Background: an optimization exercise with open tools, aiming at small area and a short achievable clock period. Do not read the settings as production practice. Where RTL was checked, it was by simulation tests only, not by an equivalence proof against the original. The series may have gaps, and a smaller design here may also do less where the tests do not look. The RTL of runs 2 to 12 was laid out without a check of its function. Power is estimated from default activity; no workload was simulated.

===== design/flow/run.sh =====
#!/bin/bash
# synth_recipe.tcl (not shown) runs the flow's synth.tcl, then flattens the netlist and writes it again
# the make line also repeats each setting of config.mk as NAME=value (left out here)
make -C /OpenROAD-flow-scripts/flow DESIGN_CONFIG=/design/flow/config.mk WORK_HOME=/design/flow/orfs CLKGATE_MAP_FILE= SYNTH_SCRIPT=/design/flow/synth_recipe.tcl finish

===== design/flow/config.mk =====
export PLATFORM = sky130hd
export DESIGN_NAME = Vcpu32Alu
export DESIGN_NICKNAME = Vcpu32Alu
export VERILOG_FILES = /design/flow/design.v
export SDC_FILE = /design/flow/constraint.sdc
export NUM_CORES = 4
export LEC_CHECK = 0
export CAP_MARGIN = 20
export CORE_MARGIN = 2
export CORE_UTILIZATION = 40
export SLEW_MARGIN = 20

===== design/flow/constraint.sdc =====
create_clock -name core_clock -period 5.5 [get_ports {clk}]
set_input_delay 1.1000 -clock core_clock [delete_from_list [all_inputs] [get_ports {clk}]]
set_output_delay 1.1000 -clock core_clock [all_outputs]
set_load 0.01 [all_outputs]

===== design/flow/design.v =====
module AluUnit (
   input    wire[0:32-1]  a,
   input    wire[0:32-1]  b,
   input    wire[0:7]               ac,
   output   wire[0:32-1]  r,
   output   wire                    c,
   output   wire                    n,
   output   wire                    z,
   output   wire                    err
   );
   wire[0:32-1] tmpA, tmpB, tAnd, tOr, tXor, tAdd, tmpR;
   wire tCout;
   AdderUnit #( .WIDTH( 32 )) U1 ( .a( tmpA ), .b( tmpB ), .inC( ac[0] ), .s( tAdd ), .outC( tCout )); 
   Mux_8_1  U2 (  .a0( 32'd0 ),
                  .a1( tmpA ),
                  .a2( tmpB ),
                  .a3( tAdd ),
                  .a4( 32'd0 ),
                  .a5( tAnd ),
                  .a6( tOr ),
                  .a7( tXor ),
                  .sel( ac[5:7] ), 
                  .enb( 1'b1 ),
                  .y( tmpR ));
   assign tmpA =  ( ac[3:4] == 2'b00 ) ? a :
                  ( ac[3:4] == 2'b01 ) ? { a[1:31], 1'b0 } :
                  ( ac[3:4] == 2'b10 ) ? { a[2:31], 2'b00 } :
                                         { a[3:31], 3'b000 };
   assign tmpB = ( ac[1] ? ( ~ b ) : ( b ));
   assign tAnd = tmpA & tmpB;
   assign tOr  = tmpA | tmpB;
   assign tXor = tmpA ^ tmpB;
   assign r    = ( ac[2] == 1'b1 ) ? ( ~ tmpR ) : ( tmpR );
   assign n    = r[0];
   assign z    = ( r == 32'd0 );
   assign c    = ( ac[5:7] == 3 ) ? tCout : 0;
   assign err  = 1'b0;  
endmodule
module AdderUnit #( 
   parameter WIDTH = 32
   ) ( 
   input    wire[0:WIDTH-1]   a, 
   input    wire[0:WIDTH-1]   b, 
   input    wire              inC,
   output   wire[0:WIDTH-1]   s,
   output   wire              outC
   );
   assign { outC, s } = a + b + inC;
endmodule
module Mux_8_1 #( 
   parameter WIDTH = 32
   ) (
   input  wire[0:WIDTH-1]  a0,
   input  wire[0:WIDTH-1]  a1,
   input  wire[0:WIDTH-1]  a2,
   input  wire[0:WIDTH-1]  a3,
   input  wire[0:WIDTH-1]  a4,
   input  wire[0:WIDTH-1]  a5,
   input  wire[0:WIDTH-1]  a6,
   input  wire[0:WIDTH-1]  a7,
   input  wire[0:2]        sel, 
   input  wire             enb,
   output reg[0:WIDTH-1]   y 
   );
   always @(*) begin
      if ( enb == 1'b0 ) begin
         y = 1'b0;
      end else begin
         y =   ( sel == 3'b000 ) ? a0 :
               ( sel == 3'b001 ) ? a1 :
               ( sel == 3'b010 ) ? a2 :
               ( sel == 3'b011 ) ? a3 :
               ( sel == 3'b100 ) ? a4 :
               ( sel == 3'b101 ) ? a5 :
               ( sel == 3'b110 ) ? a6 :
               ( sel == 3'b111 ) ? a7 :
               1'bX;
      end
   end
endmodule 
module Vcpu32Alu (
   input    wire                    clk,
   input    wire[0:32-1]  a,
   input    wire[0:32-1]  b,
   input    wire[0:7]               ac,
   output   reg[0:32-1]   r,
   output   reg                     c,
   output   reg                     n,
   output   reg                     z,
   output   reg                     err
   );
   reg[0:32-1]   regA, regB;
   reg[0:7]                regAc;
   wire[0:32-1]  wR;
   wire                    wC, wN, wZ, wErr;
   AluUnit U0 ( .a( regA ), .b( regB ), .ac( regAc ), .r( wR ), .c( wC ), .n( wN ), .z( wZ ), .err( wErr ));
   always @( posedge clk ) begin
      regA  <= a;
      regB  <= b;
      regAc <= ac;
      r     <= wR;
      c     <= wC;
      n     <= wN;
      z     <= wZ;
      err   <= wErr;
   end
endmodule

Figure 1. Metal layers overlaid (run 1).
Drawn at 2 px/micron. Only two layers are drawn.
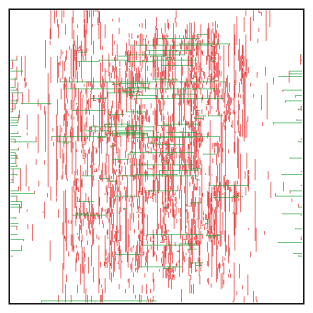
| color | layer | wire length |
|---|---|---|
| red | metal 2 | 9470 microns |
| green | metal 3 | 1670 microns |

Figure 2. Where the registers sit (run 1).
Drawn at 4 px/micron. Other sequential cells in the stronger gray, the rest of the logic in the fainter gray.
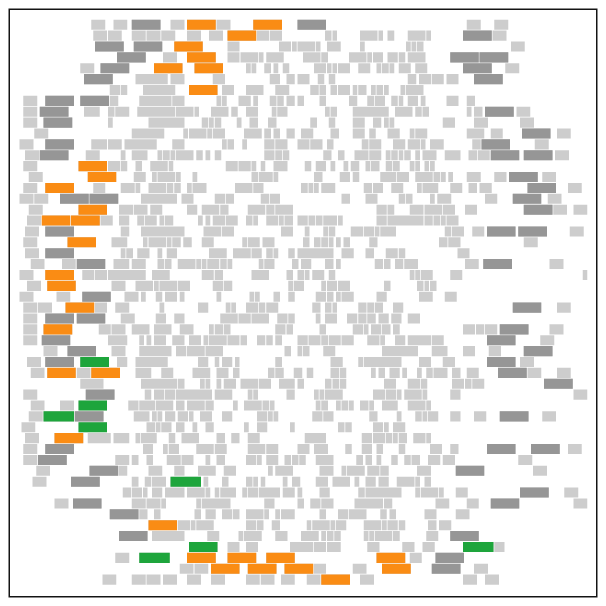
| color | name in the netlist | flops |
|---|---|---|
| green | regAc | 8 |
| orange | regB | 32 |
not colored: 66

Figure 3. Track usage over the die (run 1).
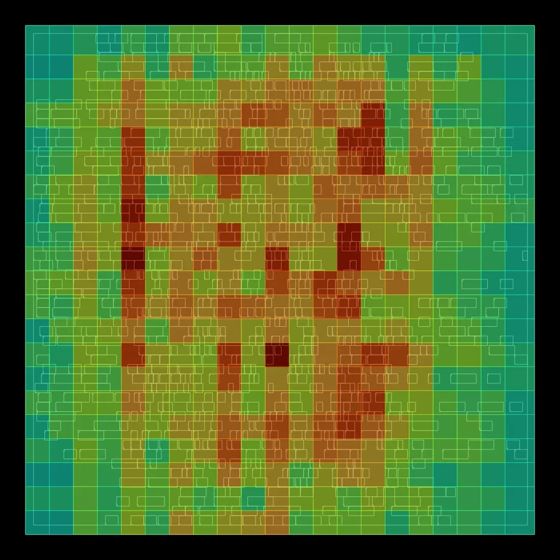
overall track demand over capacity in global routing: 21.7%
layer carrying the most global-route usage: met1
final core area utilization: 48.0%
met1 usage: 33.0%
wire length per cell: 17.9 microns

Figure 4. Gate-type map (run 1).
Drawn at 2 px/micron.
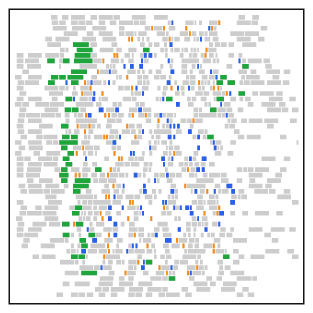
| color | family | cells | most used |
|---|---|---|---|
| orange | inverters | 83 | inv_1 |
| green | multiplexers | 54 | mux2i_1 |
| blue | NAND gates | 108 | nand2_1 |

==> results.toml, run 1 <==
[run_status]
result_of_the_run = "no timing/DRC/antenna violations"

[pwr]
seq_power_uw = 882
cellPowerDensity_nw_per_um2 = 275
total_switching_power_uw = 968
clockNetworkPower_uw = 686
power_frac_seq_pct = 33.2
power.share.combinational_pct = 41.0
p_total_uw = 2660
sw_frac_of_total_pct = 36.4
top_power_group = "combinational logic"
power.static_leakage_uw = 0.00403
vdd_ir_drop_max_v = 0.000150

[cts]
clock-root-buffer = "clkbuf_16"
cts-buffers-inserted = 9
clock_sinks = 106
worst_setup_hold_path_clk_slew_ns = 0.08
post_cts_hold_buffer_count = 0
post_cts.resized_instances = 0

[die]
floorplan.die.height_microns = 146
boundaryPins = 109
die_x_microns = 146

[timing]
finalWorstSetupSlack_ns = 0.596
worstMarginPinSlew_ns = 0.760
slew-limit-headroom_pct = 48.6
hold_slack_ns = 0.858
period_needed_ns = 4.90
fmaxAchievable_ghz = 0.204
setup_viol = 0

[layout]
multi_input_gates = 698
final_antenna_diode_count = 0
layout_commonest_cell = "clkdlybuf4s50_1"
final-clk-cell-share_pct = 3.24
reg.largest.list = "r x32, regA x32, regB x32"
register_area_sq_um = 2130
clkbuf_count = 10
area.share.sequential_pct = 22.0
multi_input_area_share_pct = 55.3
nonClkBufAreaFrac_pct = 12.7
multiInputGateArea_sq_um = 5340
dominant_cells = "multi-input combinational cells"
final_cell_mix = "clkdlybuf4s50_1 (107), dfxtp_1 (102), inv_1 (81)"
layout-drive-gt1-share_pct = 9.12

[logic_synthesis]
synth_top_flop_cell = "dfxtp_1"
yosys.cell_count.top_type = "dfxtp_1"
synth.cells.most_frequent = "dfxtp_1 (106), inv_1 (81), a21oi_1 (75)"
synth_edf_count = 0
synthArstFlopShare_pct = 0
synth_fa_ha_area_share_pct = 10.4
yosysUniqueCellTypes = 93
post_synth_xor_area_fraction_pct = 8.57
synthCells = 956
synth_simple_gate_area_share_pct = 14.0
synth_largest_type_area_fraction_pct = 26.1
cell_area_synth_sq_um = 8120

[critical_path]
crit_path_top_delay_cell = "dfxtp_1"
cp_common_cell = "or4b_1"
timing.critical_path.arrival_ns = 5.22
required_ns = 5.82
critical_path.max_fanout = 27
startpoint = "regAc[3]"
worstReg2RegStart = "regAc[3]"
critPathKind = "register to register"

[placement]
dp_hpwl_microns = 18200
port-buffer-count = 107

[drt]
drtAntennaViolNets = 0
avgViaCountPerCell = 5.61
drt-met1-wl_microns = 11700
drt_iter0_drc = 654
firstDrtPassIters = 5
met3WireLength_microns = 1670

[flow_run]
timing.max_cap.violations = 0

[hold_path]
worst_hold_startpoint = "regAc[2]"

[global_routing]
gr-total-overflow = 0
grt_pass1_wl_microns = 36600
grt.met3_usage_pct = 3.13
Figure 5. Placed cells, one color a class (run 1).
Drawn at 3 px/micron.
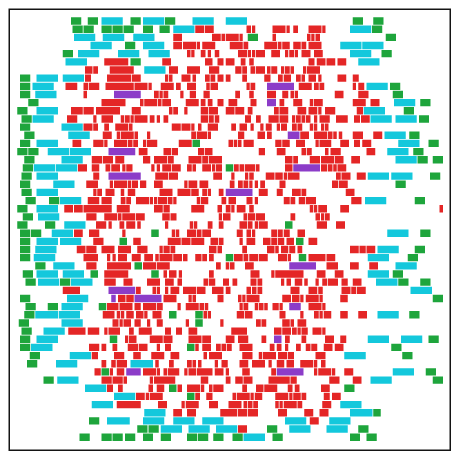

## Run 2: what changed since run 1
==> design/flow/design.v (replaced) <==
module Vcpu32Alu #(
   parameter K = 8                         
   ) (
   input    wire          clk,
   input    wire[0:31]    a,
   input    wire[0:31]    b,
   input    wire[0:7]     ac,
   output   wire[0:31]    r,
   output   wire          c,
   output   wire          n,
   output   wire          z,
   output   wire          err
   );
   localparam NG = 32 / K;
   wire        cin   = ac[0];
   wire [31:0] tA    = a << ac[3:4];
   wire [31:0] tB    = ac[1] ? ~b : b;
   wire [2:0]  op    = ac[5:7];
   wire        isAdd = ( op == 3'd3 );
   reg  [31:0] tL;
   always @(*) begin
      case ( op )
         3'd1:    tL = tA;
         3'd2:    tL = tB;
         3'd5:    tL = tA & tB;
         3'd6:    tL = tA | tB;
         3'd7:    tL = tA ^ tB;
         default: tL = 32'd0;
      endcase
   end
   wire [31:0]   gSum;
   wire [NG-1:0] gCout;
   genvar j;
   generate
      for ( j = 0; j < NG; j = j + 1 ) begin : grp
         if ( j == 0 ) begin : g0
            assign { gCout[j], gSum[K-1:0] } = tA[K-1:0] + tB[K-1:0] + cin;
         end else begin : gn
            assign { gCout[j], gSum[K*j+K-1:K*j] } = tA[K*j+K-1:K*j] + tB[K*j+K-1:K*j];
         end
      end
   endgenerate
   reg [31:0]   s1X;
   reg [NG-1:0] s1G;
   reg          s1Inv;
   always @( posedge clk ) begin
      s1X   <= isAdd ? gSum : tL;
      s1G   <= isAdd ? gCout : { NG { 1'b0 }};
      s1Inv <= ac[2];
   end
   wire [32:0] gVec;
   generate
      for ( j = 0; j < NG; j = j + 1 ) begin : gv
         assign gVec[K*j+K] = s1G[j];
         assign gVec[K*j+K-1:K*j+1] = 0;
      end
   endgenerate
   assign gVec[0] = 1'b0;
   wire [32:0] sum = { 1'b0, s1X } + gVec;
   reg [31:0] s2R;
   reg        s2C;
   always @( posedge clk ) begin
      s2R <= sum[31:0] ^ { 32 { s1Inv }};
      s2C <= sum[32];
   end
   assign r   = s2R;
   assign c   = s2C;
   assign n   = s2R[31];
   assign z   = ( s2R == 32'd0 );
   assign err = 1'b0;
endmodule
Figure 6. Placed cells, one color a class (run 2).
Drawn at 4 px/micron.
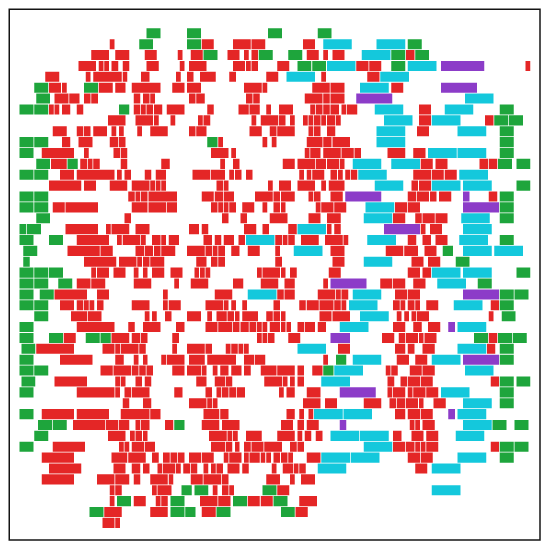
| color | class | cells |
|---|---|---|
| red | combinational and other logic | 664 |
| cyan | flops | 70 |
| green | other buffers and delay cells | 117 |
| purple | clock drivers and dummy loads | 15 |

Figure 7. Where the registers sit (run 2).
Drawn at 4 px/micron. Other sequential cells in the stronger gray, the rest of the logic in the fainter gray.
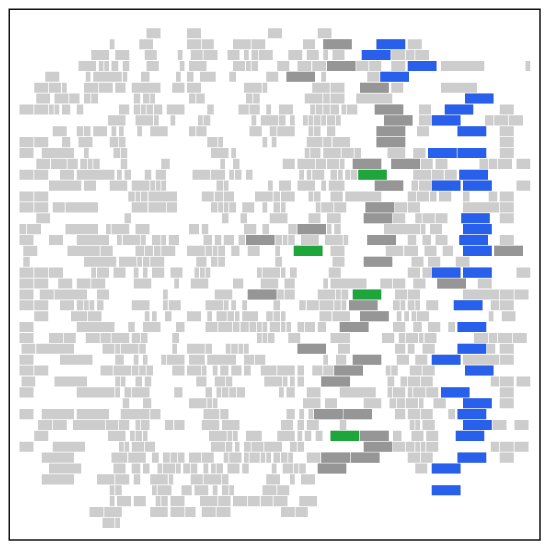
| color | name in the netlist | flops |
|---|---|---|
| blue | s2R | 32 |
| green | s1G | 4 |
not colored: 34
FF+latch area: 1400 sq um
power consumed by sequential cells: 669 uW

==> results.toml, run 2 <==
[cts]
clock-root-buffer = "clkbuf_16"
clock_sinks = 70
cts-buffers-inserted = 9
post_cts_hold_buffer_count = 0
worst_setup_hold_path_clk_slew_ns = 0.05
cts-htree-levels = 3
clock_insertion_delay_worst_skew_ns = 0.33
buffer_depth_of_the_longest_clock_path = 2

[pwr]
cellPowerDensity_nw_per_um2 = 260
clockNetworkPower_uw = 550
vdd_ir_drop_max_v = 0.000163
power_frac_seq_pct = 32.0
power.share.combinational_pct = 41.7
p_total_uw = 2090
power.static_leakage_uw = 0.00344
top_power_group = "combinational logic"
sw_frac_of_total_pct = 33.6
total_switching_power_uw = 704

[global_routing]
gr-total-overflow = 0
met2_usage_pct = 32.8
met1_usage_pct = 30.1
grt.met3_usage_pct = 2.96
grt_pass1_wl_microns = 29800
grt-busiest-layer = "met2"
grtUsageTotal_pct = 21.2

[critical_path]
worstReg2RegStart = "s1X[8]"
critPathKind = "primary input to register"
critical_path.max_fanout = 26
required_ns = 5.70
crit_path_top_delay_cell = "clkdlybuf4s50_1"
startpoint = "ac[3]"
timing.critical_path.arrival_ns = 4.09

[logic_synthesis]
synthArstFlopShare_pct = 0
synth_edf_count = 0
synth_simple_gate_area_share_pct = 11.9
synth_fa_ha_area_share_pct = 14.4
synth.cells.most_frequent = "inv_1 (77), o21ai_0 (72), dfxtp_1 (70)"
synth_top_flop_cell = "dfxtp_1"
yosys.cell_count.top_type = "inv_1"
synth_largest_type_area_fraction_pct = 21.3
synthCells = 774
cell_area_synth_sq_um = 6590
yosysUniqueCellTypes = 62
post_synth_xor_area_fraction_pct = 13.4

[layout]
multi_input_gates = 585
reg.largest.list = "s1X x32, s2R x32, s1G x4"
final_core_area_utilization_pct = 50.4
final_antenna_diode_count = 0
fill_cells = 1521
multi_input_area_share_pct = 57.9
clkbuf_count = 10
area.share.sequential_pct = 17.4
multiInputGateArea_sq_um = 4670
layout_commonest_cell = "clkdlybuf4s50_1"
final_cell_mix = "clkdlybuf4s50_1 (105), inv_1 (77), o21ai_0 (72)"
dominant_cells = "multi-input combinational cells"
nonClkBufAreaFrac_pct = 14.1
final-clk-cell-share_pct = 3.59
layout-drive-gt1-share_pct = 7.27

[run_status]
result_of_the_run = "no timing/DRC/antenna violations"

[timing]
fmaxAchievable_ghz = 0.257
final.setup.tns_ns = 0
period_needed_ns = 3.89
setup_viol = 0
finalWorstSetupSlack_ns = 1.61
worstMarginPinSlew_ns = 0.811
hold_slack_ns = 0.416
slew-limit-headroom_pct = 45.9

[drt]
firstDrtPassIters = 6
avgViaCountPerCell = 5.47
drt-met1-wl_microns = 8690
routedWlPerCell_microns = 17.0
drt_iter0_drc = 494
met2RoutedLength_microns = 8080
met3WireLength_microns = 1390
drtAntennaViolNets = 0
via_count = 5918

[die]
die_x_microns = 132
boundaryPins = 109
die_area_sq_um = 17500
floorplan.die.height_microns = 132
tap-cell-count = 216

[flow_run]
timing.max_cap.violations = 0

[hold_path]
worst_min_delay_path_endpoint = "s2R[2]"
worst_hold_startpoint = "s1X[2]"

[placement]
port-buffer-count = 107
Figure 8. Gate-type map (run 2).
Drawn at 3 px/micron.
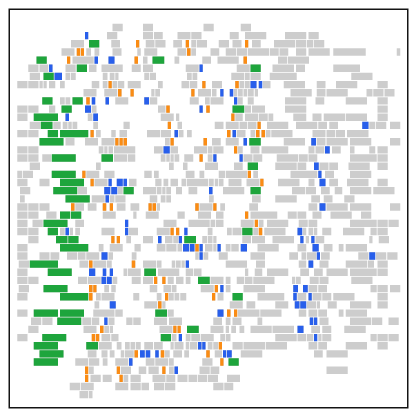
| color | family | cells | most used |
|---|---|---|---|
| blue | NAND gates | 88 | nand2_1 |
| green | multiplexers | 53 | mux2i_1 |
| orange | inverters | 79 | inv_1 |

Figure 9. Track usage over the die (run 2).
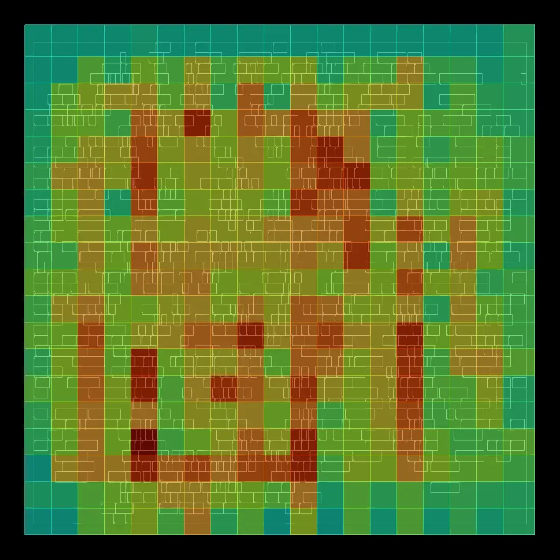

## Run 3: what changed since run 2
--- a/design/flow/config.mk
+++ b/design/flow/config.mk
@@ -9,3 +9,4 @@
 export CORE_MARGIN = 2
 export CORE_UTILIZATION = 40
+export SETUP_SLACK_MARGIN = 2.5
 export SLEW_MARGIN = 20
Figure 10. Track usage over the die (run 3).
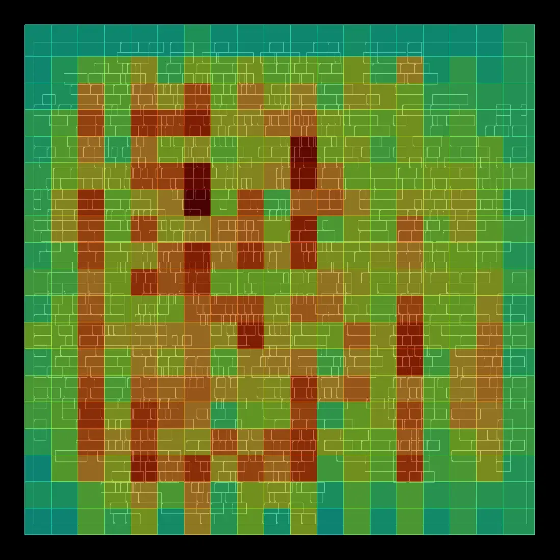
final core area utilization: 56.2%
met3 Use GR: 4.04%
layer carrying the most global-route usage: met2
met2 Resource Use GR: 33.3%
overall track demand over capacity in global routing: 21.2%

Figure 11. Placed cells, one color a class (run 3).
Drawn at 4 px/micron.
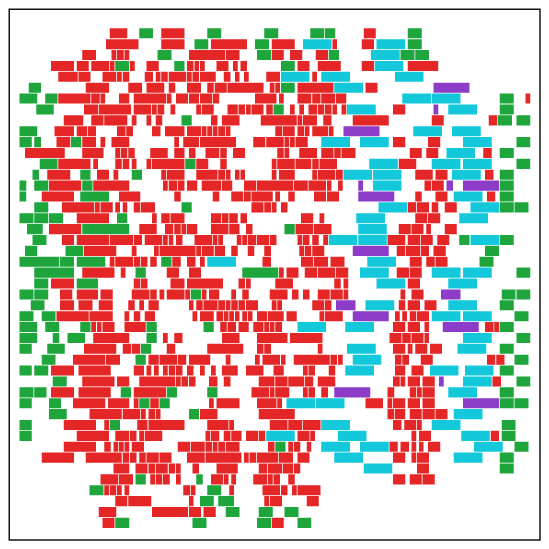
| color | class | cells |
|---|---|---|
| red | combinational and other logic | 664 |
| purple | clock drivers and dummy loads | 15 |
| cyan | flops | 70 |
| green | other buffers and delay cells | 145 |

==> results.toml, run 3 <==
[run_status]
result_of_the_run = "no timing/DRC/antenna violations"

[logic_synthesis]
post_synth_xor_area_fraction_pct = 13.4
cell_area_synth_sq_um = 6590
synth_simple_gate_area_share_pct = 11.9
yosysUniqueCellTypes = 62
synthArstFlopShare_pct = 0
synth_fa_ha_area_share_pct = 14.4
synth_top_flop_cell = "dfxtp_1"
synth.cells.most_frequent = "inv_1 (77), o21ai_0 (72), dfxtp_1 (70)"
yosys.cell_count.top_type = "inv_1"
synthCells = 774
synth_edf_count = 0
synth_largest_type_area_fraction_pct = 21.3

[hold_path]
worst_min_delay_path_endpoint = "s2R[7]"
worst_hold_startpoint = "s1X[7]"
worst_hold_path_class = "register to register"

[layout]
final-clk-cell-share_pct = 2.99
nonClkBufAreaFrac_pct = 16.1
clkbuf_count = 14
final_design_area_no_fill_sq_um = 9000
layout-drive-gt1-share_pct = 22.5
dominant_cells = "multi-input combinational cells"
multiInputGateArea_sq_um = 5300
fill_cells = 1439
multi_input_gates = 585
multi_input_area_share_pct = 59.0
layout_commonest_cell = "clkdlybuf4s50_1"
final_antenna_diode_count = 0
register_area_sq_um = 1400
reg.largest.list = "s1X x32, s2R x32, s1G x4"
final_cell_mix = "clkdlybuf4s50_1 (71), dfxtp_1 (70), inv_1 (63)"

[die]
die_x_microns = 132
floorplan.die.height_microns = 132
die_area_sq_um = 17500
tap-cell-count = 216
boundaryPins = 109

[placement]
dp_hpwl_microns = 14300
place.gp.congestion = 0.887
port-buffer-count = 107

[critical_path]
startpoint = "a[15]"
worstReg2RegStart = "s1X[8]"
timing.reg2reg.setup_slack_ns = 3.68
crit_path_top_delay_cell = "mux4_2"
critPathKind = "primary input to register"
required_ns = 5.71
critical_path.max_fanout = 4
timing.critical_path.arrival_ns = 3.25

[global_routing]
met1_usage_pct = 29.0
first_global_vias = 5934
grt_pass1_wl_microns = 29900
gr-total-overflow = 0

[drt]
via_count = 6189
avgViaCountPerCell = 5.58
firstDrtPassIters = 7
met3WireLength_microns = 1500
routedWlPerCell_microns = 17.7
drt_iter0_drc = 464
drtAntennaViolNets = 0
met2RoutedLength_microns = 8930
drt-met1-wl_microns = 8930

[timing]
slew-limit-headroom_pct = 64.1
fmaxAchievable_ghz = 0.329
finalWorstSetupSlack_ns = 2.46
maxSlewViolCount = 0
final.setup.tns_ns = 0
finalHoldViolations = 0
period_needed_ns = 3.04
hold_slack_ns = 0.422
setup_viol = 0
worstMarginPinSlew_ns = 0.538

[pwr]
top_power_group = "combinational logic"
power.share.combinational_pct = 46.3
total_switching_power_uw = 769
power_frac_seq_pct = 30.4
power.static_leakage_uw = 0.00377
p_total_uw = 2220
power_report.internal_total_uw = 1450
vdd_ir_drop_max_v = 0.000171
seq_power_uw = 674
sw_frac_of_total_pct = 34.7
cellPowerDensity_nw_per_um2 = 247
clockNetworkPower_uw = 517

[cts]
cts-buffers-inserted = 9
post_cts_hold_buffer_count = 0
buffer_depth_of_the_longest_clock_path = 2
post_cts.resized_instances = 75
clock_insertion_delay_worst_skew_ns = 0.32
worst_setup_hold_path_clk_slew_ns = 0.05
clock_sinks = 70
cts-htree-levels = 3
clock-root-buffer = "clkbuf_16"

[flow_run]
timing.max_cap.violations = 0
Figure 12. Where the registers sit (run 3).
Drawn at 4 px/micron. Other sequential cells in the stronger gray, the rest of the logic in the fainter gray.
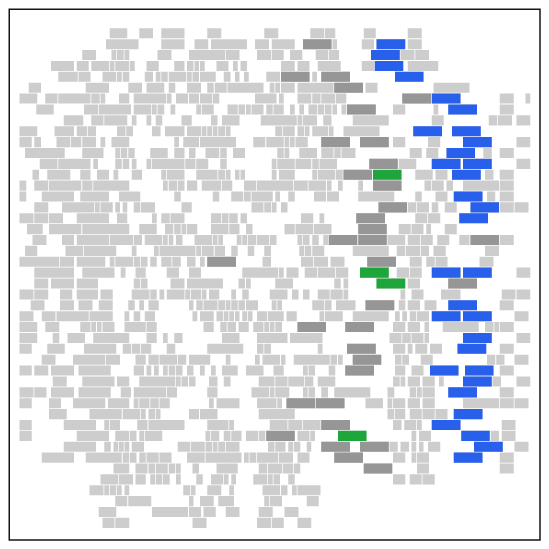
| color | name in the netlist | flops |
|---|---|---|
| blue | s2R | 32 |
| green | s1G | 4 |

Figure 13. Metal layers overlaid (run 3).
Drawn at 3 px/micron. Only two layers are drawn.
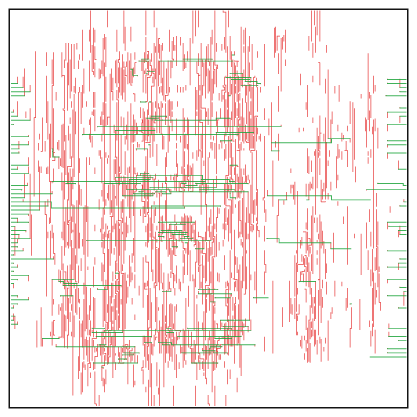

## Run 4: what changed since run 3
--- a/design/flow/config.mk
+++ b/design/flow/config.mk
@@ -9,4 +9,4 @@
 export CORE_MARGIN = 2
 export CORE_UTILIZATION = 40
-export SETUP_SLACK_MARGIN = 2.5
+export SETUP_SLACK_MARGIN = 3.5
 export SLEW_MARGIN = 20
Figure 14. Metal layers overlaid (run 4).
Drawn at 3 px/micron. Only two layers are drawn.
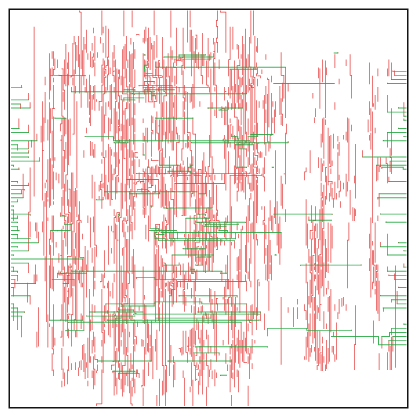
| color | layer | wire length |
|---|---|---|
| red | metal 2 | 9600 microns |
| green | metal 3 | 1830 microns |
overall track demand over capacity in global routing: 23.7%
total wirelength of the detailed-routed design: 21100 microns
Vias: 6480
wire length per cell: 18.3 microns

Figure 15. Track usage over the die (run 4).
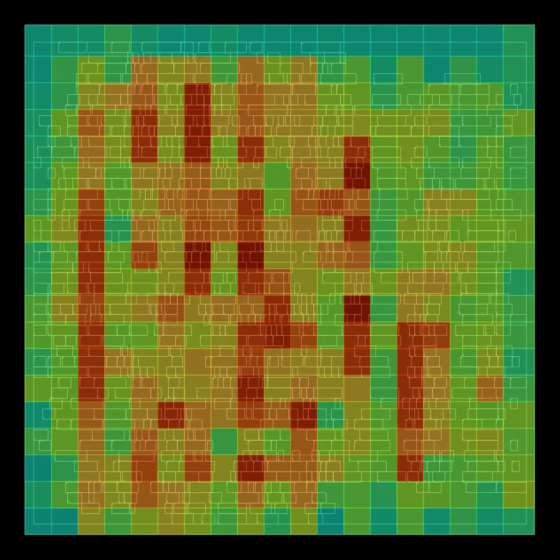
met2 Resource Use GR: 38.7%
final core area utilization: 62.2%
met3 Use GR: 4.31%
met1 usage: 32.2%

==> results.toml, run 4 <==
[placement]
dp_hpwl_microns = 14500
port-buffer-count = 107

[critical_path]
timing.critical_path.arrival_ns = 3.14
critPathKind = "primary input to register"
startpoint = "ac[4]"
timing.reg2reg.setup_slack_ns = 3.69
crit_path_top_delay_cell = "mux4_2"

[cts]
clock-root-buffer = "clkbuf_16"
post_cts.resized_instances = 384
clock_insertion_delay_worst_skew_ns = 0.32
clock_sinks = 70
cts-htree-levels = 3
buffer_depth_of_the_longest_clock_path = 2
post_cts_hold_buffer_count = 0

[logic_synthesis]
yosys.cell_count.top_type = "inv_1"
post_synth_xor_area_fraction_pct = 13.4
synth_fa_ha_area_share_pct = 14.4
yosysUniqueCellTypes = 62
synthCells = 774
synth_top_flop_cell = "dfxtp_1"

[layout]
multiInputGateArea_sq_um = 5850
layout_commonest_cell = "buf_4"
multi_input_gates = 585
layout-drive-gt1-share_pct = 40.5
multi_input_area_share_pct = 58.8
final_antenna_diode_count = 0
reg.largest.list = "s1X x32, s2R x32, s1G x4"
dominant_cells = "multi-input combinational cells"
final_cell_mix = "buf_4 (61), dfxtp_1 (51), nand2_1 (49), inv_1 (49), xnor2_1 (39)"
final_design_area_no_fill_sq_um = 9960

[die]
boundaryPins = 109
tap-cell-count = 216
floorplan.die.height_microns = 132

[timing]
hold_slack_ns = 0.417
finalWorstSetupSlack_ns = 2.57
final.setup.tns_ns = 0
finalHoldViolations = 0
fmaxAchievable_ghz = 0.342

[run_status]
result_of_the_run = "no timing/DRC/antenna violations"

[pwr]
total_switching_power_uw = 831
vdd_ir_drop_max_v = 0.000199
p_total_uw = 2340
power_frac_seq_pct = 29.4

[flow_run]
timing.max_cap.violations = 0

[drt]
met2RoutedLength_microns = 9600
drt-met1-wl_microns = 9330
firstDrtPassIters = 5

[global_routing]
grt-busiest-layer = "met2"
first_global_vias = 6338
Figure 16. Where the registers sit (run 4).
Drawn at 4 px/micron. Other sequential cells in the stronger gray, the rest of the logic in the fainter gray.
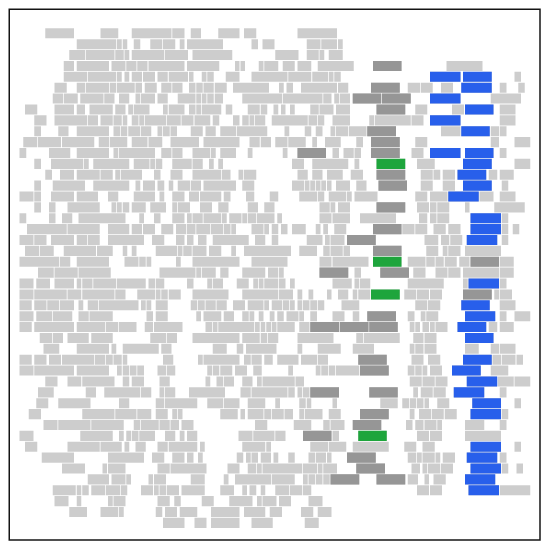
| color | name in the netlist | flops |
|---|---|---|
| blue | s2R | 32 |
| green | s1G | 4 |
not colored: 34
power consumed by sequential cells: 688 uW
sequential portion of the cell area: 14.3%
FF+latch area: 1430 sq um

Figure 17. Gate-type map (run 4).
Drawn at 3 px/micron.
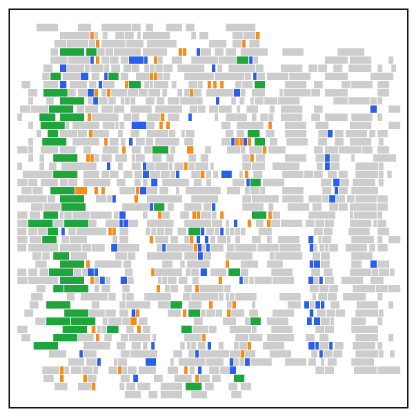

## Run 5: what changed since run 4
--- a/design/flow/design.v
+++ b/design/flow/design.v
@@ -1,4 +1,4 @@
 module Vcpu32Alu #(
-   parameter K = 8                         
+   parameter K = 4                         
    ) (
    input    wire          clk,
--- a/design/flow/config.mk
+++ b/design/flow/config.mk
@@ -9,4 +9,3 @@
 export CORE_MARGIN = 2
 export CORE_UTILIZATION = 40
-export SETUP_SLACK_MARGIN = 3.5
 export SLEW_MARGIN = 20
Figure 18. Gate-type map (run 5).
Drawn at 3 px/micron.
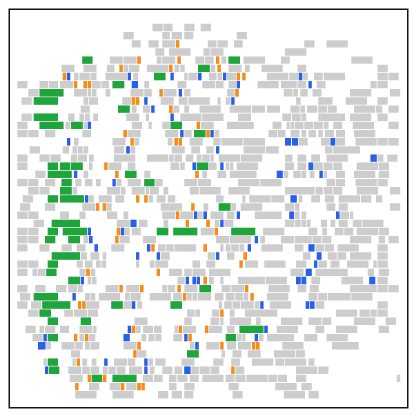
| color | family | cells | most used |
|---|---|---|---|
| green | multiplexers | 53 | mux2_2 |
| orange | inverters | 73 | inv_1 |
| blue | NAND gates | 79 | nand2_1 |
most frequent standard cell in the layout excluding fill and tap cells: clkdlybuf4s50_1
multi-input gate share of the layout cell area: 57.2%
count of non-filler cells in the finished layout: 1058

Figure 19. Track usage over the die (run 5).
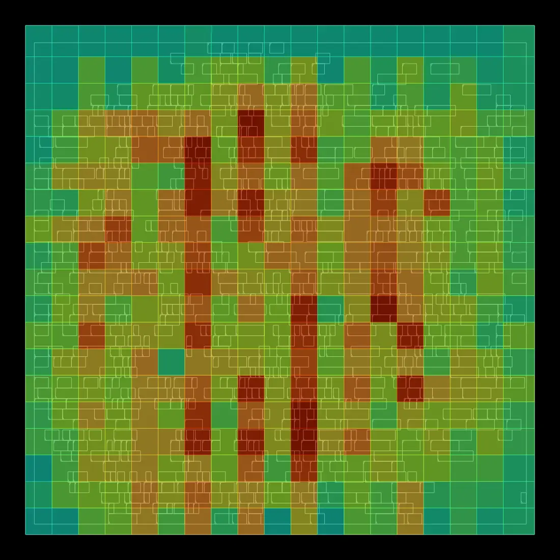
met1 usage: 27.9%
overall track demand over capacity in global routing: 21.0%
wire length per cell: 17.3 microns
met2 Resource Use GR: 34.7%
met3 Use GR: 3.34%

==> results.toml, run 5 <==
[logic_synthesis]
synth_simple_gate_area_share_pct = 10.2
synthCells = 752
yosys.cell_count.top_type = "dfxtp_1"
cell_area_synth_sq_um = 6590
synth.cells.most_frequent = "dfxtp_1 (74), ha_1 (72), inv_1 (72)"
yosysUniqueCellTypes = 54

[pwr]
vdd_ir_drop_max_v = 0.000162
total_switching_power_uw = 693
cellPowerDensity_nw_per_um2 = 265
seq_power_uw = 718
power.share.combinational_pct = 37.4
power_report.internal_total_uw = 1450
p_total_uw = 2140
power_frac_seq_pct = 33.5
power.static_leakage_uw = 0.00358

[timing]
maxSlewViolCount = 0
worstMarginPinSlew_ns = 1.12
finalHoldViolations = 0
fmaxAchievable_ghz = 0.241
hold_slack_ns = 0.417
final.setup.tns_ns = 0

[run_status]
result_of_the_run = "no timing/DRC/antenna violations"

[cts]
cts-buffers-inserted = 9
clock_sinks = 74
worst_setup_hold_path_clk_slew_ns = 0.06
clock_insertion_delay_worst_skew_ns = 0.33

[layout]
final-clk-cell-share_pct = 3.94
reg.largest.list = "s1X x32, s2R x32, s1G x8"
register_area_sq_um = 1480
nonClkBufAreaFrac_pct = 13.8
layout-drive-gt1-share_pct = 7.60
multiInputGateArea_sq_um = 4630
area.share.sequential_pct = 18.3
final_design_area_no_fill_sq_um = 8100
final_core_area_utilization_pct = 50.6
clkbuf_count = 11
final_cell_mix = "clkdlybuf4s50_1 (105), dfxtp_1 (73), inv_1 (72), ha_1 (72), xor2_1 (66)"

[hold_path]
worst_min_delay_path_endpoint = "s2R[0]"
worst_hold_startpoint = "s1X[0]"
worst_hold_path_class = "register to register"

[global_routing]
gr-total-overflow = 0
first_global_vias = 5822
grt-busiest-layer = "met2"

[drt]
via_count = 5742
avgViaCountPerCell = 5.43
drtAntennaViolNets = 0
firstDrtPassIters = 5
routed_wirelength_microns = 18300
met2RoutedLength_microns = 8370
drt-met1-wl_microns = 8470

[die]
die_area_sq_um = 17500
tap-cell-count = 216
die_x_microns = 132
floorplan.die.height_microns = 132

[critical_path]
crit_path_top_delay_cell = "clkdlybuf4s50_1"
critPathKind = "primary input to register"
worstReg2RegStart = "s1X[4]"
required_ns = 5.69

[flow_run]
timing.max_cap.violations = 0

[placement]
port-buffer-count = 107
Figure 20. Placed cells, one color a class (run 5).
Drawn at 4 px/micron.
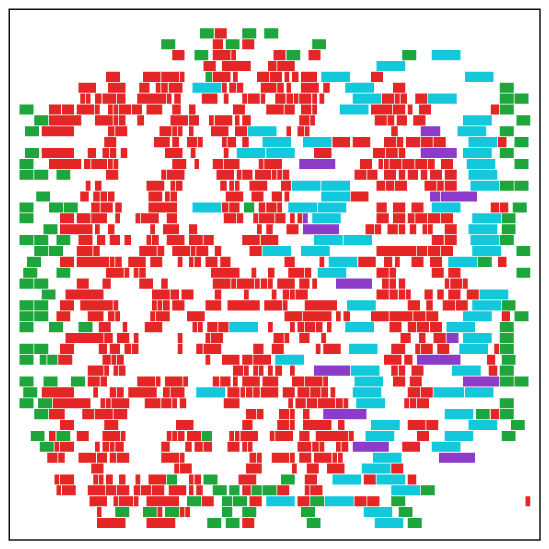
| color | class | cells |
|---|---|---|
| purple | clock drivers and dummy loads | 15 |
| cyan | flops | 74 |
| red | combinational and other logic | 638 |
| green | other buffers and delay cells | 115 |

Figure 21. Where the registers sit (run 5).
Drawn at 4 px/micron. Other sequential cells in the stronger gray, the rest of the logic in the fainter gray.
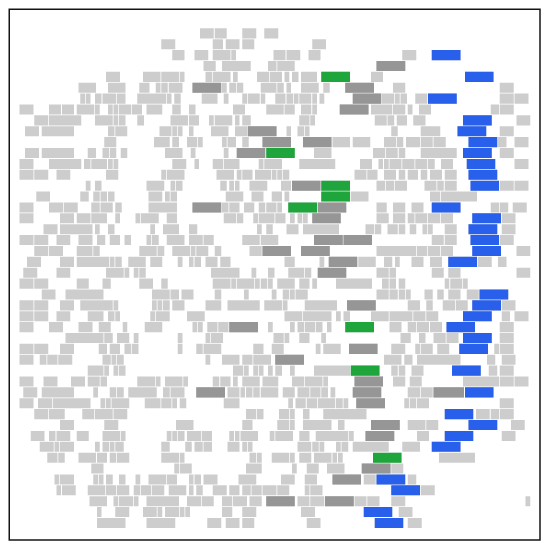

## Run 6: files that changed since run 5, shown whole
removed: design/flow/run.sh
==> design/flow/design.v <==
module AluShiftBit (
   input    wire[3:0]   d,
   input    wire[1:0]   sh,
   output   wire        t
   );
   assign t = d[3 - sh];
endmodule
module AluPair (
   input    wire[1:0]   tA,
   input    wire[1:0]   b,
   input    wire[3:0]   u,
   input    wire        gP,
   input    wire        gN,
   input    wire        ci,
   output   wire[1:0]   x,
   output   wire        co
   );
   wire [1:0] l = { u[{ tA[1], b[1] }], u[{ tA[0], b[0] }] };
   wire [1:0] g = tA & (( b & { 2 { gP }} ) | ( ~b & { 2 { gN }} ));
   wire       c1 = g[0] | ( l[0] & ci );
   assign x  = l ^ { c1, ci };
   assign co = g[1] | ( l[1] & c1 );
endmodule
module AluStage2 (
   input    wire[31:0]  x,
   input    wire[15:0]  g,
   input    wire        inv,
   output   wire[31:0]  r,
   output   wire        co
   );
   wire [15:0] p;
   genvar j;
   generate
      for ( j = 0; j < 16; j = j + 1 ) begin : gp
         assign p[j] = x[2*j+1] & x[2*j];
      end
   endgenerate
   wire [15:0] g1, p1, g2, p2, g3, p3, g4;
   generate
      for ( j = 0; j < 16; j = j + 1 ) begin : sk
         if ( j % 2 == 1 ) begin : l1a
            assign g1[j] = g[j] | ( p[j] & g[j-1] );
            assign p1[j] = p[j] & p[j-1];
         end else begin : l1b
            assign g1[j] = g[j];
            assign p1[j] = p[j];
         end
         if ( j % 4 >= 2 ) begin : l2a
            assign g2[j] = g1[j] | ( p1[j] & g1[j - j % 4 + 1] );
            assign p2[j] = p1[j] & p1[j - j % 4 + 1];
         end else begin : l2b
            assign g2[j] = g1[j];
            assign p2[j] = p1[j];
         end
         if ( j % 8 >= 4 ) begin : l3a
            assign g3[j] = g2[j] | ( p2[j] & g2[j - j % 8 + 3] );
            assign p3[j] = p2[j] & p2[j - j % 8 + 3];
         end else begin : l3b
            assign g3[j] = g2[j];
            assign p3[j] = p2[j];
         end
         if ( j >= 8 ) begin : l4a
            assign g4[j] = g3[j] | ( p3[j] & g3[7] );
         end else begin : l4b
            assign g4[j] = g3[j];
         end
      end
   endgenerate
   wire [15:0] cin = { g4[14:0], 1'b0 };
   generate
      for ( j = 0; j < 16; j = j + 1 ) begin : inc
         assign r[2*j]   = x[2*j] ^ cin[j] ^ inv;
         assign r[2*j+1] = x[2*j+1] ^ ( cin[j] & x[2*j] ) ^ inv;
      end
   endgenerate
   assign co = g4[15];
endmodule
module Vcpu32Alu (
   input    wire          clk,
   input    wire[0:31]    a,
   input    wire[0:31]    b,
   input    wire[0:7]     ac,
   output   wire[0:31]    r,
   output   wire          c,
   output   wire          n,
   output   wire          z,
   output   wire          err
   );
   wire [31:0] A    = a;
   wire [31:0] B    = b;
   wire        cin  = ac[0];
   wire        invB = ac[1];
   wire [1:0]  sh   = ac[3:4];
   wire [2:0]  op   = ac[5:7];
   wire isAdd  = ( op == 3'd3 );
   wire selA   = ( op == 3'd1 );
   wire selB   = ( op == 3'd2 );
   wire selAnd = ( op == 3'd5 );
   wire selOr  = ( op == 3'd6 );
   wire selXor = ( op == 3'd7 );
   wire [3:0]  fT = { selA | selB | selAnd | selOr,          
                      selA | isAdd | selOr | selXor,         
                      selB | isAdd | selOr | selXor,         
                      1'b0 };                                
   wire [3:0]  uT = invB ? { fT[2], fT[3], fT[0], fT[1] } : fT;
   wire        gP = isAdd & ~invB;                          
   wire        gN = isAdd & invB;                           
   wire        cinA = cin & isAdd;
   wire [34:0] Ax = { A, 3'b000 };
   wire [31:0] tA;
   wire [31:0] gSum;
   wire [15:0] gCo;
   genvar i;
   generate
      for ( i = 0; i < 32; i = i + 1 ) begin : sb
         AluShiftBit S ( .d( Ax[i+3:i] ), .sh( sh ), .t( tA[i] ));
      end
      for ( i = 0; i < 16; i = i + 1 ) begin : pr
         AluPair P ( .tA( tA[2*i+1:2*i] ), .b( B[2*i+1:2*i] ), .u( uT ), .gP( gP ), .gN( gN ),
                     .ci( i == 0 ? cinA : 1'b0 ), .x( gSum[2*i+1:2*i] ), .co( gCo[i] ));
      end
   endgenerate
   reg [31:0]   s1X;
   reg [15:0]   s1G;
   reg          s1Inv;
   always @( posedge clk ) begin
      s1X   <= gSum;
      s1G   <= gCo;
      s1Inv <= ac[2];
   end
   wire [31:0] rOut;
   wire        rCo;
   AluStage2 U2 ( .x( s1X ), .g( s1G ), .inv( s1Inv ), .r( rOut ), .co( rCo ));
   reg [31:0] s2R;
   reg        s2C;
   always @( posedge clk ) begin
      s2R <= rOut;
      s2C <= rCo;
   end
   assign r   = s2R;
   assign c   = s2C;
   assign n   = s2R[31];
   assign z   = ( s2R == 32'd0 );
   assign err = 1'b0;
endmodule
==> design/flow/flow/run.sh <==
#!/bin/bash
# Layout flow: the standard layout (standard.sh, the standard synthesis and ORFS steps unchanged),
# except that each input and output port is buffered with a plain sky130_fd_sc_hd__buf_N cell
# (PORT_BUF below) rather than the delay buffer that buffer_ports picks by default.
# The whole make output goes to standard_flow.log in the work folder; ORFS's per-step logs are
# under orfs/logs/.
set -euo pipefail
cd "$(dirname "${BASH_SOURCE[0]}")/.."
PORT_BUF=sky130_fd_sc_hd__buf_1
export BUFFER_PORTS_ARGS="-buffer_cell ${PORT_BUF}"
bash standard.sh finish > standard_flow.log 2>&1
==> design/flow/standard.sh <==
#!/bin/bash
# synth_recipe.tcl (not shown) runs the flow's synth.tcl, then flattens the netlist and writes it again
# the make line also repeats each setting of config.mk as NAME=value (left out here)
make -C /OpenROAD-flow-scripts/flow DESIGN_CONFIG=/design/flow/config.mk WORK_HOME=/design/flow/orfs CLKGATE_MAP_FILE= SYNTH_SCRIPT=/design/flow/synth_recipe.tcl "${@:-finish}"
==> design/flow/config.mk <==
export PLATFORM = sky130hd
export DESIGN_NAME = Vcpu32Alu
export DESIGN_NICKNAME = Vcpu32Alu
export VERILOG_FILES = /design/flow/design.v
export SDC_FILE = /design/flow/constraint.sdc
export NUM_CORES = 4
export LEC_CHECK = 0
export CAP_MARGIN = 20
export CORE_MARGIN = 2
export CORE_UTILIZATION = 40
export CTS_BUF_LIST = sky130_fd_sc_hd__clkbuf_4 sky130_fd_sc_hd__clkbuf_8
export SETUP_SLACK_MARGIN = 3.0
export SLEW_MARGIN = 20
export SYNTH_HIERARCHICAL = 1
Figure 22. Where the registers sit (run 6).
Drawn at 6 px/micron. Other sequential cells in the stronger gray, the rest of the logic in the fainter gray.
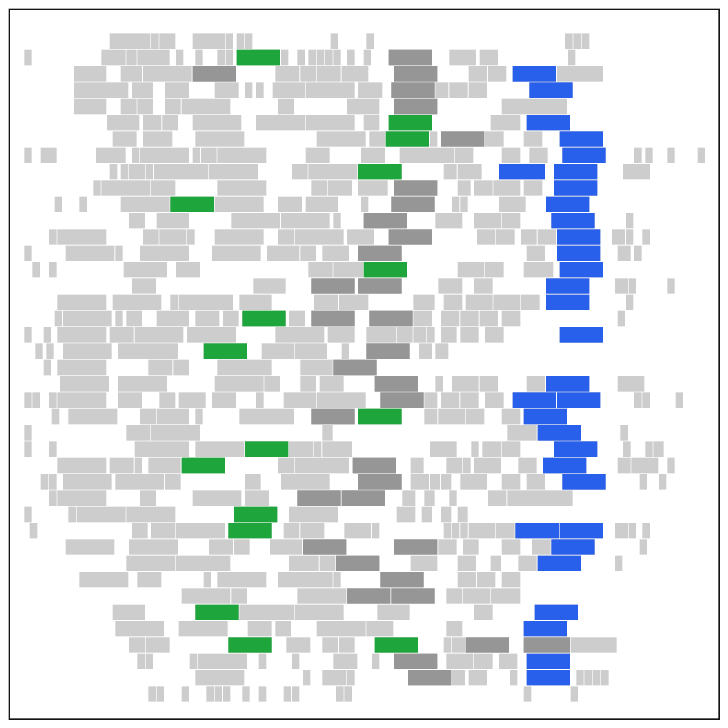
| color | name in the netlist | flops |
|---|---|---|
| green | s1G | 16 |
| blue | s2R | 32 |
final core area utilization: 51.7%
power consumed by sequential cells: 891 uW
sequential portion of the cell area: 25.1%
FF+latch area: 1640 sq um

Figure 23. Gate-type map (run 6).
Drawn at 3 px/micron.
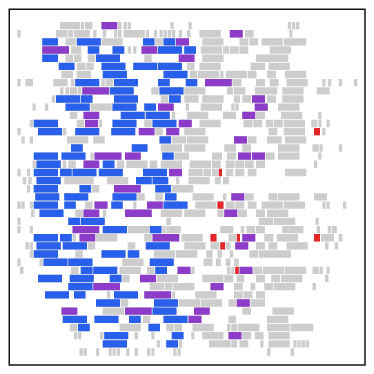
| color | family | cells | most used |
|---|---|---|---|
| blue | multiplexers | 103 | mux4_2 |
| purple | adder and majority cells | 48 | ha_1 |
| red | NAND gates | 8 | nand4_1 |

==> results.toml, run 6 <==
[run_status]
result_of_the_run = "no timing/DRC/antenna violations"

[timing]
finalWorstSetupSlack_ns = 2.82
setup_viol = 0
slew-limit-headroom_pct = 41.8
maxSlewViolCount = 0
finalHoldViolations = 0
period_needed_ns = 2.68

[cts]
clock_insertion_delay_worst_skew_ns = 0.36
clock_sinks = 82
cts-buffers-inserted = 9
clock-root-buffer = "clkbuf_8"
worst_setup_hold_path_clk_slew_ns = 0.08
cts-htree-levels = 3

[pwr]
power.share.combinational_pct = 32.4
top_power_group = "registers"
p_total_uw = 2020
power_report.internal_total_uw = 1370
total_switching_power_uw = 653

[layout]
multi_input_area_share_pct = 59.8
final-clk-cell-share_pct = 3.40
clkbuf_count = 11
multiInputGateArea_sq_um = 3910
nonClkBufAreaFrac_pct = 8.32
layout_commonest_cell = "buf_1"
dominant_cells = "multi-input combinational cells"

[logic_synthesis]
synthCells = 380
post_synth_xor_area_fraction_pct = 7.91
synth_largest_type_area_fraction_pct = 31.5
synth.cells.most_frequent = "dfxtp_1 (82), mux4_2 (64), ha_1 (48)"
cell_area_synth_sq_um = 5200

[drt]
avgViaCountPerCell = 5.49
drt_iter0_drc = 323
firstDrtPassIters = 4

[hold_path]
worst_min_delay_path_endpoint = "s2R[0]"

[critical_path]
startpoint = "ac[5]"

[die]
die_x_microns = 118
floorplan.die.height_microns = 118
die_area_sq_um = 13900

[global_routing]
grt_pass1_wl_microns = 20000
first_global_vias = 3688
gr-total-overflow = 0
Figure 24. Metal layers overlaid (run 6).
Drawn at 3 px/micron. Only two layers are drawn.
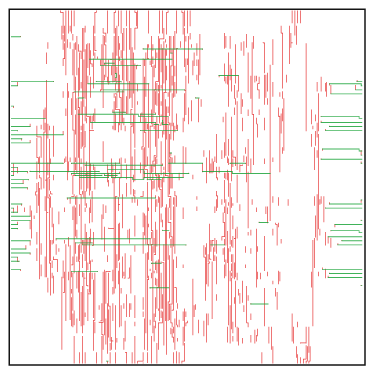
| color | layer | wire length |
|---|---|---|
| green | metal 3 | 925 microns |
| red | metal 2 | 5820 microns |
overall track demand over capacity in global routing: 18.2%
Vias: 3861
total wirelength of the detailed-routed design: 12600 microns
wire length per cell: 17.9 microns

Figure 25. Placed cells, one color a class (run 6).
Drawn at 4 px/micron.
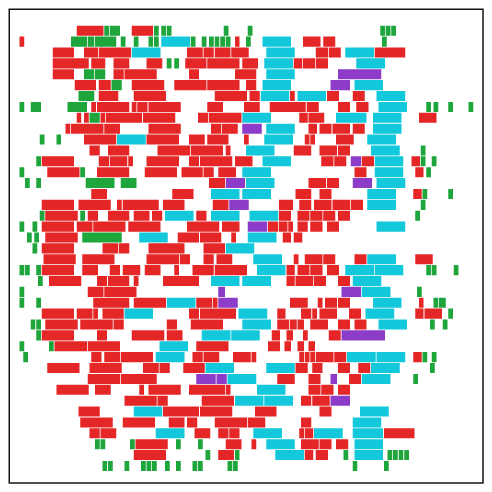

## Run 7: what changed since run 6
==> design/flow/flow/run.sh (replaced) <==
#!/bin/bash
# Layout flow: the standard layout (standard.sh: the standard synthesis script and ORFS steps), with
# two changes:
#  - each input and output port is buffered with a plain sky130_fd_sc_hd__buf_1 (PORT_BUF) rather than
#    the delay buffer that buffer_ports picks by default;
#  - the 4-input multiplexer cells (slow select inputs) are added to the platform's don't-use list
#    (EXTRA_DONT_USE), so synthesis builds the A pre-shift from 2-input multiplexers.
# The whole make output goes to standard_flow.log in the work folder; ORFS's per-step logs are
# under orfs/logs/.
set -euo pipefail
cd "$(dirname "${BASH_SOURCE[0]}")/.."
PORT_BUF=sky130_fd_sc_hd__buf_1
EXTRA_DONT_USE="sky130_fd_sc_hd__mux4_1 sky130_fd_sc_hd__mux4_2 sky130_fd_sc_hd__mux4_4"
export BUFFER_PORTS_ARGS="-buffer_cell ${PORT_BUF}"
# the platform's own don't-use list, as ORFS's make computes it
PLATFORM_DONT_USE=$(make -s -C "$FLOW_HOME" DESIGN_CONFIG="$PWD/config.mk" WORK_HOME="$PWD/orfs" \
  print-DONT_USE_CELLS 2> dont_use_probe.log | sed -n 's/^DONT_USE_CELLS: *//p')
echo "platform don't-use: $PLATFORM_DONT_USE" > dont_use.log
[[ -n "$PLATFORM_DONT_USE" ]]
bash standard.sh "DONT_USE_CELLS=${PLATFORM_DONT_USE} ${EXTRA_DONT_USE}" finish > standard_flow.log 2>&1
Figure 26. Placed cells, one color a class (run 7).
Drawn at 4 px/micron.
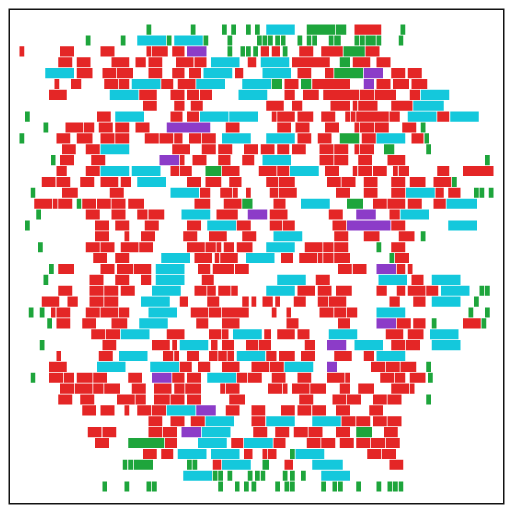
| color | class | cells |
|---|---|---|
| green | other buffers and delay cells | 118 |
| purple | clock drivers and dummy loads | 15 |
| cyan | flops | 82 |
| red | combinational and other logic | 443 |

Figure 27. Metal layers overlaid (run 7).
Drawn at 3 px/micron. Only two layers are drawn.
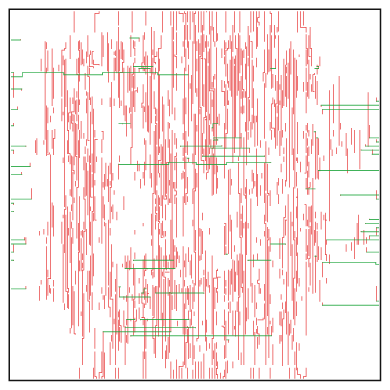
| color | layer | wire length |
|---|---|---|
| red | metal 2 | 8070 microns |
| green | metal 3 | 597 microns |

Figure 28. Track usage over the die (run 7).
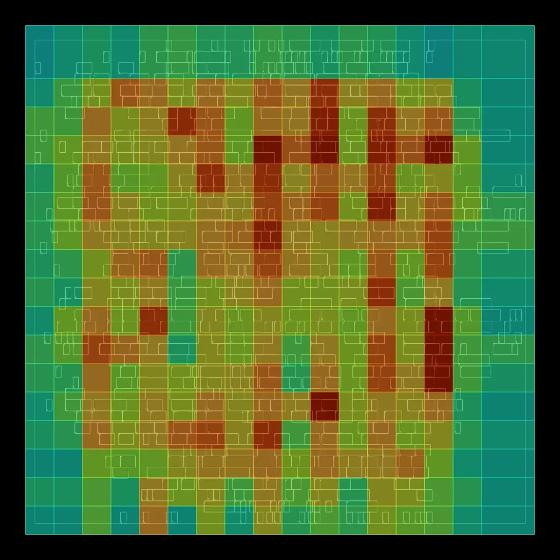
met3 Use GR: 3.04%
met2 Resource Use GR: 37.9%
met1 usage: 27.0%
final core area utilization: 49.9%
wire length per cell: 18.9 microns

==> results.toml, run 7 <==
[logic_synthesis]
synth_fa_ha_area_share_pct = 10.6
cell_area_synth_sq_um = 5690
post_synth_xor_area_fraction_pct = 7.24
synthCells = 508
yosysUniqueCellTypes = 41
synth.cells.most_frequent = "mux2i_1 (192), dfxtp_1 (82), ha_1 (48)"
synth_edf_count = 0
synth_top_flop_cell = "dfxtp_1"

[drt]
met3WireLength_microns = 596
firstDrtPassIters = 4

[pwr]
vdd_ir_drop_max_v = 0.000143
clockNetworkPower_uw = 504
top_power_group = "registers"
power.share.combinational_pct = 33.4
power_frac_seq_pct = 42.4
power_report.internal_total_uw = 1360

[critical_path]
critPathKind = "register to primary output"
startpoint = "s2R[2]"
critical_path.max_fanout = 2
timing.reg2reg.setup_slack_ns = 3.14
crit_path_top_delay_cell = "nor4_4"

[timing]
slew-limit-headroom_pct = 32.5
period_needed_ns = 2.74
hold_slack_ns = 0.420

[cts]
worst_setup_hold_path_clk_slew_ns = 0.08
buffer_depth_of_the_longest_clock_path = 2
cts-buffers-inserted = 9
clock_insertion_delay_worst_skew_ns = 0.37
clock-root-buffer = "clkbuf_8"
post_cts_hold_buffer_count = 0

[layout]
multi_input_area_share_pct = 61.2
reg.largest.list = "s1X x32, s2R x32, s1G x16"
final_antenna_diode_count = 0
register_area_sq_um = 1650
final-instance-count-excl-fill = 838

[die]
die_x_microns = 123
die_area_sq_um = 15200

[placement]
port-buffer-count = 107
dp_hpwl_microns = 10700

[global_routing]
grt-busiest-layer = "met2"
first_global_vias = 4659
grtUsageTotal_pct = 21.6

[run_status]
result_of_the_run = "no timing/DRC/antenna violations"
Figure 29. Where the registers sit (run 7).
Drawn at 6 px/micron. Other sequential cells in the stronger gray, the rest of the logic in the fainter gray.
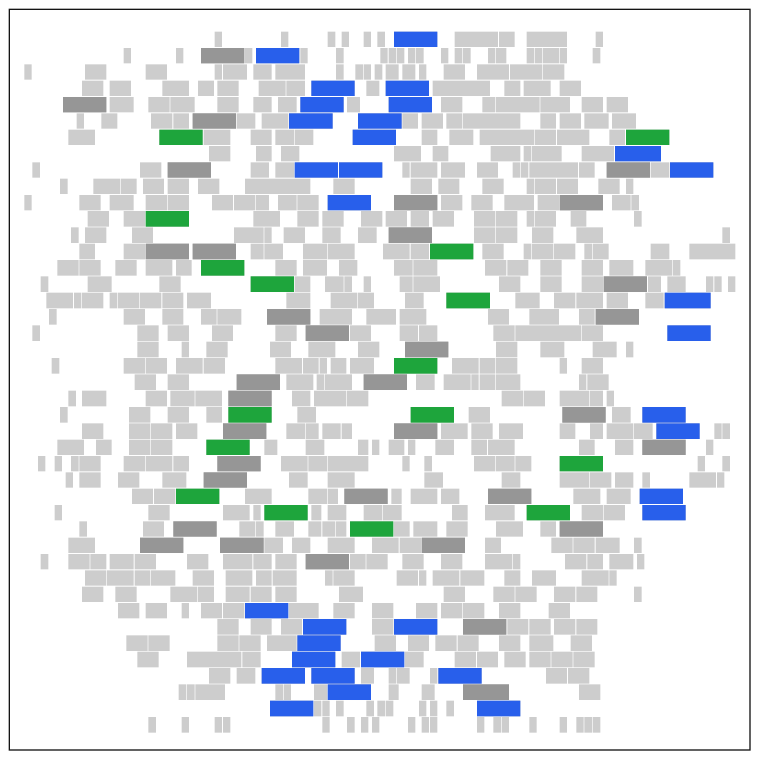

==> run 8: a larger rewrite; changed files in full <==
removed: design/flow/flow/run.sh
removed: design/flow/standard.sh
==> design/flow/design.v <==
module Vcpu32Alu (
   input    wire          clk,
   input    wire[0:31]    a,
   input    wire[0:31]    b,
   input    wire[0:7]     ac,
   output   wire[0:31]    r,
   output   wire          c,
   output   wire          n,
   output   wire          z,
   output   wire          err
   );
   wire [31:0] A   = a;
   wire [31:0] B   = b;
   wire        cin = ac[0];
   wire        invB = ac[1];
   wire [1:0]  sh  = ac[3:4];
   wire [2:0]  op  = ac[5:7];
   wire isAdd = ( op == 3'd3 );
   wire selA  = ( op == 3'd1 );
   wire selB  = ( op == 3'd2 );
   wire selAnd = ( op == 3'd5 );
   wire selOr  = ( op == 3'd6 );
   wire selXor = ( op == 3'd7 );
   wire [31:0] tA = ( sh == 2'd0 ) ? A :
                    ( sh == 2'd1 ) ? { A[30:0], 1'b0 } :
                    ( sh == 2'd2 ) ? { A[29:0], 2'b00 } :
                                     { A[28:0], 3'b000 };
   wire [31:0] tB = B ^ { 32 { invB }};
   wire [31:0] g  = tA & tB;
   wire [31:0] p  = tA ^ tB;
   wire [31:0] tL = ( { 32 { selA }} & tA ) | ( { 32 { selB }} & tB ) | ( { 32 { selAnd | selOr }} & g ) |
                    ( { 32 { selOr | selXor }} & p );
   wire s1c0_g0_1 = g[1] | ( p[1] & g[0] );
   wire s1c0_p0_1 = p[1] & p[0];
   wire s1c0_g0_3 = g[3] | ( p[3] & g[2] );
   wire s1c0_p0_3 = p[3] & p[2];
   wire s1c0_g1_2 = g[2] | ( p[2] & s1c0_g0_1 );
   wire s1c0_p1_2 = p[2] & s1c0_p0_1;
   wire s1c0_g1_3 = s1c0_g0_3 | ( s1c0_p0_3 & s1c0_g0_1 );
   wire s1c0_p1_3 = s1c0_p0_3 & s1c0_p0_1;
   wire sum_0 = p[0] ^ cin;
   wire sum_1 = p[1] ^ ( g[0] | ( p[0] & cin ));
   wire sum_2 = p[2] ^ ( s1c0_g0_1 | ( s1c0_p0_1 & cin ));
   wire sum_3 = p[3] ^ ( s1c0_g1_2 | ( s1c0_p1_2 & cin ));
   wire gco_0 = ( s1c0_g1_3 | ( s1c0_p1_3 & cin ));
   wire s1c1_g0_1 = g[5] | ( p[5] & g[4] );
   wire s1c1_p0_1 = p[5] & p[4];
   wire s1c1_g0_3 = g[7] | ( p[7] & g[6] );
   wire s1c1_p0_3 = p[7] & p[6];
   wire s1c1_g1_2 = g[6] | ( p[6] & s1c1_g0_1 );
   wire s1c1_p1_2 = p[6] & s1c1_p0_1;
   wire s1c1_g1_3 = s1c1_g0_3 | ( s1c1_p0_3 & s1c1_g0_1 );
   wire s1c1_p1_3 = s1c1_p0_3 & s1c1_p0_1;
   wire sum_4 = p[4];
   wire sum_5 = p[5] ^ g[4];
   wire sum_6 = p[6] ^ s1c1_g0_1;
   wire sum_7 = p[7] ^ s1c1_g1_2;
   wire gco_1 = s1c1_g1_3;
   wire s1c2_g0_1 = g[9] | ( p[9] & g[8] );
   wire s1c2_p0_1 = p[9] & p[8];
   wire s1c2_g0_3 = g[11] | ( p[11] & g[10] );
   wire s1c2_p0_3 = p[11] & p[10];
   wire s1c2_g1_2 = g[10] | ( p[10] & s1c2_g0_1 );
   wire s1c2_p1_2 = p[10] & s1c2_p0_1;
   wire s1c2_g1_3 = s1c2_g0_3 | ( s1c2_p0_3 & s1c2_g0_1 );
   wire s1c2_p1_3 = s1c2_p0_3 & s1c2_p0_1;
   wire sum_8 = p[8];
   wire sum_9 = p[9] ^ g[8];
   wire sum_10 = p[10] ^ s1c2_g0_1;
   wire sum_11 = p[11] ^ s1c2_g1_2;
   wire gco_2 = s1c2_g1_3;
   wire s1c3_g0_1 = g[13] | ( p[13] & g[12] );
   wire s1c3_p0_1 = p[13] & p[12];
   wire s1c3_g0_3 = g[15] | ( p[15] & g[14] );
   wire s1c3_p0_3 = p[15] & p[14];
   wire s1c3_g1_2 = g[14] | ( p[14] & s1c3_g0_1 );
   wire s1c3_p1_2 = p[14] & s1c3_p0_1;
   wire s1c3_g1_3 = s1c3_g0_3 | ( s1c3_p0_3 & s1c3_g0_1 );
   wire s1c3_p1_3 = s1c3_p0_3 & s1c3_p0_1;
   wire sum_12 = p[12];
   wire sum_13 = p[13] ^ g[12];
   wire sum_14 = p[14] ^ s1c3_g0_1;
   wire sum_15 = p[15] ^ s1c3_g1_2;
   wire gco_3 = s1c3_g1_3;
   wire s1c4_g0_1 = g[17] | ( p[17] & g[16] );
   wire s1c4_p0_1 = p[17] & p[16];
   wire s1c4_g0_3 = g[19] | ( p[19] & g[18] );
   wire s1c4_p0_3 = p[19] & p[18];
   wire s1c4_g1_2 = g[18] | ( p[18] & s1c4_g0_1 );
   wire s1c4_p1_2 = p[18] & s1c4_p0_1;
   wire s1c4_g1_3 = s1c4_g0_3 | ( s1c4_p0_3 & s1c4_g0_1 );
   wire s1c4_p1_3 = s1c4_p0_3 & s1c4_p0_1;
   wire sum_16 = p[16];
   wire sum_17 = p[17] ^ g[16];
   wire sum_18 = p[18] ^ s1c4_g0_1;
   wire sum_19 = p[19] ^ s1c4_g1_2;
   wire gco_4 = s1c4_g1_3;
   wire s1c5_g0_1 = g[21] | ( p[21] & g[20] );
   wire s1c5_p0_1 = p[21] & p[20];
   wire s1c5_g0_3 = g[23] | ( p[23] & g[22] );
   wire s1c5_p0_3 = p[23] & p[22];
   wire s1c5_g1_2 = g[22] | ( p[22] & s1c5_g0_1 );
   wire s1c5_p1_2 = p[22] & s1c5_p0_1;
   wire s1c5_g1_3 = s1c5_g0_3 | ( s1c5_p0_3 & s1c5_g0_1 );
   wire s1c5_p1_3 = s1c5_p0_3 & s1c5_p0_1;
   wire sum_20 = p[20];
   wire sum_21 = p[21] ^ g[20];
   wire sum_22 = p[22] ^ s1c5_g0_1;
   wire sum_23 = p[23] ^ s1c5_g1_2;
   wire gco_5 = s1c5_g1_3;
   wire s1c6_g0_1 = g[25] | ( p[25] & g[24] );
   wire s1c6_p0_1 = p[25] & p[24];
   wire s1c6_g0_3 = g[27] | ( p[27] & g[26] );
   wire s1c6_p0_3 = p[27] & p[26];
   wire s1c6_g1_2 = g[26] | ( p[26] & s1c6_g0_1 );
   wire s1c6_p1_2 = p[26] & s1c6_p0_1;
   wire s1c6_g1_3 = s1c6_g0_3 | ( s1c6_p0_3 & s1c6_g0_1 );
   wire s1c6_p1_3 = s1c6_p0_3 & s1c6_p0_1;
   wire sum_24 = p[24];
   wire sum_25 = p[25] ^ g[24];
   wire sum_26 = p[26] ^ s1c6_g0_1;
   wire sum_27 = p[27] ^ s1c6_g1_2;
   wire gco_6 = s1c6_g1_3;
   wire s1c7_g0_1 = g[29] | ( p[29] & g[28] );
   wire s1c7_p0_1 = p[29] & p[28];
   wire s1c7_g0_3 = g[31] | ( p[31] & g[30] );
   wire s1c7_p0_3 = p[31] & p[30];
   wire s1c7_g1_2 = g[30] | ( p[30] & s1c7_g0_1 );
   wire s1c7_p1_2 = p[30] & s1c7_p0_1;
   wire s1c7_g1_3 = s1c7_g0_3 | ( s1c7_p0_3 & s1c7_g0_1 );
   wire s1c7_p1_3 = s1c7_p0_3 & s1c7_p0_1;
   wire sum_28 = p[28];
   wire sum_29 = p[29] ^ g[28];
   wire sum_30 = p[30] ^ s1c7_g0_1;
   wire sum_31 = p[31] ^ s1c7_g1_2;
   wire gco_7 = s1c7_g1_3;
   wire [31:0] gSum = { sum_31, sum_30, sum_29, sum_28, sum_27, sum_26, sum_25, sum_24, sum_23, sum_22, sum_21, sum_20, sum_19, sum_18, sum_17, sum_16, sum_15, sum_14, sum_13, sum_12, sum_11, sum_10, sum_9, sum_8, sum_7, sum_6, sum_5, sum_4, sum_3, sum_2, sum_1, sum_0 };
   wire [7:0] gCo = { gco_7, gco_6, gco_5, gco_4, gco_3, gco_2, gco_1, gco_0 };
   reg [31:0]   s1X;
   reg [7:0]   s1G;
   reg          s1Inv;
   always @( posedge clk ) begin
      s1X   <= isAdd ? gSum : tL;
      s1G   <= { 8 { isAdd }} & gCo;
      s1Inv <= ac[2];
   end
   wire gP_0 = &s1X[3:0];
   wire gP_1 = &s1X[7:4];
   wire gP_2 = &s1X[11:8];
   wire gP_3 = &s1X[15:12];
   wire gP_4 = &s1X[19:16];
   wire gP_5 = &s1X[23:20];
   wire gP_6 = &s1X[27:24];
   wire gP_7 = &s1X[31:28];
   wire s2c_g0_1 = s1G[1] | ( gP_1 & s1G[0] );
   wire s2c_p0_1 = gP_1 & gP_0;
   wire s2c_g0_3 = s1G[3] | ( gP_3 & s1G[2] );
   wire s2c_p0_3 = gP_3 & gP_2;
   wire s2c_g0_5 = s1G[5] | ( gP_5 & s1G[4] );
   wire s2c_p0_5 = gP_5 & gP_4;
   wire s2c_g0_7 = s1G[7] | ( gP_7 & s1G[6] );
   wire s2c_p0_7 = gP_7 & gP_6;
   wire s2c_g1_2 = s1G[2] | ( gP_2 & s2c_g0_1 );
   wire s2c_p1_2 = gP_2 & s2c_p0_1;
   wire s2c_g1_3 = s2c_g0_3 | ( s2c_p0_3 & s2c_g0_1 );
   wire s2c_p1_3 = s2c_p0_3 & s2c_p0_1;
   wire s2c_g1_6 = s1G[6] | ( gP_6 & s2c_g0_5 );
   wire s2c_p1_6 = gP_6 & s2c_p0_5;
   wire s2c_g1_7 = s2c_g0_7 | ( s2c_p0_7 & s2c_g0_5 );
   wire s2c_p1_7 = s2c_p0_7 & s2c_p0_5;
   wire s2c_g2_4 = s1G[4] | ( gP_4 & s2c_g1_3 );
   wire s2c_p2_4 = gP_4 & s2c_p1_3;
   wire s2c_g2_5 = s2c_g0_5 | ( s2c_p0_5 & s2c_g1_3 );
   wire s2c_p2_5 = s2c_p0_5 & s2c_p1_3;
   wire s2c_g2_6 = s2c_g1_6 | ( s2c_p1_6 & s2c_g1_3 );
   wire s2c_p2_6 = s2c_p1_6 & s2c_p1_3;
   wire s2c_g2_7 = s2c_g1_7 | ( s2c_p1_7 & s2c_g1_3 );
   wire s2c_p2_7 = s2c_p1_7 & s2c_p1_3;
   wire rs_0 = s1X[0];
   wire rs_1 = s1X[1];
   wire rs_2 = s1X[2];
   wire rs_3 = s1X[3];
   wire rs_4 = s1X[4] ^ ( s1G[0] );
   wire rs_5 = s1X[5] ^ ( s1G[0] & ( &s1X[4:4] ) );
   wire rs_6 = s1X[6] ^ ( s1G[0] & ( &s1X[5:4] ) );
   wire rs_7 = s1X[7] ^ ( s1G[0] & ( &s1X[6:4] ) );
   wire rs_8 = s1X[8] ^ ( s2c_g0_1 );
   wire rs_9 = s1X[9] ^ ( s2c_g0_1 & ( &s1X[8:8] ) );
   wire rs_10 = s1X[10] ^ ( s2c_g0_1 & ( &s1X[9:8] ) );
   wire rs_11 = s1X[11] ^ ( s2c_g0_1 & ( &s1X[10:8] ) );
   wire rs_12 = s1X[12] ^ ( s2c_g1_2 );
   wire rs_13 = s1X[13] ^ ( s2c_g1_2 & ( &s1X[12:12] ) );
   wire rs_14 = s1X[14] ^ ( s2c_g1_2 & ( &s1X[13:12] ) );
   wire rs_15 = s1X[15] ^ ( s2c_g1_2 & ( &s1X[14:12] ) );
   wire rs_16 = s1X[16] ^ ( s2c_g1_3 );
   wire rs_17 = s1X[17] ^ ( s2c_g1_3 & ( &s1X[16:16] ) );
   wire rs_18 = s1X[18] ^ ( s2c_g1_3 & ( &s1X[17:16] ) );
   wire rs_19 = s1X[19] ^ ( s2c_g1_3 & ( &s1X[18:16] ) );
   wire rs_20 = s1X[20] ^ ( s2c_g2_4 );
   wire rs_21 = s1X[21] ^ ( s2c_g2_4 & ( &s1X[20:20] ) );
   wire rs_22 = s1X[22] ^ ( s2c_g2_4 & ( &s1X[21:20] ) );
   wire rs_23 = s1X[23] ^ ( s2c_g2_4 & ( &s1X[22:20] ) );
   wire rs_24 = s1X[24] ^ ( s2c_g2_5 );
   wire rs_25 = s1X[25] ^ ( s2c_g2_5 & ( &s1X[24:24] ) );
   wire rs_26 = s1X[26] ^ ( s2c_g2_5 & ( &s1X[25:24] ) );
   wire rs_27 = s1X[27] ^ ( s2c_g2_5 & ( &s1X[26:24] ) );
   wire rs_28 = s1X[28] ^ ( s2c_g2_6 );
   wire rs_29 = s1X[29] ^ ( s2c_g2_6 & ( &s1X[28:28] ) );
   wire rs_30 = s1X[30] ^ ( s2c_g2_6 & ( &s1X[29:28] ) );
   wire rs_31 = s1X[31] ^ ( s2c_g2_6 & ( &s1X[30:28] ) );
   wire [31:0] rSum = { rs_31, rs_30, rs_29, rs_28, rs_27, rs_26, rs_25, rs_24, rs_23, rs_22, rs_21, rs_20, rs_19, rs_18, rs_17, rs_16, rs_15, rs_14, rs_13, rs_12, rs_11, rs_10, rs_9, rs_8, rs_7, rs_6, rs_5, rs_4, rs_3, rs_2, rs_1, rs_0 };
   wire rCo = s2c_g2_7;
   reg [31:0] s2R;
   reg        s2C;
   always @( posedge clk ) begin
      s2R <= rSum ^ { 32 { s1Inv }};
      s2C <= rCo;
   end
   assign r   = s2R;
   assign c   = s2C;
   assign n   = s2R[31];
   assign z   = ( s2R == 32'd0 );
   assign err = 1'b0;
endmodule
==> design/flow/run.sh <==
#!/bin/bash
# synth_recipe.tcl (not shown) runs the flow's synth.tcl, then flattens the netlist and writes it again
# the make line also repeats each setting of config.mk as NAME=value (left out here)
make -C /OpenROAD-flow-scripts/flow DESIGN_CONFIG=/design/flow/config.mk WORK_HOME=/design/flow/orfs CLKGATE_MAP_FILE= SYNTH_SCRIPT=/design/flow/synth_recipe.tcl finish
==> design/flow/config.mk <==
export PLATFORM = sky130hd
export DESIGN_NAME = Vcpu32Alu
export DESIGN_NICKNAME = Vcpu32Alu
export VERILOG_FILES = /design/flow/design.v
export SDC_FILE = /design/flow/constraint.sdc
export NUM_CORES = 4
export LEC_CHECK = 0
export CAP_MARGIN = 20
export CORE_MARGIN = 2
export CORE_UTILIZATION = 40
export SETUP_SLACK_MARGIN = 2.5
export SLEW_MARGIN = 20
Figure 30. Where the registers sit (run 8).
Drawn at 6 px/micron. Other sequential cells in the stronger gray, the rest of the logic in the fainter gray.
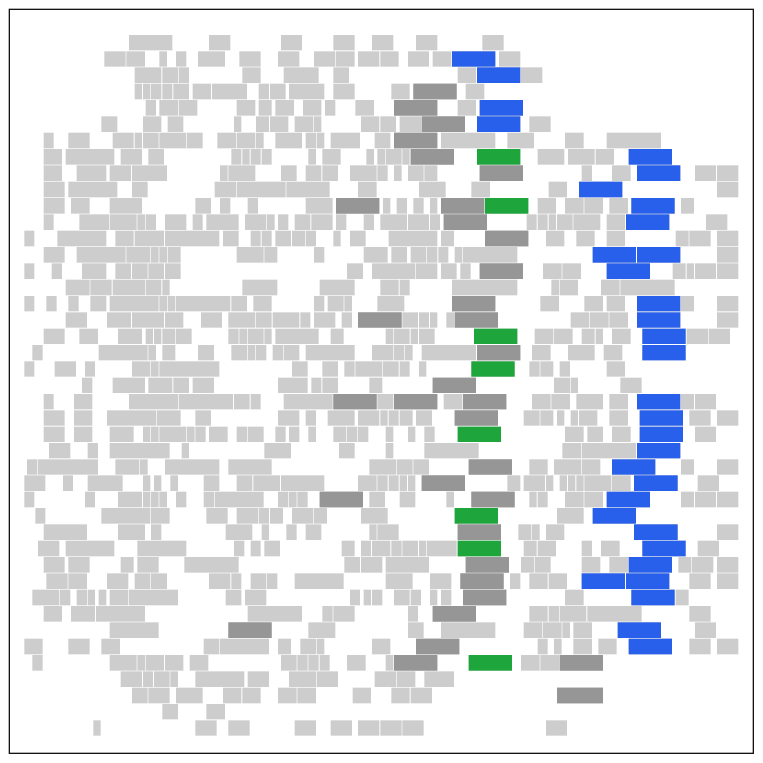
| color | name in the netlist | flops |
|---|---|---|
| green | s1G | 8 |
| blue | s2R | 32 |
power consumed by sequential cells: 702 uW
FF+latch area: 1480 sq um
final core area utilization: 54.1%
sequential portion of the cell area: 19.7%

Figure 31. Metal layers overlaid (run 8).
Drawn at 3 px/micron. Only two layers are drawn.
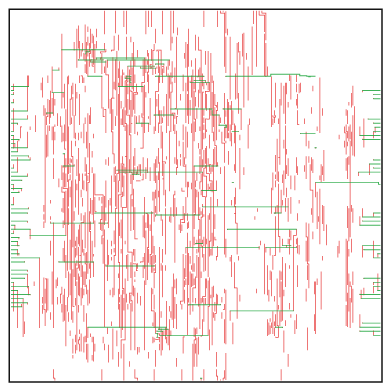
| color | layer | wire length |
|---|---|---|
| red | metal 2 | 6660 microns |
| green | metal 3 | 842 microns |

Figure 32. Placed cells, one color a class (run 8).
Drawn at 4 px/micron.
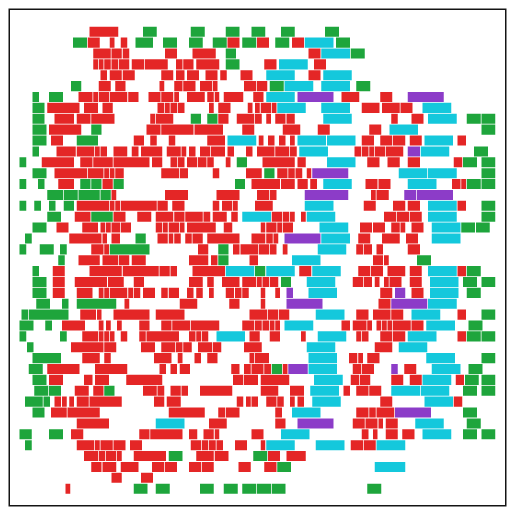
| color | class | cells |
|---|---|---|
| red | combinational and other logic | 505 |
| green | other buffers and delay cells | 132 |
| purple | clock drivers and dummy loads | 16 |
| cyan | flops | 74 |
FP Rows: 43
CORE AREA: 13900 sq um
Post-Layout Inst Area: 7540 sq um

==> results.toml, run 8 <==
[critical_path]
timing.critical_path.arrival_ns = 3.38
worstReg2RegStart = "s1X[14]"
crit_path_top_delay_cell = "fa_1"
timing.reg2reg.setup_slack_ns = 3.48

[global_routing]
grt-busiest-layer = "met2"
grtUsageTotal_pct = 20.4
gr-total-overflow = 0
first_global_vias = 4700
grt_pass1_wl_microns = 24200
grt.met3_usage_pct = 1.74
met1_usage_pct = 30.7

[logic_synthesis]
synth_simple_gate_area_share_pct = 11.1
synth.cells.most_frequent = "dfxtp_1 (74), xor2_1 (50), xnor2_1 (45)"
synth_top_flop_cell = "dfxtp_1"
synthCells = 618
yosys.cell_count.top_type = "dfxtp_1"
post_synth_xor_area_fraction_pct = 15.1
synthArstFlopShare_pct = 0
synth_largest_type_area_fraction_pct = 25.8

[drt]
avgViaCountPerCell = 5.44
drtAntennaViolNets = 0
drt-met1-wl_microns = 7500
routed_wirelength_microns = 15200
via_count = 4933

[layout]
layout_commonest_cell = "clkdlybuf4s50_1"
final-instance-count-excl-fill = 907
clkbuf_count = 10
multiInputGateArea_sq_um = 4250
multi_input_area_share_pct = 56.3
layout-drive-gt1-share_pct = 19.7
reg.largest.list = "s1X x32, s2R x32, s1G x8"
fill_cells = 1285
multi_input_gates = 495
dominant_cells = "multi-input combinational cells"
final_cell_mix = "clkdlybuf4s50_1 (75), dfxtp_1 (73), xor2_1 (48)"

[pwr]
vdd_ir_drop_max_v = 0.000154
cellPowerDensity_nw_per_um2 = 272
power.static_leakage_uw = 0.00305
sw_frac_of_total_pct = 31.5
power_report.internal_total_uw = 1410
p_total_uw = 2050
power_frac_seq_pct = 34.2
top_power_group = "combinational logic"
total_switching_power_uw = 647

[timing]
final.setup.tns_ns = 0
slew-limit-headroom_pct = 39.2
hold_slack_ns = 0.422
finalWorstSetupSlack_ns = 2.38
period_needed_ns = 3.12
maxSlewViolCount = 0

[die]
boundaryPins = 109
die_area_sq_um = 15300
floorplan.die.height_microns = 124
die_x_microns = 124

[hold_path]
worst_min_delay_path_endpoint = "s2R[0]"

[cts]
clock_insertion_delay_worst_skew_ns = 0.33
buffer_depth_of_the_longest_clock_path = 2
cts-buffers-inserted = 9
cts-htree-levels = 3

[run_status]
result_of_the_run = "no timing/DRC/antenna violations"
Figure 33. Gate-type map (run 8).
Drawn at 3 px/micron.
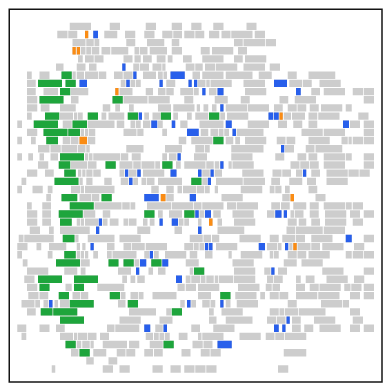

## Run 9: what changed since run 8
--- a/design/flow/design.v
+++ b/design/flow/design.v
@@ -27,8 +27,9 @@
                                      { A[28:0], 3'b000 };
    wire [31:0] tB = B ^ { 32 { invB }};
-   wire [31:0] g  = tA & tB;
+   wire [31:0] g  = tA & tB & { 32 { isAdd }};
    wire [31:0] p  = tA ^ tB;
-   wire [31:0] tL = ( { 32 { selA }} & tA ) | ( { 32 { selB }} & tB ) | ( { 32 { selAnd | selOr }} & g ) |
-                    ( { 32 { selOr | selXor }} & p );
+   wire        cinA = cin & isAdd;
+   wire [31:0] tL = ( { 32 { selA }} & tA ) | ( { 32 { selB }} & tB ) | ( { 32 { selAnd | selOr }} & tA & tB ) |
+                    ( { 32 { isAdd | selOr | selXor }} & p );
    wire s1c0_g0_1 = g[1] | ( p[1] & g[0] );
    wire s1c0_p0_1 = p[1] & p[0];
@@ -39,9 +40,9 @@
    wire s1c0_g1_3 = s1c0_g0_3 | ( s1c0_p0_3 & s1c0_g0_1 );
    wire s1c0_p1_3 = s1c0_p0_3 & s1c0_p0_1;
-   wire sum_0 = p[0] ^ cin;
-   wire sum_1 = p[1] ^ ( g[0] | ( p[0] & cin ));
-   wire sum_2 = p[2] ^ ( s1c0_g0_1 | ( s1c0_p0_1 & cin ));
-   wire sum_3 = p[3] ^ ( s1c0_g1_2 | ( s1c0_p1_2 & cin ));
-   wire gco_0 = ( s1c0_g1_3 | ( s1c0_p1_3 & cin ));
+   wire sum_0 = tL[0] ^ cinA;
+   wire sum_1 = tL[1] ^ ( g[0] | ( p[0] & cinA ));
+   wire sum_2 = tL[2] ^ ( s1c0_g0_1 | ( s1c0_p0_1 & cinA ));
+   wire sum_3 = tL[3] ^ ( s1c0_g1_2 | ( s1c0_p1_2 & cinA ));
+   wire gco_0 = ( s1c0_g1_3 | ( s1c0_p1_3 & cinA ));
    wire s1c1_g0_1 = g[5] | ( p[5] & g[4] );
    wire s1c1_p0_1 = p[5] & p[4];
@@ -52,8 +53,8 @@
    wire s1c1_g1_3 = s1c1_g0_3 | ( s1c1_p0_3 & s1c1_g0_1 );
    wire s1c1_p1_3 = s1c1_p0_3 & s1c1_p0_1;
-   wire sum_4 = p[4];
-   wire sum_5 = p[5] ^ g[4];
-   wire sum_6 = p[6] ^ s1c1_g0_1;
-   wire sum_7 = p[7] ^ s1c1_g1_2;
+   wire sum_4 = tL[4];
+   wire sum_5 = tL[5] ^ g[4];
+   wire sum_6 = tL[6] ^ s1c1_g0_1;
+   wire sum_7 = tL[7] ^ s1c1_g1_2;
    wire gco_1 = s1c1_g1_3;
    wire s1c2_g0_1 = g[9] | ( p[9] & g[8] );
@@ -65,8 +66,8 @@
    wire s1c2_g1_3 = s1c2_g0_3 | ( s1c2_p0_3 & s1c2_g0_1 );
    wire s1c2_p1_3 = s1c2_p0_3 & s1c2_p0_1;
-   wire sum_8 = p[8];
-   wire sum_9 = p[9] ^ g[8];
-   wire sum_10 = p[10] ^ s1c2_g0_1;
-   wire sum_11 = p[11] ^ s1c2_g1_2;
+   wire sum_8 = tL[8];
+   wire sum_9 = tL[9] ^ g[8];
+   wire sum_10 = tL[10] ^ s1c2_g0_1;
+   wire sum_11 = tL[11] ^ s1c2_g1_2;
    wire gco_2 = s1c2_g1_3;
    wire s1c3_g0_1 = g[13] | ( p[13] & g[12] );
@@ -78,8 +79,8 @@
    wire s1c3_g1_3 = s1c3_g0_3 | ( s1c3_p0_3 & s1c3_g0_1 );
    wire s1c3_p1_3 = s1c3_p0_3 & s1c3_p0_1;
-   wire sum_12 = p[12];
-   wire sum_13 = p[13] ^ g[12];
-   wire sum_14 = p[14] ^ s1c3_g0_1;
-   wire sum_15 = p[15] ^ s1c3_g1_2;
+   wire sum_12 = tL[12];
+   wire sum_13 = tL[13] ^ g[12];
+   wire sum_14 = tL[14] ^ s1c3_g0_1;
+   wire sum_15 = tL[15] ^ s1c3_g1_2;
    wire gco_3 = s1c3_g1_3;
    wire s1c4_g0_1 = g[17] | ( p[17] & g[16] );
@@ -91,8 +92,8 @@
    wire s1c4_g1_3 = s1c4_g0_3 | ( s1c4_p0_3 & s1c4_g0_1 );
    wire s1c4_p1_3 = s1c4_p0_3 & s1c4_p0_1;
-   wire sum_16 = p[16];
-   wire sum_17 = p[17] ^ g[16];
-   wire sum_18 = p[18] ^ s1c4_g0_1;
-   wire sum_19 = p[19] ^ s1c4_g1_2;
+   wire sum_16 = tL[16];
+   wire sum_17 = tL[17] ^ g[16];
+   wire sum_18 = tL[18] ^ s1c4_g0_1;
+   wire sum_19 = tL[19] ^ s1c4_g1_2;
    wire gco_4 = s1c4_g1_3;
    wire s1c5_g0_1 = g[21] | ( p[21] & g[20] );
@@ -104,8 +105,8 @@
    wire s1c5_g1_3 = s1c5_g0_3 | ( s1c5_p0_3 & s1c5_g0_1 );
    wire s1c5_p1_3 = s1c5_p0_3 & s1c5_p0_1;
-   wire sum_20 = p[20];
-   wire sum_21 = p[21] ^ g[20];
-   wire sum_22 = p[22] ^ s1c5_g0_1;
-   wire sum_23 = p[23] ^ s1c5_g1_2;
+   wire sum_20 = tL[20];
+   wire sum_21 = tL[21] ^ g[20];
+   wire sum_22 = tL[22] ^ s1c5_g0_1;
+   wire sum_23 = tL[23] ^ s1c5_g1_2;
    wire gco_5 = s1c5_g1_3;
    wire s1c6_g0_1 = g[25] | ( p[25] & g[24] );
@@ -117,8 +118,8 @@
    wire s1c6_g1_3 = s1c6_g0_3 | ( s1c6_p0_3 & s1c6_g0_1 );
    wire s1c6_p1_3 = s1c6_p0_3 & s1c6_p0_1;
-   wire sum_24 = p[24];
-   wire sum_25 = p[25] ^ g[24];
-   wire sum_26 = p[26] ^ s1c6_g0_1;
-   wire sum_27 = p[27] ^ s1c6_g1_2;
+   wire sum_24 = tL[24];
+   wire sum_25 = tL[25] ^ g[24];
+   wire sum_26 = tL[26] ^ s1c6_g0_1;
+   wire sum_27 = tL[27] ^ s1c6_g1_2;
    wire gco_6 = s1c6_g1_3;
    wire s1c7_g0_1 = g[29] | ( p[29] & g[28] );
@@ -130,8 +131,8 @@
    wire s1c7_g1_3 = s1c7_g0_3 | ( s1c7_p0_3 & s1c7_g0_1 );
    wire s1c7_p1_3 = s1c7_p0_3 & s1c7_p0_1;
-   wire sum_28 = p[28];
-   wire sum_29 = p[29] ^ g[28];
-   wire sum_30 = p[30] ^ s1c7_g0_1;
-   wire sum_31 = p[31] ^ s1c7_g1_2;
+   wire sum_28 = tL[28];
+   wire sum_29 = tL[29] ^ g[28];
+   wire sum_30 = tL[30] ^ s1c7_g0_1;
+   wire sum_31 = tL[31] ^ s1c7_g1_2;
    wire gco_7 = s1c7_g1_3;
    wire [31:0] gSum = { sum_31, sum_30, sum_29, sum_28, sum_27, sum_26, sum_25, sum_24, sum_23, sum_22, sum_21, sum_20, sum_19, sum_18, sum_17, sum_16, sum_15, sum_14, sum_13, sum_12, sum_11, sum_10, sum_9, sum_8, sum_7, sum_6, sum_5, sum_4, sum_3, sum_2, sum_1, sum_0 };
@@ -141,6 +142,6 @@
    reg          s1Inv;
    always @( posedge clk ) begin
-      s1X   <= isAdd ? gSum : tL;
-      s1G   <= { 8 { isAdd }} & gCo;
+      s1X   <= gSum;
+      s1G   <= gCo;
       s1Inv <= ac[2];
    end
Figure 34. Gate-type map (run 9).
Drawn at 3 px/micron.
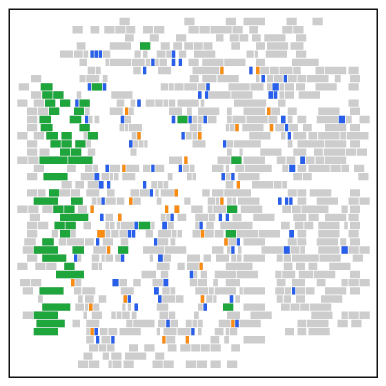
| color | family | cells | most used |
|---|---|---|---|
| green | multiplexers | 52 | mux2i_1 |
| orange | inverters | 31 | inv_1 |
| blue | NAND gates | 84 | nand2_1 |

Figure 35. Where the registers sit (run 9).
Drawn at 6 px/micron. Other sequential cells in the stronger gray, the rest of the logic in the fainter gray.
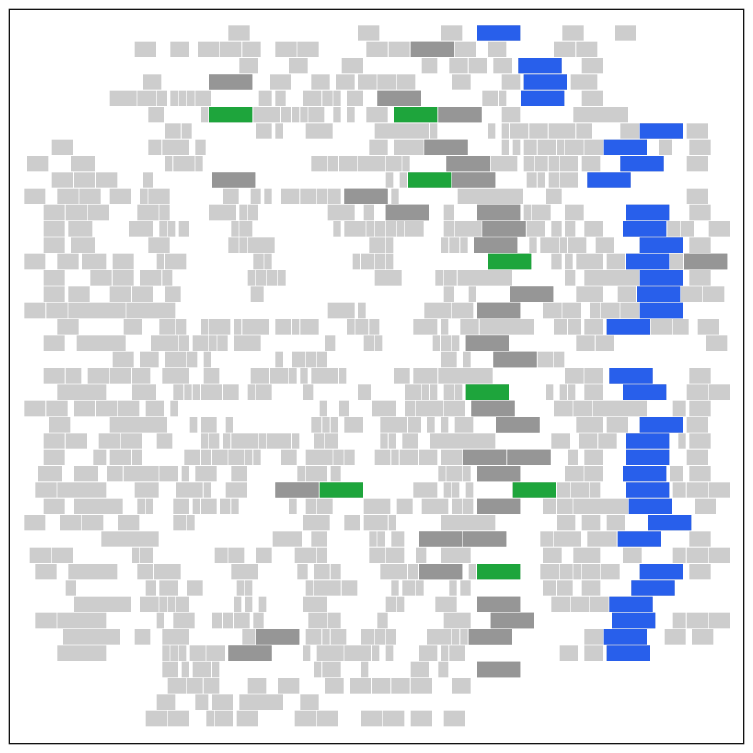
| color | name in the netlist | flops |
|---|---|---|
| green | s1G | 8 |
| blue | s2R | 32 |
not colored: 34

==> results.toml, run 9 <==
[cts]
clock_sinks = 74
worst_setup_hold_path_clk_slew_ns = 0.06
clock_insertion_delay_worst_skew_ns = 0.33

[logic_synthesis]
synth_largest_type_area_fraction_pct = 26.5
yosys.cell_count.top_type = "dfxtp_1"

[hold_path]
worst_hold_startpoint = "s1G[7]"
worst_hold_path_class = "register to register"

[global_routing]
grt_pass1_wl_microns = 23900
gr-total-overflow = 0
met1_usage_pct = 29.3
grtUsageTotal_pct = 20.7
grt.met3_usage_pct = 4.40
grt-busiest-layer = "met2"
met2_usage_pct = 31.7
first_global_vias = 4641

[critical_path]
timing.reg2reg.setup_slack_ns = 3.49
critPathKind = "primary input to register"
worstReg2RegStart = "s1X[9]"
crit_path_top_delay_cell = "mux4_1"
cp_common_cell = "a21o_1"
startpoint = "a[24]"
critical_path.max_fanout = 4
timing.critical_path.arrival_ns = 3.22

[layout]
register_area_sq_um = 1480
final_antenna_diode_count = 0
multi_input_gates = 496
final-clk-cell-share_pct = 4.79
final_cell_mix = "clkdlybuf4s50_1 (102), dfxtp_1 (74), nand2_1 (68)"
clkbuf_count = 12
area.share.sequential_pct = 20.9

[placement]
place.gp.congestion = 0.793
port-buffer-count = 107
dp_hpwl_microns = 11500

[pwr]
power_frac_seq_pct = 34.7
sw_frac_of_total_pct = 30.0
p_total_uw = 2050
top_power_group = "registers"
total_switching_power_uw = 616

[die]
boundaryPins = 109

[drt]
routedWlPerCell_microns = 16.5
drt-met1-wl_microns = 7420
via_count = 4920
firstDrtPassIters = 4
met3WireLength_microns = 944

[timing]
period_needed_ns = 2.96
hold_slack_ns = 0.412
maxSlewViolCount = 0
fmaxAchievable_ghz = 0.337

[run_status]
result_of_the_run = "no timing/DRC/antenna violations"
Figure 36. Placed cells, one color a class (run 9).
Drawn at 4 px/micron.
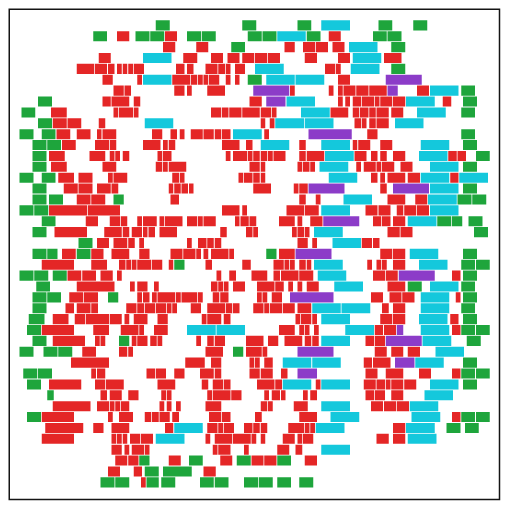
| color | class | cells |
|---|---|---|
| cyan | flops | 74 |
| green | other buffers and delay cells | 115 |
| red | combinational and other logic | 527 |
| purple | clock drivers and dummy loads | 16 |

Figure 37. Track usage over the die (run 9).
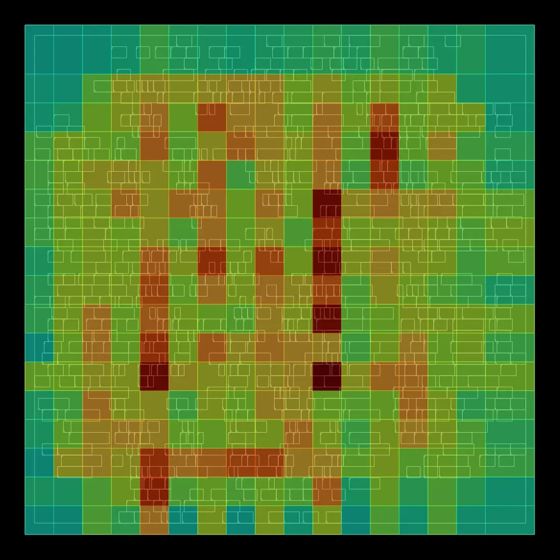

## Run 10: what changed since run 9
--- a/design/flow/design.v
+++ b/design/flow/design.v
@@ -26,10 +26,16 @@
                     ( sh == 2'd2 ) ? { A[29:0], 2'b00 } :
                                      { A[28:0], 3'b000 };
-   wire [31:0] tB = B ^ { 32 { invB }};
-   wire [31:0] g  = tA & tB & { 32 { isAdd }};
-   wire [31:0] p  = tA ^ tB;
+   wire [3:0]  fT = { selA | selB | selAnd | selOr,          
+                      selA | isAdd | selOr | selXor,         
+                      selB | isAdd | selOr | selXor,         
+                      1'b0 };                                
+   wire [3:0]  uT = invB ? { fT[2], fT[3], fT[0], fT[1] } : fT;
+   wire        gP = isAdd & ~invB;                          
+   wire        gN = isAdd & invB;                           
+   wire [31:0] g  = tA & (( B & { 32 { gP }} ) | ( ~B & { 32 { gN }} ));
    wire        cinA = cin & isAdd;
-   wire [31:0] tL = ( { 32 { selA }} & tA ) | ( { 32 { selB }} & tB ) | ( { 32 { selAnd | selOr }} & tA & tB ) |
-                    ( { 32 { isAdd | selOr | selXor }} & p );
+   wire [31:0] tL = ( tA & B & { 32 { uT[3] }} ) | ( tA & ~B & { 32 { uT[2] }} ) | ( ~tA & B & { 32 { uT[1] }} ) |
+                    ( ~tA & ~B & { 32 { uT[0] }} );
+   wire [31:0] p  = tL;
    wire s1c0_g0_1 = g[1] | ( p[1] & g[0] );
    wire s1c0_p0_1 = p[1] & p[0];
==> design/flow/flow/run.sh (new file) <==
#!/bin/bash
# Layout flow: the standard layout (standard.sh, the standard synthesis and ORFS steps unchanged),
# except that each input and output port is buffered with a plain sky130_fd_sc_hd__buf_N cell
# (PORT_BUF below) rather than the delay buffer that buffer_ports picks by default.
# The whole make output goes to standard_flow.log in the work folder; ORFS's per-step logs are
# under orfs/logs/.
set -euo pipefail
cd "$(dirname "${BASH_SOURCE[0]}")/.."
PORT_BUF=sky130_fd_sc_hd__buf_1
export BUFFER_PORTS_ARGS="-buffer_cell ${PORT_BUF}"
bash standard.sh finish > standard_flow.log 2>&1
==> design/flow/standard.sh (new file) <==
#!/bin/bash
# synth_recipe.tcl (not shown) runs the flow's synth.tcl, then flattens the netlist and writes it again
# the make line also repeats each setting of config.mk as NAME=value (left out here)
make -C /OpenROAD-flow-scripts/flow DESIGN_CONFIG=/design/flow/config.mk WORK_HOME=/design/flow/orfs CLKGATE_MAP_FILE= SYNTH_SCRIPT=/design/flow/synth_recipe.tcl "${@:-finish}"
--- a/design/flow/config.mk
+++ b/design/flow/config.mk
@@ -9,4 +9,4 @@
 export CORE_MARGIN = 2
 export CORE_UTILIZATION = 40
-export SETUP_SLACK_MARGIN = 2.5
+export SETUP_SLACK_MARGIN = 3.0
 export SLEW_MARGIN = 20
removed: design/flow/run.sh
Figure 38. Track usage over the die (run 10).
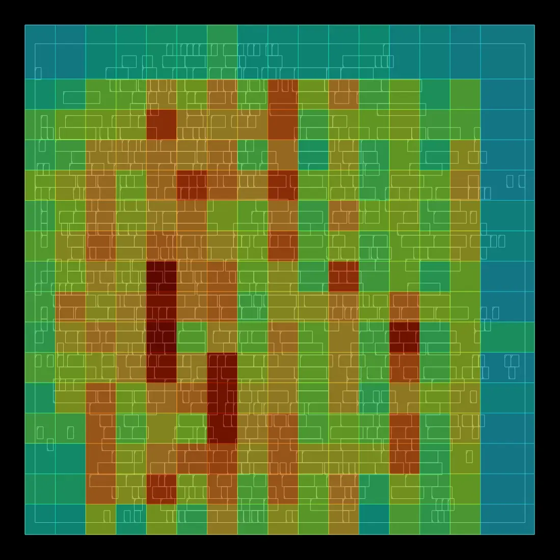
met3 Use GR: 2.88%
wire length per cell: 16.6 microns
met1 usage: 27.3%
overall track demand over capacity in global routing: 19.7%
met2 Resource Use GR: 31.5%

Figure 39. Gate-type map (run 10).
Drawn at 3 px/micron.
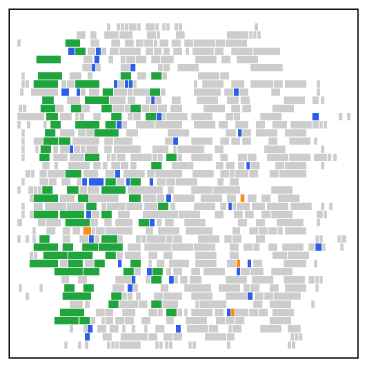
| color | family | cells | most used |
|---|---|---|---|
| blue | NAND gates | 42 | nand3_1 |
| green | multiplexers | 75 | mux2i_1 |
| orange | inverters | 4 | inv_1 |
count of non-filler cells in the finished layout: 798
most frequent standard cell in the layout excluding fill and tap cells: buf_1
multi-input gate share of the layout cell area: 56.8%

==> results.toml, run 10 <==
[run_status]
result_of_the_run = "no timing/DRC/antenna violations"

[timing]
slew-limit-headroom_pct = 39.5
finalClockSkew_ns = 0.00884
maxSlewViolCount = 0
final.setup.tns_ns = 0
setup_viol = 0
finalWorstSetupSlack_ns = 2.79
period_needed_ns = 2.71
fmaxAchievable_ghz = 0.369
finalHoldViolations = 0
worstMarginPinSlew_ns = 0.907
hold_slack_ns = 0.414

[logic_synthesis]
synth_simple_gate_area_share_pct = 11.6
yosysUniqueCellTypes = 60
synth_edf_count = 0
synthArstFlopShare_pct = 0
synth.cells.most_frequent = "dfxtp_1 (74), xnor2_1 (70), mux2i_1 (49)"
post_synth_xor_area_fraction_pct = 16.6
synth_top_flop_cell = "dfxtp_1"
synth_largest_type_area_fraction_pct = 29.6
yosys.cell_count.top_type = "dfxtp_1"
seq_area_frac_synth_pct = 29.6
cell_area_synth_sq_um = 5000
synthCells = 500
synth_fa_ha_area_share_pct = 5.76

[critical_path]
critical_path.max_fanout = 5
r2r-end = "s2R[28]"
worstReg2RegStart = "s1G[0]"
startpoint = "ac[3]"
timing.critical_path.to_type = "register"
crit_path_top_delay_cell = "mux4_2"
required_ns = 5.71
path_delay_family = "multiplexers"
timing.reg2reg.setup_slack_ns = 3.43
critPathKind = "primary input to register"
timing.critical_path.arrival_ns = 2.92
reg2regPathDepth = 7

[die]
die_x_microns = 116
die_area_sq_um = 13400
boundaryPins = 109
floorplan.die.height_microns = 116
core_sq_um = 12100
starting_density_pct = 41.3
core.rowCount = 40
tap-cell-count = 168

[layout]
final-clk-cell-share_pct = 4.50
reg.largest.list = "s1X x32, s2R x32, s1G x8"
register_area_sq_um = 1480
nonClkBufAreaFrac_pct = 12.9
dominant_cells = "multi-input combinational cells"
multi_input_gates = 394
layout-drive-gt1-share_pct = 23.8
multiInputGateArea_sq_um = 3780
final_design_area_no_fill_sq_um = 6650
final_core_area_utilization_pct = 54.9
area.growth.synth_to_final_pct = 33.0
area.share.sequential_pct = 22.3
final_cell_mix = "buf_1 (99), dfxtp_1 (73), xnor2_1 (69)"
fill_cells = 1124
clkbuf_count = 14
final_antenna_diode_count = 0

[global_routing]
first_global_vias = 4088
gr-total-overflow = 0
grt_pass1_wl_microns = 20900
grt-busiest-layer = "met2"

[drt]
met3WireLength_microns = 721
firstDrtPassIters = 4
drt_iter0_drc = 229
drt-met1-wl_microns = 6130
route.top_layer_used = "met4"
drtAntennaViolNets = 0
avgViaCountPerCell = 5.22
met2RoutedLength_microns = 6060

[pwr]
seq_power_uw = 724
total_switching_power_uw = 578
vdd_ir_drop_max_v = 0.000158
clockNetworkPower_uw = 570
powerComb_uw = 588
cellPowerDensity_nw_per_um2 = 283
top_power_group = "registers"
power.share.combinational_pct = 31.3
sw_frac_of_total_pct = 30.7
p_total_uw = 1880
power_report.internal_total_uw = 1300
power.static_leakage_uw = 0.00266
power_frac_seq_pct = 38.5

[hold_path]
worst_hold_startpoint = "s1G[7]"
worst_min_delay_path_endpoint = "s2C"
min_delay_path_depth = 1
worst_hold_path_class = "register to register"

[cts]
cts-buffers-inserted = 9
post_cts_hold_buffer_count = 0
post_cts.resized_instances = 61
clock_sinks = 74
clock_insertion_delay_worst_skew_ns = 0.33
clock-root-buffer = "clkbuf_16"
cts-htree-levels = 3
buffer_depth_of_the_longest_clock_path = 2
worst_setup_hold_path_clk_slew_ns = 0.05

[placement]
place.gp.congestion = 0.809
dp_hpwl_microns = 8970
port-buffer-count = 107

[flow_run]
timing.max_cap.violations = 0
Figure 40. Metal layers overlaid (run 10).
Drawn at 3 px/micron. Only two layers are drawn.
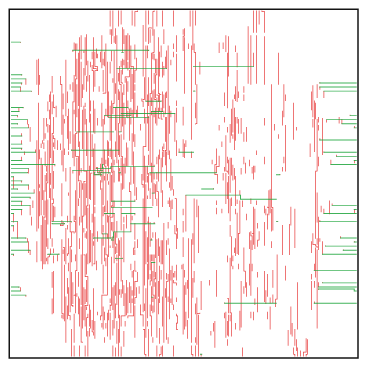
| color | layer | wire length |
|---|---|---|
| green | metal 3 | 721 microns |
| red | metal 2 | 6060 microns |
total wirelength of the detailed-routed design: 13200 microns
Vias: 4165

Figure 41. Placed cells, one color a class (run 10).
Drawn at 4 px/micron.
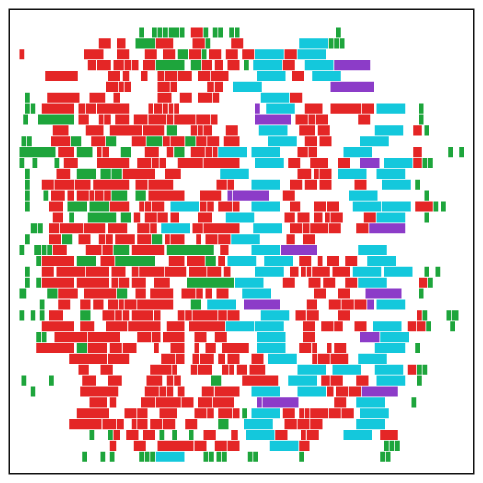

## Run 11: what changed since run 10
==> design/flow/flow/run.sh (replaced) <==
#!/bin/bash
# Layout flow: the standard layout (standard.sh: the standard synthesis script and ORFS steps), with
# two changes:
#  - each input and output port is buffered with a plain sky130_fd_sc_hd__buf_1 (PORT_BUF) rather than
#    the delay buffer that buffer_ports picks by default;
#  - the 4-input multiplexer cells (slow select inputs) are added to the platform's don't-use list
#    (EXTRA_DONT_USE), so synthesis builds the A pre-shift from 2-input multiplexers.
# The whole make output goes to standard_flow.log in the work folder; ORFS's per-step logs are
# under orfs/logs/.
set -euo pipefail
cd "$(dirname "${BASH_SOURCE[0]}")/.."
PORT_BUF=sky130_fd_sc_hd__buf_1
EXTRA_DONT_USE="sky130_fd_sc_hd__mux4_1 sky130_fd_sc_hd__mux4_2 sky130_fd_sc_hd__mux4_4"
export BUFFER_PORTS_ARGS="-buffer_cell ${PORT_BUF}"
# the platform's own don't-use list, as ORFS's make computes it
PLATFORM_DONT_USE=$(make -s -C "$FLOW_HOME" DESIGN_CONFIG="$PWD/config.mk" WORK_HOME="$PWD/orfs" \
  print-DONT_USE_CELLS 2> dont_use_probe.log | sed -n 's/^DONT_USE_CELLS: *//p')
echo "platform don't-use: $PLATFORM_DONT_USE" > dont_use.log
[[ -n "$PLATFORM_DONT_USE" ]]
bash standard.sh "DONT_USE_CELLS=${PLATFORM_DONT_USE} ${EXTRA_DONT_USE}" finish > standard_flow.log 2>&1
--- a/design/flow/config.mk
+++ b/design/flow/config.mk
@@ -8,5 +8,6 @@
 export CAP_MARGIN = 20
 export CORE_MARGIN = 2
-export CORE_UTILIZATION = 40
+export CORE_UTILIZATION = 60
+export CTS_BUF_LIST = sky130_fd_sc_hd__clkbuf_4 sky130_fd_sc_hd__clkbuf_8
 export SETUP_SLACK_MARGIN = 3.0
 export SLEW_MARGIN = 20
Figure 42. Placed cells, one color a class (run 11).
Drawn at 4 px/micron.
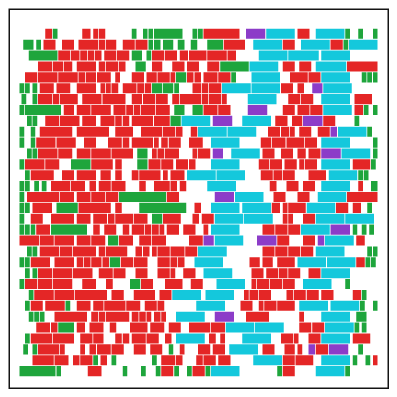
| color | class | cells |
|---|---|---|
| red | combinational and other logic | 404 |
| purple | clock drivers and dummy loads | 16 |
| cyan | flops | 74 |
| green | other buffers and delay cells | 133 |

Figure 43. Gate-type map (run 11).
Drawn at 4 px/micron.
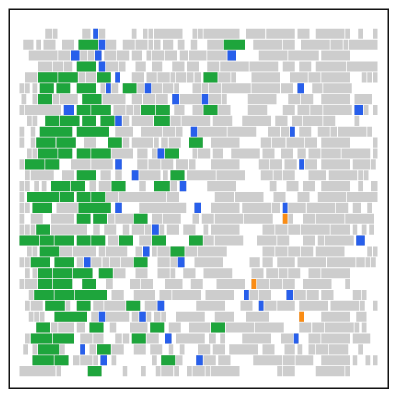
| color | family | cells | most used |
|---|---|---|---|
| green | multiplexers | 92 | mux2i_1 |
| orange | inverters | 3 | inv_1 |
| blue | NAND gates | 41 | nand3_1 |

==> results.toml, run 11 <==
[die]
boundaryPins = 109
floorplan.die.height_microns = 94.4
core.rowCount = 32
die_x_microns = 94.4
starting_density_pct = 62.7
core_sq_um = 7810

[logic_synthesis]
seq_area_frac_synth_pct = 30.2
yosys.cell_count.top_type = "mux2i_1"
synth_top_flop_cell = "dfxtp_1"
synthArstFlopShare_pct = 0
synth_fa_ha_area_share_pct = 5.87
cell_area_synth_sq_um = 4900
synth_largest_type_area_fraction_pct = 30.2
synth_edf_count = 0
synthCells = 506
synth.cells.most_frequent = "mux2i_1 (80), dfxtp_1 (74), xnor2_1 (70)"
post_synth_xor_area_fraction_pct = 17.0

[critical_path]
timing.reg2reg.setup_slack_ns = 3.47
required_ns = 5.72
timing.critical_path.arrival_ns = 2.82
path_delay_family = "compound AO/OA/AOI/OAI gates"
cp_common_cell = "a22o_1"
worstReg2RegStart = "s1G[0]"
critPathKind = "primary input to register"
timing.critical_path.to_type = "register"
crit_path_top_delay_cell = "mux2i_2"
critical_path.max_fanout = 8

[timing]
worstMarginPinSlew_ns = 0.500
finalWorstSetupSlack_ns = 2.90
slew-limit-headroom_pct = 65.7
final.setup.tns_ns = 0
finalHoldViolations = 0
setup_viol = 0
fmaxAchievable_ghz = 0.384
finalClockSkew_ns = 0.00573

[layout]
multiInputGateArea_sq_um = 3570
multi_input_gates = 401
final_design_area_no_fill_sq_um = 6140
final-instance-count-excl-fill = 729
layout-drive-gt1-share_pct = 21.1
final_cell_mix = "buf_1 (100), dfxtp_1 (72), xnor2_1 (69)"
final_antenna_diode_count = 0
register_area_sq_um = 1480
dominant_cells = "multi-input combinational cells"
area.share.sequential_pct = 24.2
final-clk-cell-share_pct = 2.85
reg.largest.list = "s1X x32, s2R x32, s1G x8"
fill_cells = 538

[cts]
clock_insertion_delay_worst_skew_ns = 0.33
clock_sinks = 74
worst_setup_hold_path_clk_slew_ns = 0.06
clock-root-buffer = "clkbuf_8"
buffer_depth_of_the_longest_clock_path = 2
cts-buffers-inserted = 9

[pwr]
sw_frac_of_total_pct = 33.0
cellPowerDensity_nw_per_um2 = 266
clockNetworkPower_uw = 352
p_total_uw = 1640
total_switching_power_uw = 540
seq_power_uw = 724
power_report.internal_total_uw = 1100
power_frac_seq_pct = 44.3
vdd_ir_drop_max_v = 0.000128
powerComb_uw = 559
power.static_leakage_uw = 0.00247

[global_routing]
grt_pass1_wl_microns = 18900
grt-busiest-layer = "met2"
gr-total-overflow = 0

[drt]
routed_wirelength_microns = 12500
met2RoutedLength_microns = 5790
avgViaCountPerCell = 5.83
firstDrtPassIters = 5

[placement]
dp_hpwl_microns = 7930
port-buffer-count = 107

[run_status]
result_of_the_run = "no timing/DRC/antenna violations"

[hold_path]
worst_min_delay_path_endpoint = "s2R[2]"
worst_hold_path_class = "register to register"
min_delay_path_depth = 1

[flow_run]
timing.max_cap.violations = 0
Figure 44. Track usage over the die (run 11).
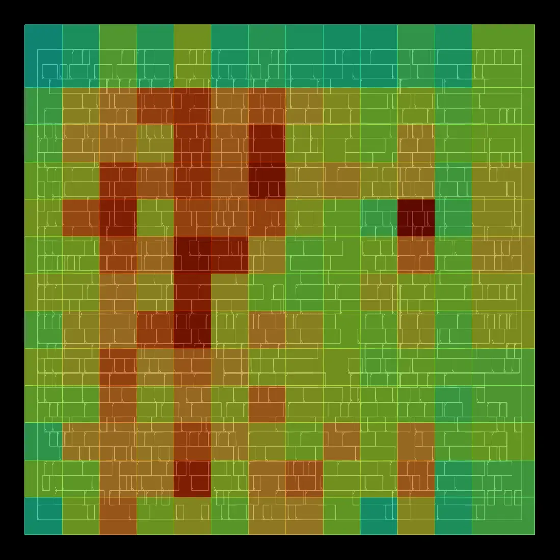
met1 usage: 37.7%
final core area utilization: 78.7%
met3 Use GR: 3.67%
overall track demand over capacity in global routing: 27.1%
met2 Resource Use GR: 44.6%

Figure 45. Metal layers overlaid (run 11).
Drawn at 4 px/micron. Only two layers are drawn.
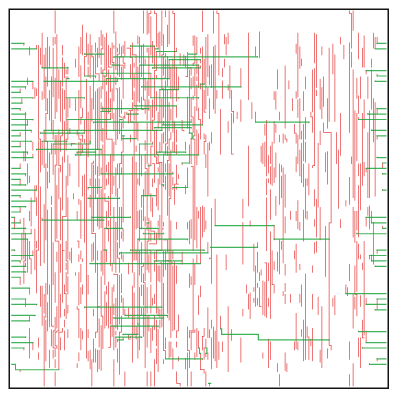

## Run 12: large edit since run 11, in outline
design/flow/design.v: 231 -> 232 lines; modules unchanged: 0
  Vcpu32Alu: edited, 231 -> 232 lines
==> design/flow/run.sh (new file) <==
#!/bin/bash
# synth_recipe.tcl (not shown) runs the flow's synth.tcl, then flattens the netlist and writes it again
# the make line also repeats each setting of config.mk as NAME=value (left out here)
make -C /OpenROAD-flow-scripts/flow DESIGN_CONFIG=/design/flow/config.mk WORK_HOME=/design/flow/orfs CLKGATE_MAP_FILE= SYNTH_SCRIPT=/design/flow/synth_recipe.tcl finish
--- a/design/flow/config.mk
+++ b/design/flow/config.mk
@@ -8,6 +8,5 @@
 export CAP_MARGIN = 20
 export CORE_MARGIN = 2
-export CORE_UTILIZATION = 60
-export CTS_BUF_LIST = sky130_fd_sc_hd__clkbuf_4 sky130_fd_sc_hd__clkbuf_8
-export SETUP_SLACK_MARGIN = 3.0
+export CORE_UTILIZATION = 40
+export SETUP_SLACK_MARGIN = 2.5
 export SLEW_MARGIN = 20
removed: design/flow/flow/run.sh
removed: design/flow/standard.sh
Figure 46. Metal layers overlaid (run 12).
Drawn at 3 px/micron. Only two layers are drawn.
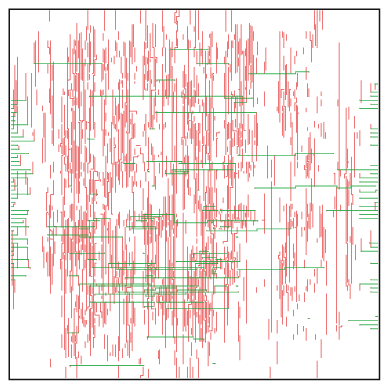
| color | layer | wire length |
|---|---|---|
| red | metal 2 | 8210 microns |
| green | metal 3 | 1290 microns |

Figure 47. Gate-type map (run 12).
Drawn at 3 px/micron.
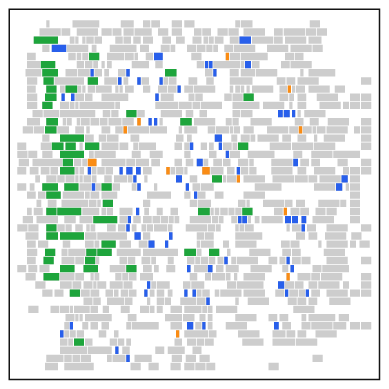
| color | family | cells | most used |
|---|---|---|---|
| green | multiplexers | 52 | mux2i_1 |
| blue | NAND gates | 73 | nand2_1 |
| orange | inverters | 12 | inv_1 |
multi-input gate share of the layout cell area: 54.6%
most frequent standard cell in the layout excluding fill and tap cells: clkdlybuf4s50_1
count of non-filler cells in the finished layout: 1014

==> results.toml, run 12 <==
[run_status]
result_of_the_run = "no timing/DRC/antenna violations"

[layout]
nonClkBufAreaFrac_pct = 22.3
final_antenna_diode_count = 0
clkbuf_count = 15
multi_input_gates = 550
area.growth.synth_to_final_pct = 48.6
final_cell_mix = "clkdlybuf4s50_1 (78), dfxtp_1 (69), buf_4 (61)"

[die]
floorplan.die.height_microns = 123
starting_density_pct = 40.9
tap-cell-count = 180
die_area_sq_um = 15100
core.rowCount = 43

[placement]
dp_hpwl_microns = 12800
place.gp.congestion = 0.906

[timing]
setup_viol = 0
hold_slack_ns = 0.422
slew-limit-headroom_pct = 37.7

[cts]
clock_sinks = 70
cts-htree-levels = 3
post_cts.resized_instances = 100

[global_routing]
met1_usage_pct = 31.8
gr-total-overflow = 0
grt_pass1_wl_microns = 27600

[drt]
routed_wirelength_microns = 18000
met3WireLength_microns = 1290
avgViaCountPerCell = 5.48

[hold_path]
worst_min_delay_path_endpoint = "s2R[0]"
min_delay_path_depth = 1
worst_hold_startpoint = "s1X[0]"

[pwr]
p_total_uw = 2150
clockNetworkPower_uw = 503
top_power_group = "combinational logic"
powerComb_uw = 981
power.static_leakage_uw = 0.00337

[critical_path]
timing.critical_path.arrival_ns = 3.65
r2r-end = "s2R[31]"
reg2regPathDepth = 6
timing.critical_path.to_type = "register"
crit_path_top_delay_cell = "fa_2"

[logic_synthesis]
synth.cells.most_frequent = "dfxtp_1 (70), a21oi_1 (57), nor2_1 (53), xor2_1 (53)"
synth_edf_count = 0

[flow_run]
timing.max_cap.violations = 0
Figure 48. Placed cells, one color a class (run 12).
Drawn at 4 px/micron.
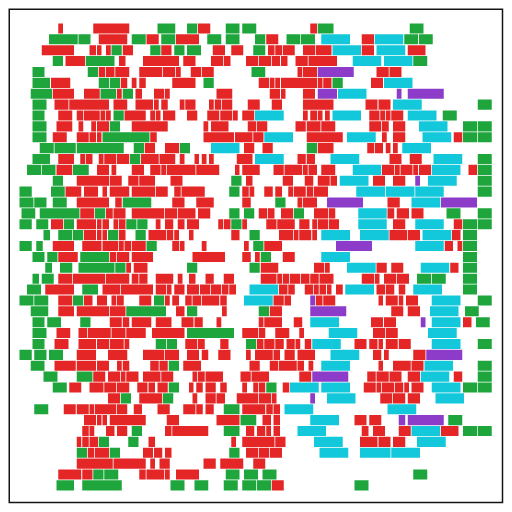
| color | class | cells |
|---|---|---|
| purple | clock drivers and dummy loads | 16 |
| green | other buffers and delay cells | 186 |
| red | combinational and other logic | 562 |
| cyan | flops | 70 |
CORE AREA: 13800 sq um
Post-Layout Inst Area: 8410 sq um
final core area utilization: 60.8%
sequential portion of the cell area: 16.7%

Figure 49. Track usage over the die (run 12).
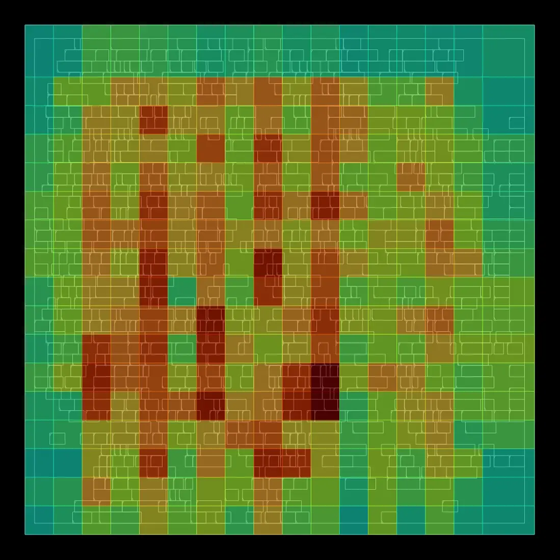

==> run 13: too many edits to list; what changed since run 12 <==
design/flow/design.v: 232 -> 249 lines; modules unchanged: 0
  Vcpu32Alu: edited, 232 -> 249 lines
Figure 50. Track usage over the die (run 13).
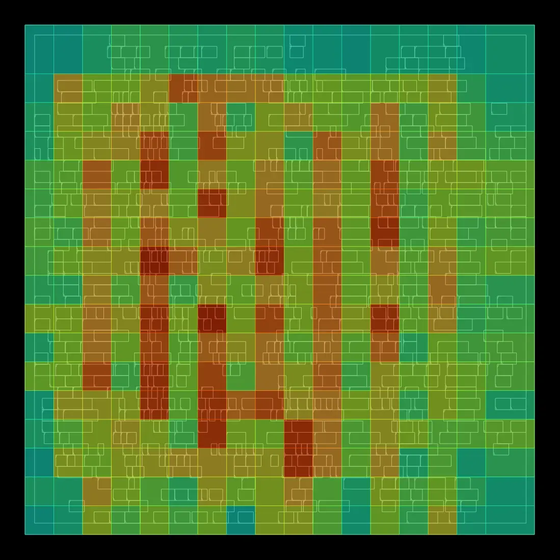
wire length per cell: 15.9 microns
final core area utilization: 51.6%

Figure 51. Placed cells, one color a class (run 13).
Drawn at 4 px/micron.
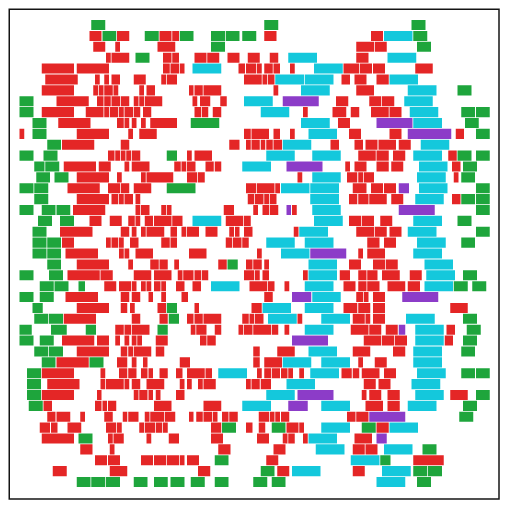
| color | class | cells |
|---|---|---|
| red | combinational and other logic | 486 |
| purple | clock drivers and dummy loads | 16 |
| green | other buffers and delay cells | 117 |
| cyan | flops | 82 |

==> results.toml, run 13 <==
[critical_path]
worstReg2RegStart = "s1X[10]"
path_delay_family = "buffers and inverters"
required_ns = 5.75
critical_path.max_fanout = 4
startpoint = "a[31]"
crit_path_top_delay_cell = "clkdlybuf4s50_1"
timing.critical_path.arrival_ns = 3.14
critPathKind = "primary input to register"
r2r-end = "s2R[26]"

[logic_synthesis]
post_synth_xor_area_fraction_pct = 13.0
synth_top_flop_cell = "dfxtp_1"
seq_area_frac_synth_pct = 29.4
cell_area_synth_sq_um = 5580
synth_edf_count = 0
yosys.cell_count.top_type = "dfxtp_1"
synth_largest_type_area_fraction_pct = 29.4
synthCells = 612
synth.cells.most_frequent = "dfxtp_1 (82), nand2_1 (71), xnor2_1 (50)"
yosysUniqueCellTypes = 51
synth_fa_ha_area_share_pct = 10.5

[global_routing]
grt-busiest-layer = "met2"
grtUsageTotal_pct = 19.0
grt.met3_usage_pct = 2.95
first_global_vias = 4332

[timing]
worstMarginPinSlew_ns = 0.641
final.setup.tns_ns = 0
finalWorstSetupSlack_ns = 2.61
slew-limit-headroom_pct = 57.3
fmaxAchievable_ghz = 0.346
maxSlewViolCount = 0
finalHoldViolations = 0
period_needed_ns = 2.89

[pwr]
sw_frac_of_total_pct = 29.9
total_switching_power_uw = 612
cellPowerDensity_nw_per_um2 = 288
power_report.internal_total_uw = 1430
power_frac_seq_pct = 38.3
powerComb_uw = 672
power.share.combinational_pct = 32.8
vdd_ir_drop_max_v = 0.000142

[cts]
buffer_depth_of_the_longest_clock_path = 2
post_cts_hold_buffer_count = 0
cts-htree-levels = 3
cts-buffers-inserted = 9
clock_insertion_delay_worst_skew_ns = 0.33
clock_sinks = 82
worst_setup_hold_path_clk_slew_ns = 0.06
post_cts.resized_instances = 8

[layout]
multiInputGateArea_sq_um = 3700
multi_input_gates = 467
nonClkBufAreaFrac_pct = 16.4
final-clk-cell-share_pct = 4.31
register_area_sq_um = 1640
fill_cells = 1306
final_design_area_no_fill_sq_um = 7110
layout-drive-gt1-share_pct = 10.3

[drt]
avgViaCountPerCell = 5.43
routed_wirelength_microns = 14000
drt-met1-wl_microns = 7070
drt_iter0_drc = 341
met2RoutedLength_microns = 5880
route.top_layer_used = "met4"

[placement]
place.gp.congestion = 0.815
port-buffer-count = 107

[die]
core_sq_um = 13800
core.rowCount = 43
starting_density_pct = 40.5

[run_status]
result_of_the_run = "no timing/DRC/antenna violations"

[hold_path]
worst_hold_path_class = "register to register"

[flow_run]
timing.max_cap.violations = 0
Figure 52. Gate-type map (run 13).
Drawn at 3 px/micron.
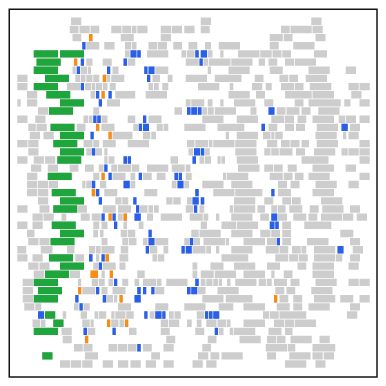
| color | family | cells | most used |
|---|---|---|---|
| green | multiplexers | 31 | mux4_2 |
| orange | inverters | 19 | inv_1 |
| blue | NAND gates | 93 | nand2_1 |
multi-input gate share of the layout cell area: 52.0%
count of non-filler cells in the finished layout: 881

Figure 53. Where the registers sit (run 13).
Drawn at 6 px/micron. Other sequential cells in the stronger gray, the rest of the logic in the fainter gray.
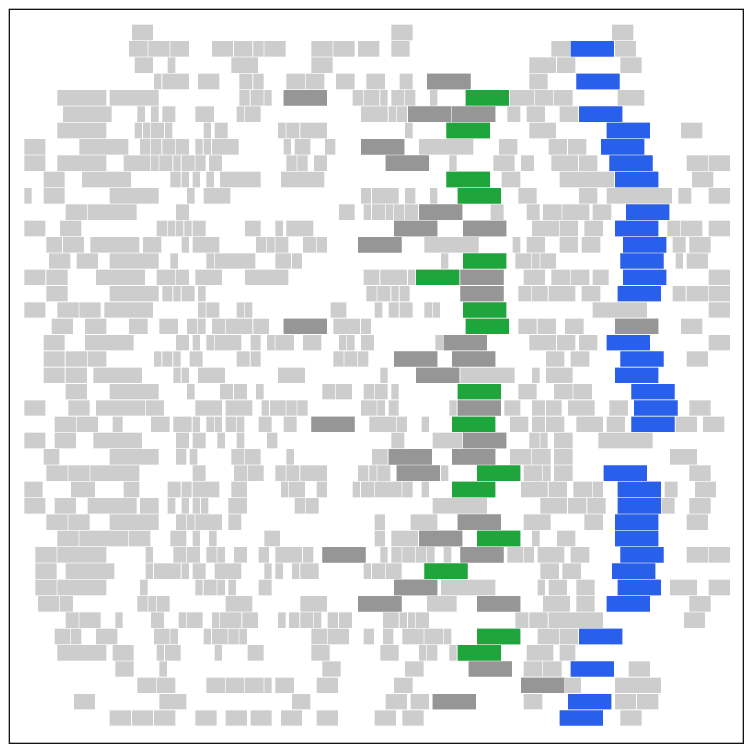

## Run 14: what changed since run 13
--- a/design/flow/config.mk
+++ b/design/flow/config.mk
@@ -9,4 +9,4 @@
 export CORE_MARGIN = 2
 export CORE_UTILIZATION = 40
-export SETUP_SLACK_MARGIN = 2.5
+export SETUP_SLACK_MARGIN = 3.0
 export SLEW_MARGIN = 20
Figure 54. Where the registers sit (run 14).
Drawn at 6 px/micron. Other sequential cells in the stronger gray, the rest of the logic in the fainter gray.
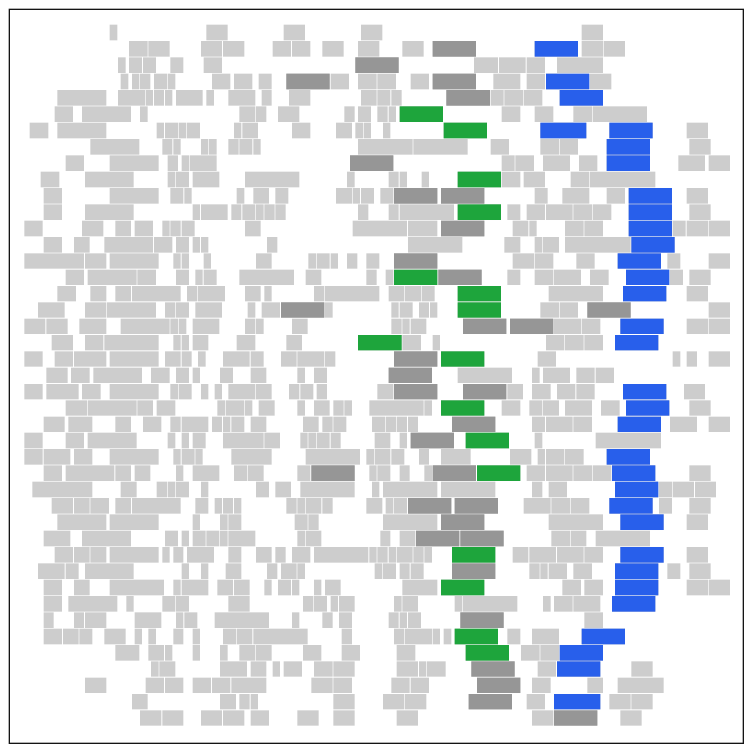
| color | name in the netlist | flops |
|---|---|---|
| green | s1G | 16 |
| blue | s2R | 32 |
not colored: 34

Figure 55. Track usage over the die (run 14).
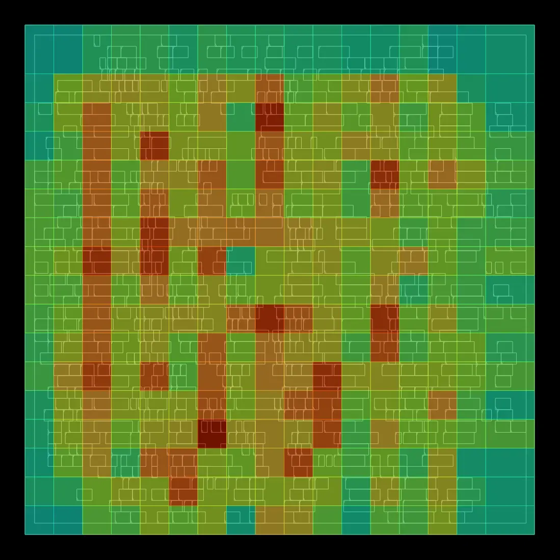
wire length per cell: 16.3 microns
overall track demand over capacity in global routing: 20.1%
met2 Resource Use GR: 31.5%
met1 usage: 29.0%
met3 Use GR: 3.00%

==> results.toml, run 14 <==
[layout]
reg.largest.list = "s1X x32, s2R x32, s1G x16"
multi_input_area_share_pct = 51.1
clkbuf_count = 12
final_design_area_no_fill_sq_um = 7670
area.share.sequential_pct = 21.4
final-clk-cell-share_pct = 4.62
final_antenna_diode_count = 0
fill_cells = 1266
nonClkBufAreaFrac_pct = 18.9
layout-drive-gt1-share_pct = 18.8
multi_input_gates = 467
final_core_area_utilization_pct = 55.7
multiInputGateArea_sq_um = 3920
register_area_sq_um = 1640

[pwr]
power.share.combinational_pct = 33.3
sw_frac_of_total_pct = 28.6
power_report.internal_total_uw = 1570
vdd_ir_drop_max_v = 0.000134
seq_power_uw = 785
power_frac_seq_pct = 35.7
power.static_leakage_uw = 0.00310

[critical_path]
path_delay_family = "compound AO/OA/AOI/OAI gates"
worstReg2RegStart = "s1X[10]"
timing.critical_path.arrival_ns = 2.71
crit_path_top_delay_cell = "or3b_4"
critPathKind = "primary input to register"
startpoint = "ac[4]"
timing.critical_path.to_type = "register"
r2r-end = "s2R[20]"
required_ns = 5.74

[logic_synthesis]
yosys.cell_count.top_type = "dfxtp_1"
synth_edf_count = 0
seq_area_frac_synth_pct = 29.4
synth_top_flop_cell = "dfxtp_1"
synth.cells.most_frequent = "dfxtp_1 (82), nand2_1 (71), xnor2_1 (50)"
post_synth_xor_area_fraction_pct = 13.0
cell_area_synth_sq_um = 5580
synthCells = 612

[die]
die_area_sq_um = 14900
starting_density_pct = 40.5
core_sq_um = 13800
boundaryPins = 109
floorplan.die.height_microns = 122
tap-cell-count = 180

[cts]
buffer_depth_of_the_longest_clock_path = 2
cts-buffers-inserted = 9
clock_sinks = 82
post_cts_hold_buffer_count = 0
post_cts.resized_instances = 80
worst_setup_hold_path_clk_slew_ns = 0.05

[timing]
fmaxAchievable_ghz = 0.404
hold_slack_ns = 0.413
finalHoldViolations = 0
setup_viol = 0
final.setup.tns_ns = 0
maxSlewViolCount = 0
slew-limit-headroom_pct = 57.3

[drt]
drt-met1-wl_microns = 7340
drt_iter0_drc = 282
route.top_layer_used = "met4"
firstDrtPassIters = 5
routed_wirelength_microns = 14900

[flow_run]
timing.max_cap.violations = 0

[run_status]
result_of_the_run = "no timing/DRC/antenna violations"

[hold_path]
worst_hold_path_class = "register to register"
min_delay_path_depth = 1

[placement]
place.gp.congestion = 0.811
port-buffer-count = 107

[global_routing]
grt-busiest-layer = "met2"
gr-total-overflow = 0
Figure 56. Metal layers overlaid (run 14).
Drawn at 3 px/micron. Only two layers are drawn.
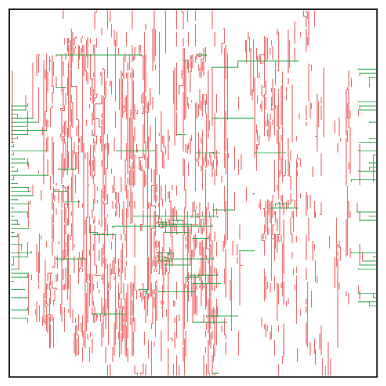
| color | layer | wire length |
|---|---|---|
| red | metal 2 | 6720 microns |
| green | metal 3 | 689 microns |

re-timing with driven ports:
The results above use ideal ports. As a check the final layouts listed here were re-extracted and re-timed, cells and wires unchanged. Step 1, drivers: a clkbuf_16 drives clk and a buf_2 each remaining input, both assumed. Step 2, shift: input delay + t, output delay - t, t = (earliest + latest rising clock arrival at the registers) / 2. This alone moves slack from input paths to output paths. a / b / c = no drivers / after step 1 / after step 2; a / b = the first two.
run	t (ns)	setup slack, ns	worst setup path after step 2
run 1	0.408	0.596 / 0.596 / 0.596	register to register
run 2	0.362	1.608 / 1.623 / 1.261	input to register
run 3	0.360	2.461 / 2.420 / 2.060	input to register
run 4	0.355	2.572 / 2.489 / 2.133	input to register
run 5	0.363	1.359 / 1.374 / 1.011	input to register
run 6	0.390	2.817 / 2.813 / 2.424	input to register
run 7	0.403	2.758 / 2.724 / 2.594	input to register
run 8	0.361	2.381 / 2.182 / 1.821	input to register
run 9	0.359	2.535 / 2.543 / 2.184	input to register
run 10	0.354	2.788 / 2.715 / 2.361	input to register
run 11	0.351	2.898 / 2.735 / 2.384	input to register
run 12	0.358	2.105 / 2.045 / 1.687	input to register
run 13	0.362	2.607 / 2.602 / 2.249	input to register
run 14	0.357	3.025 / 2.937 / 2.580	input to register
After both steps setup and hold are still met in every run listed. For run 8, which loses most, drivers alone change the setup slack by -0.199 ns; drivers and shift together by -0.560 ns.
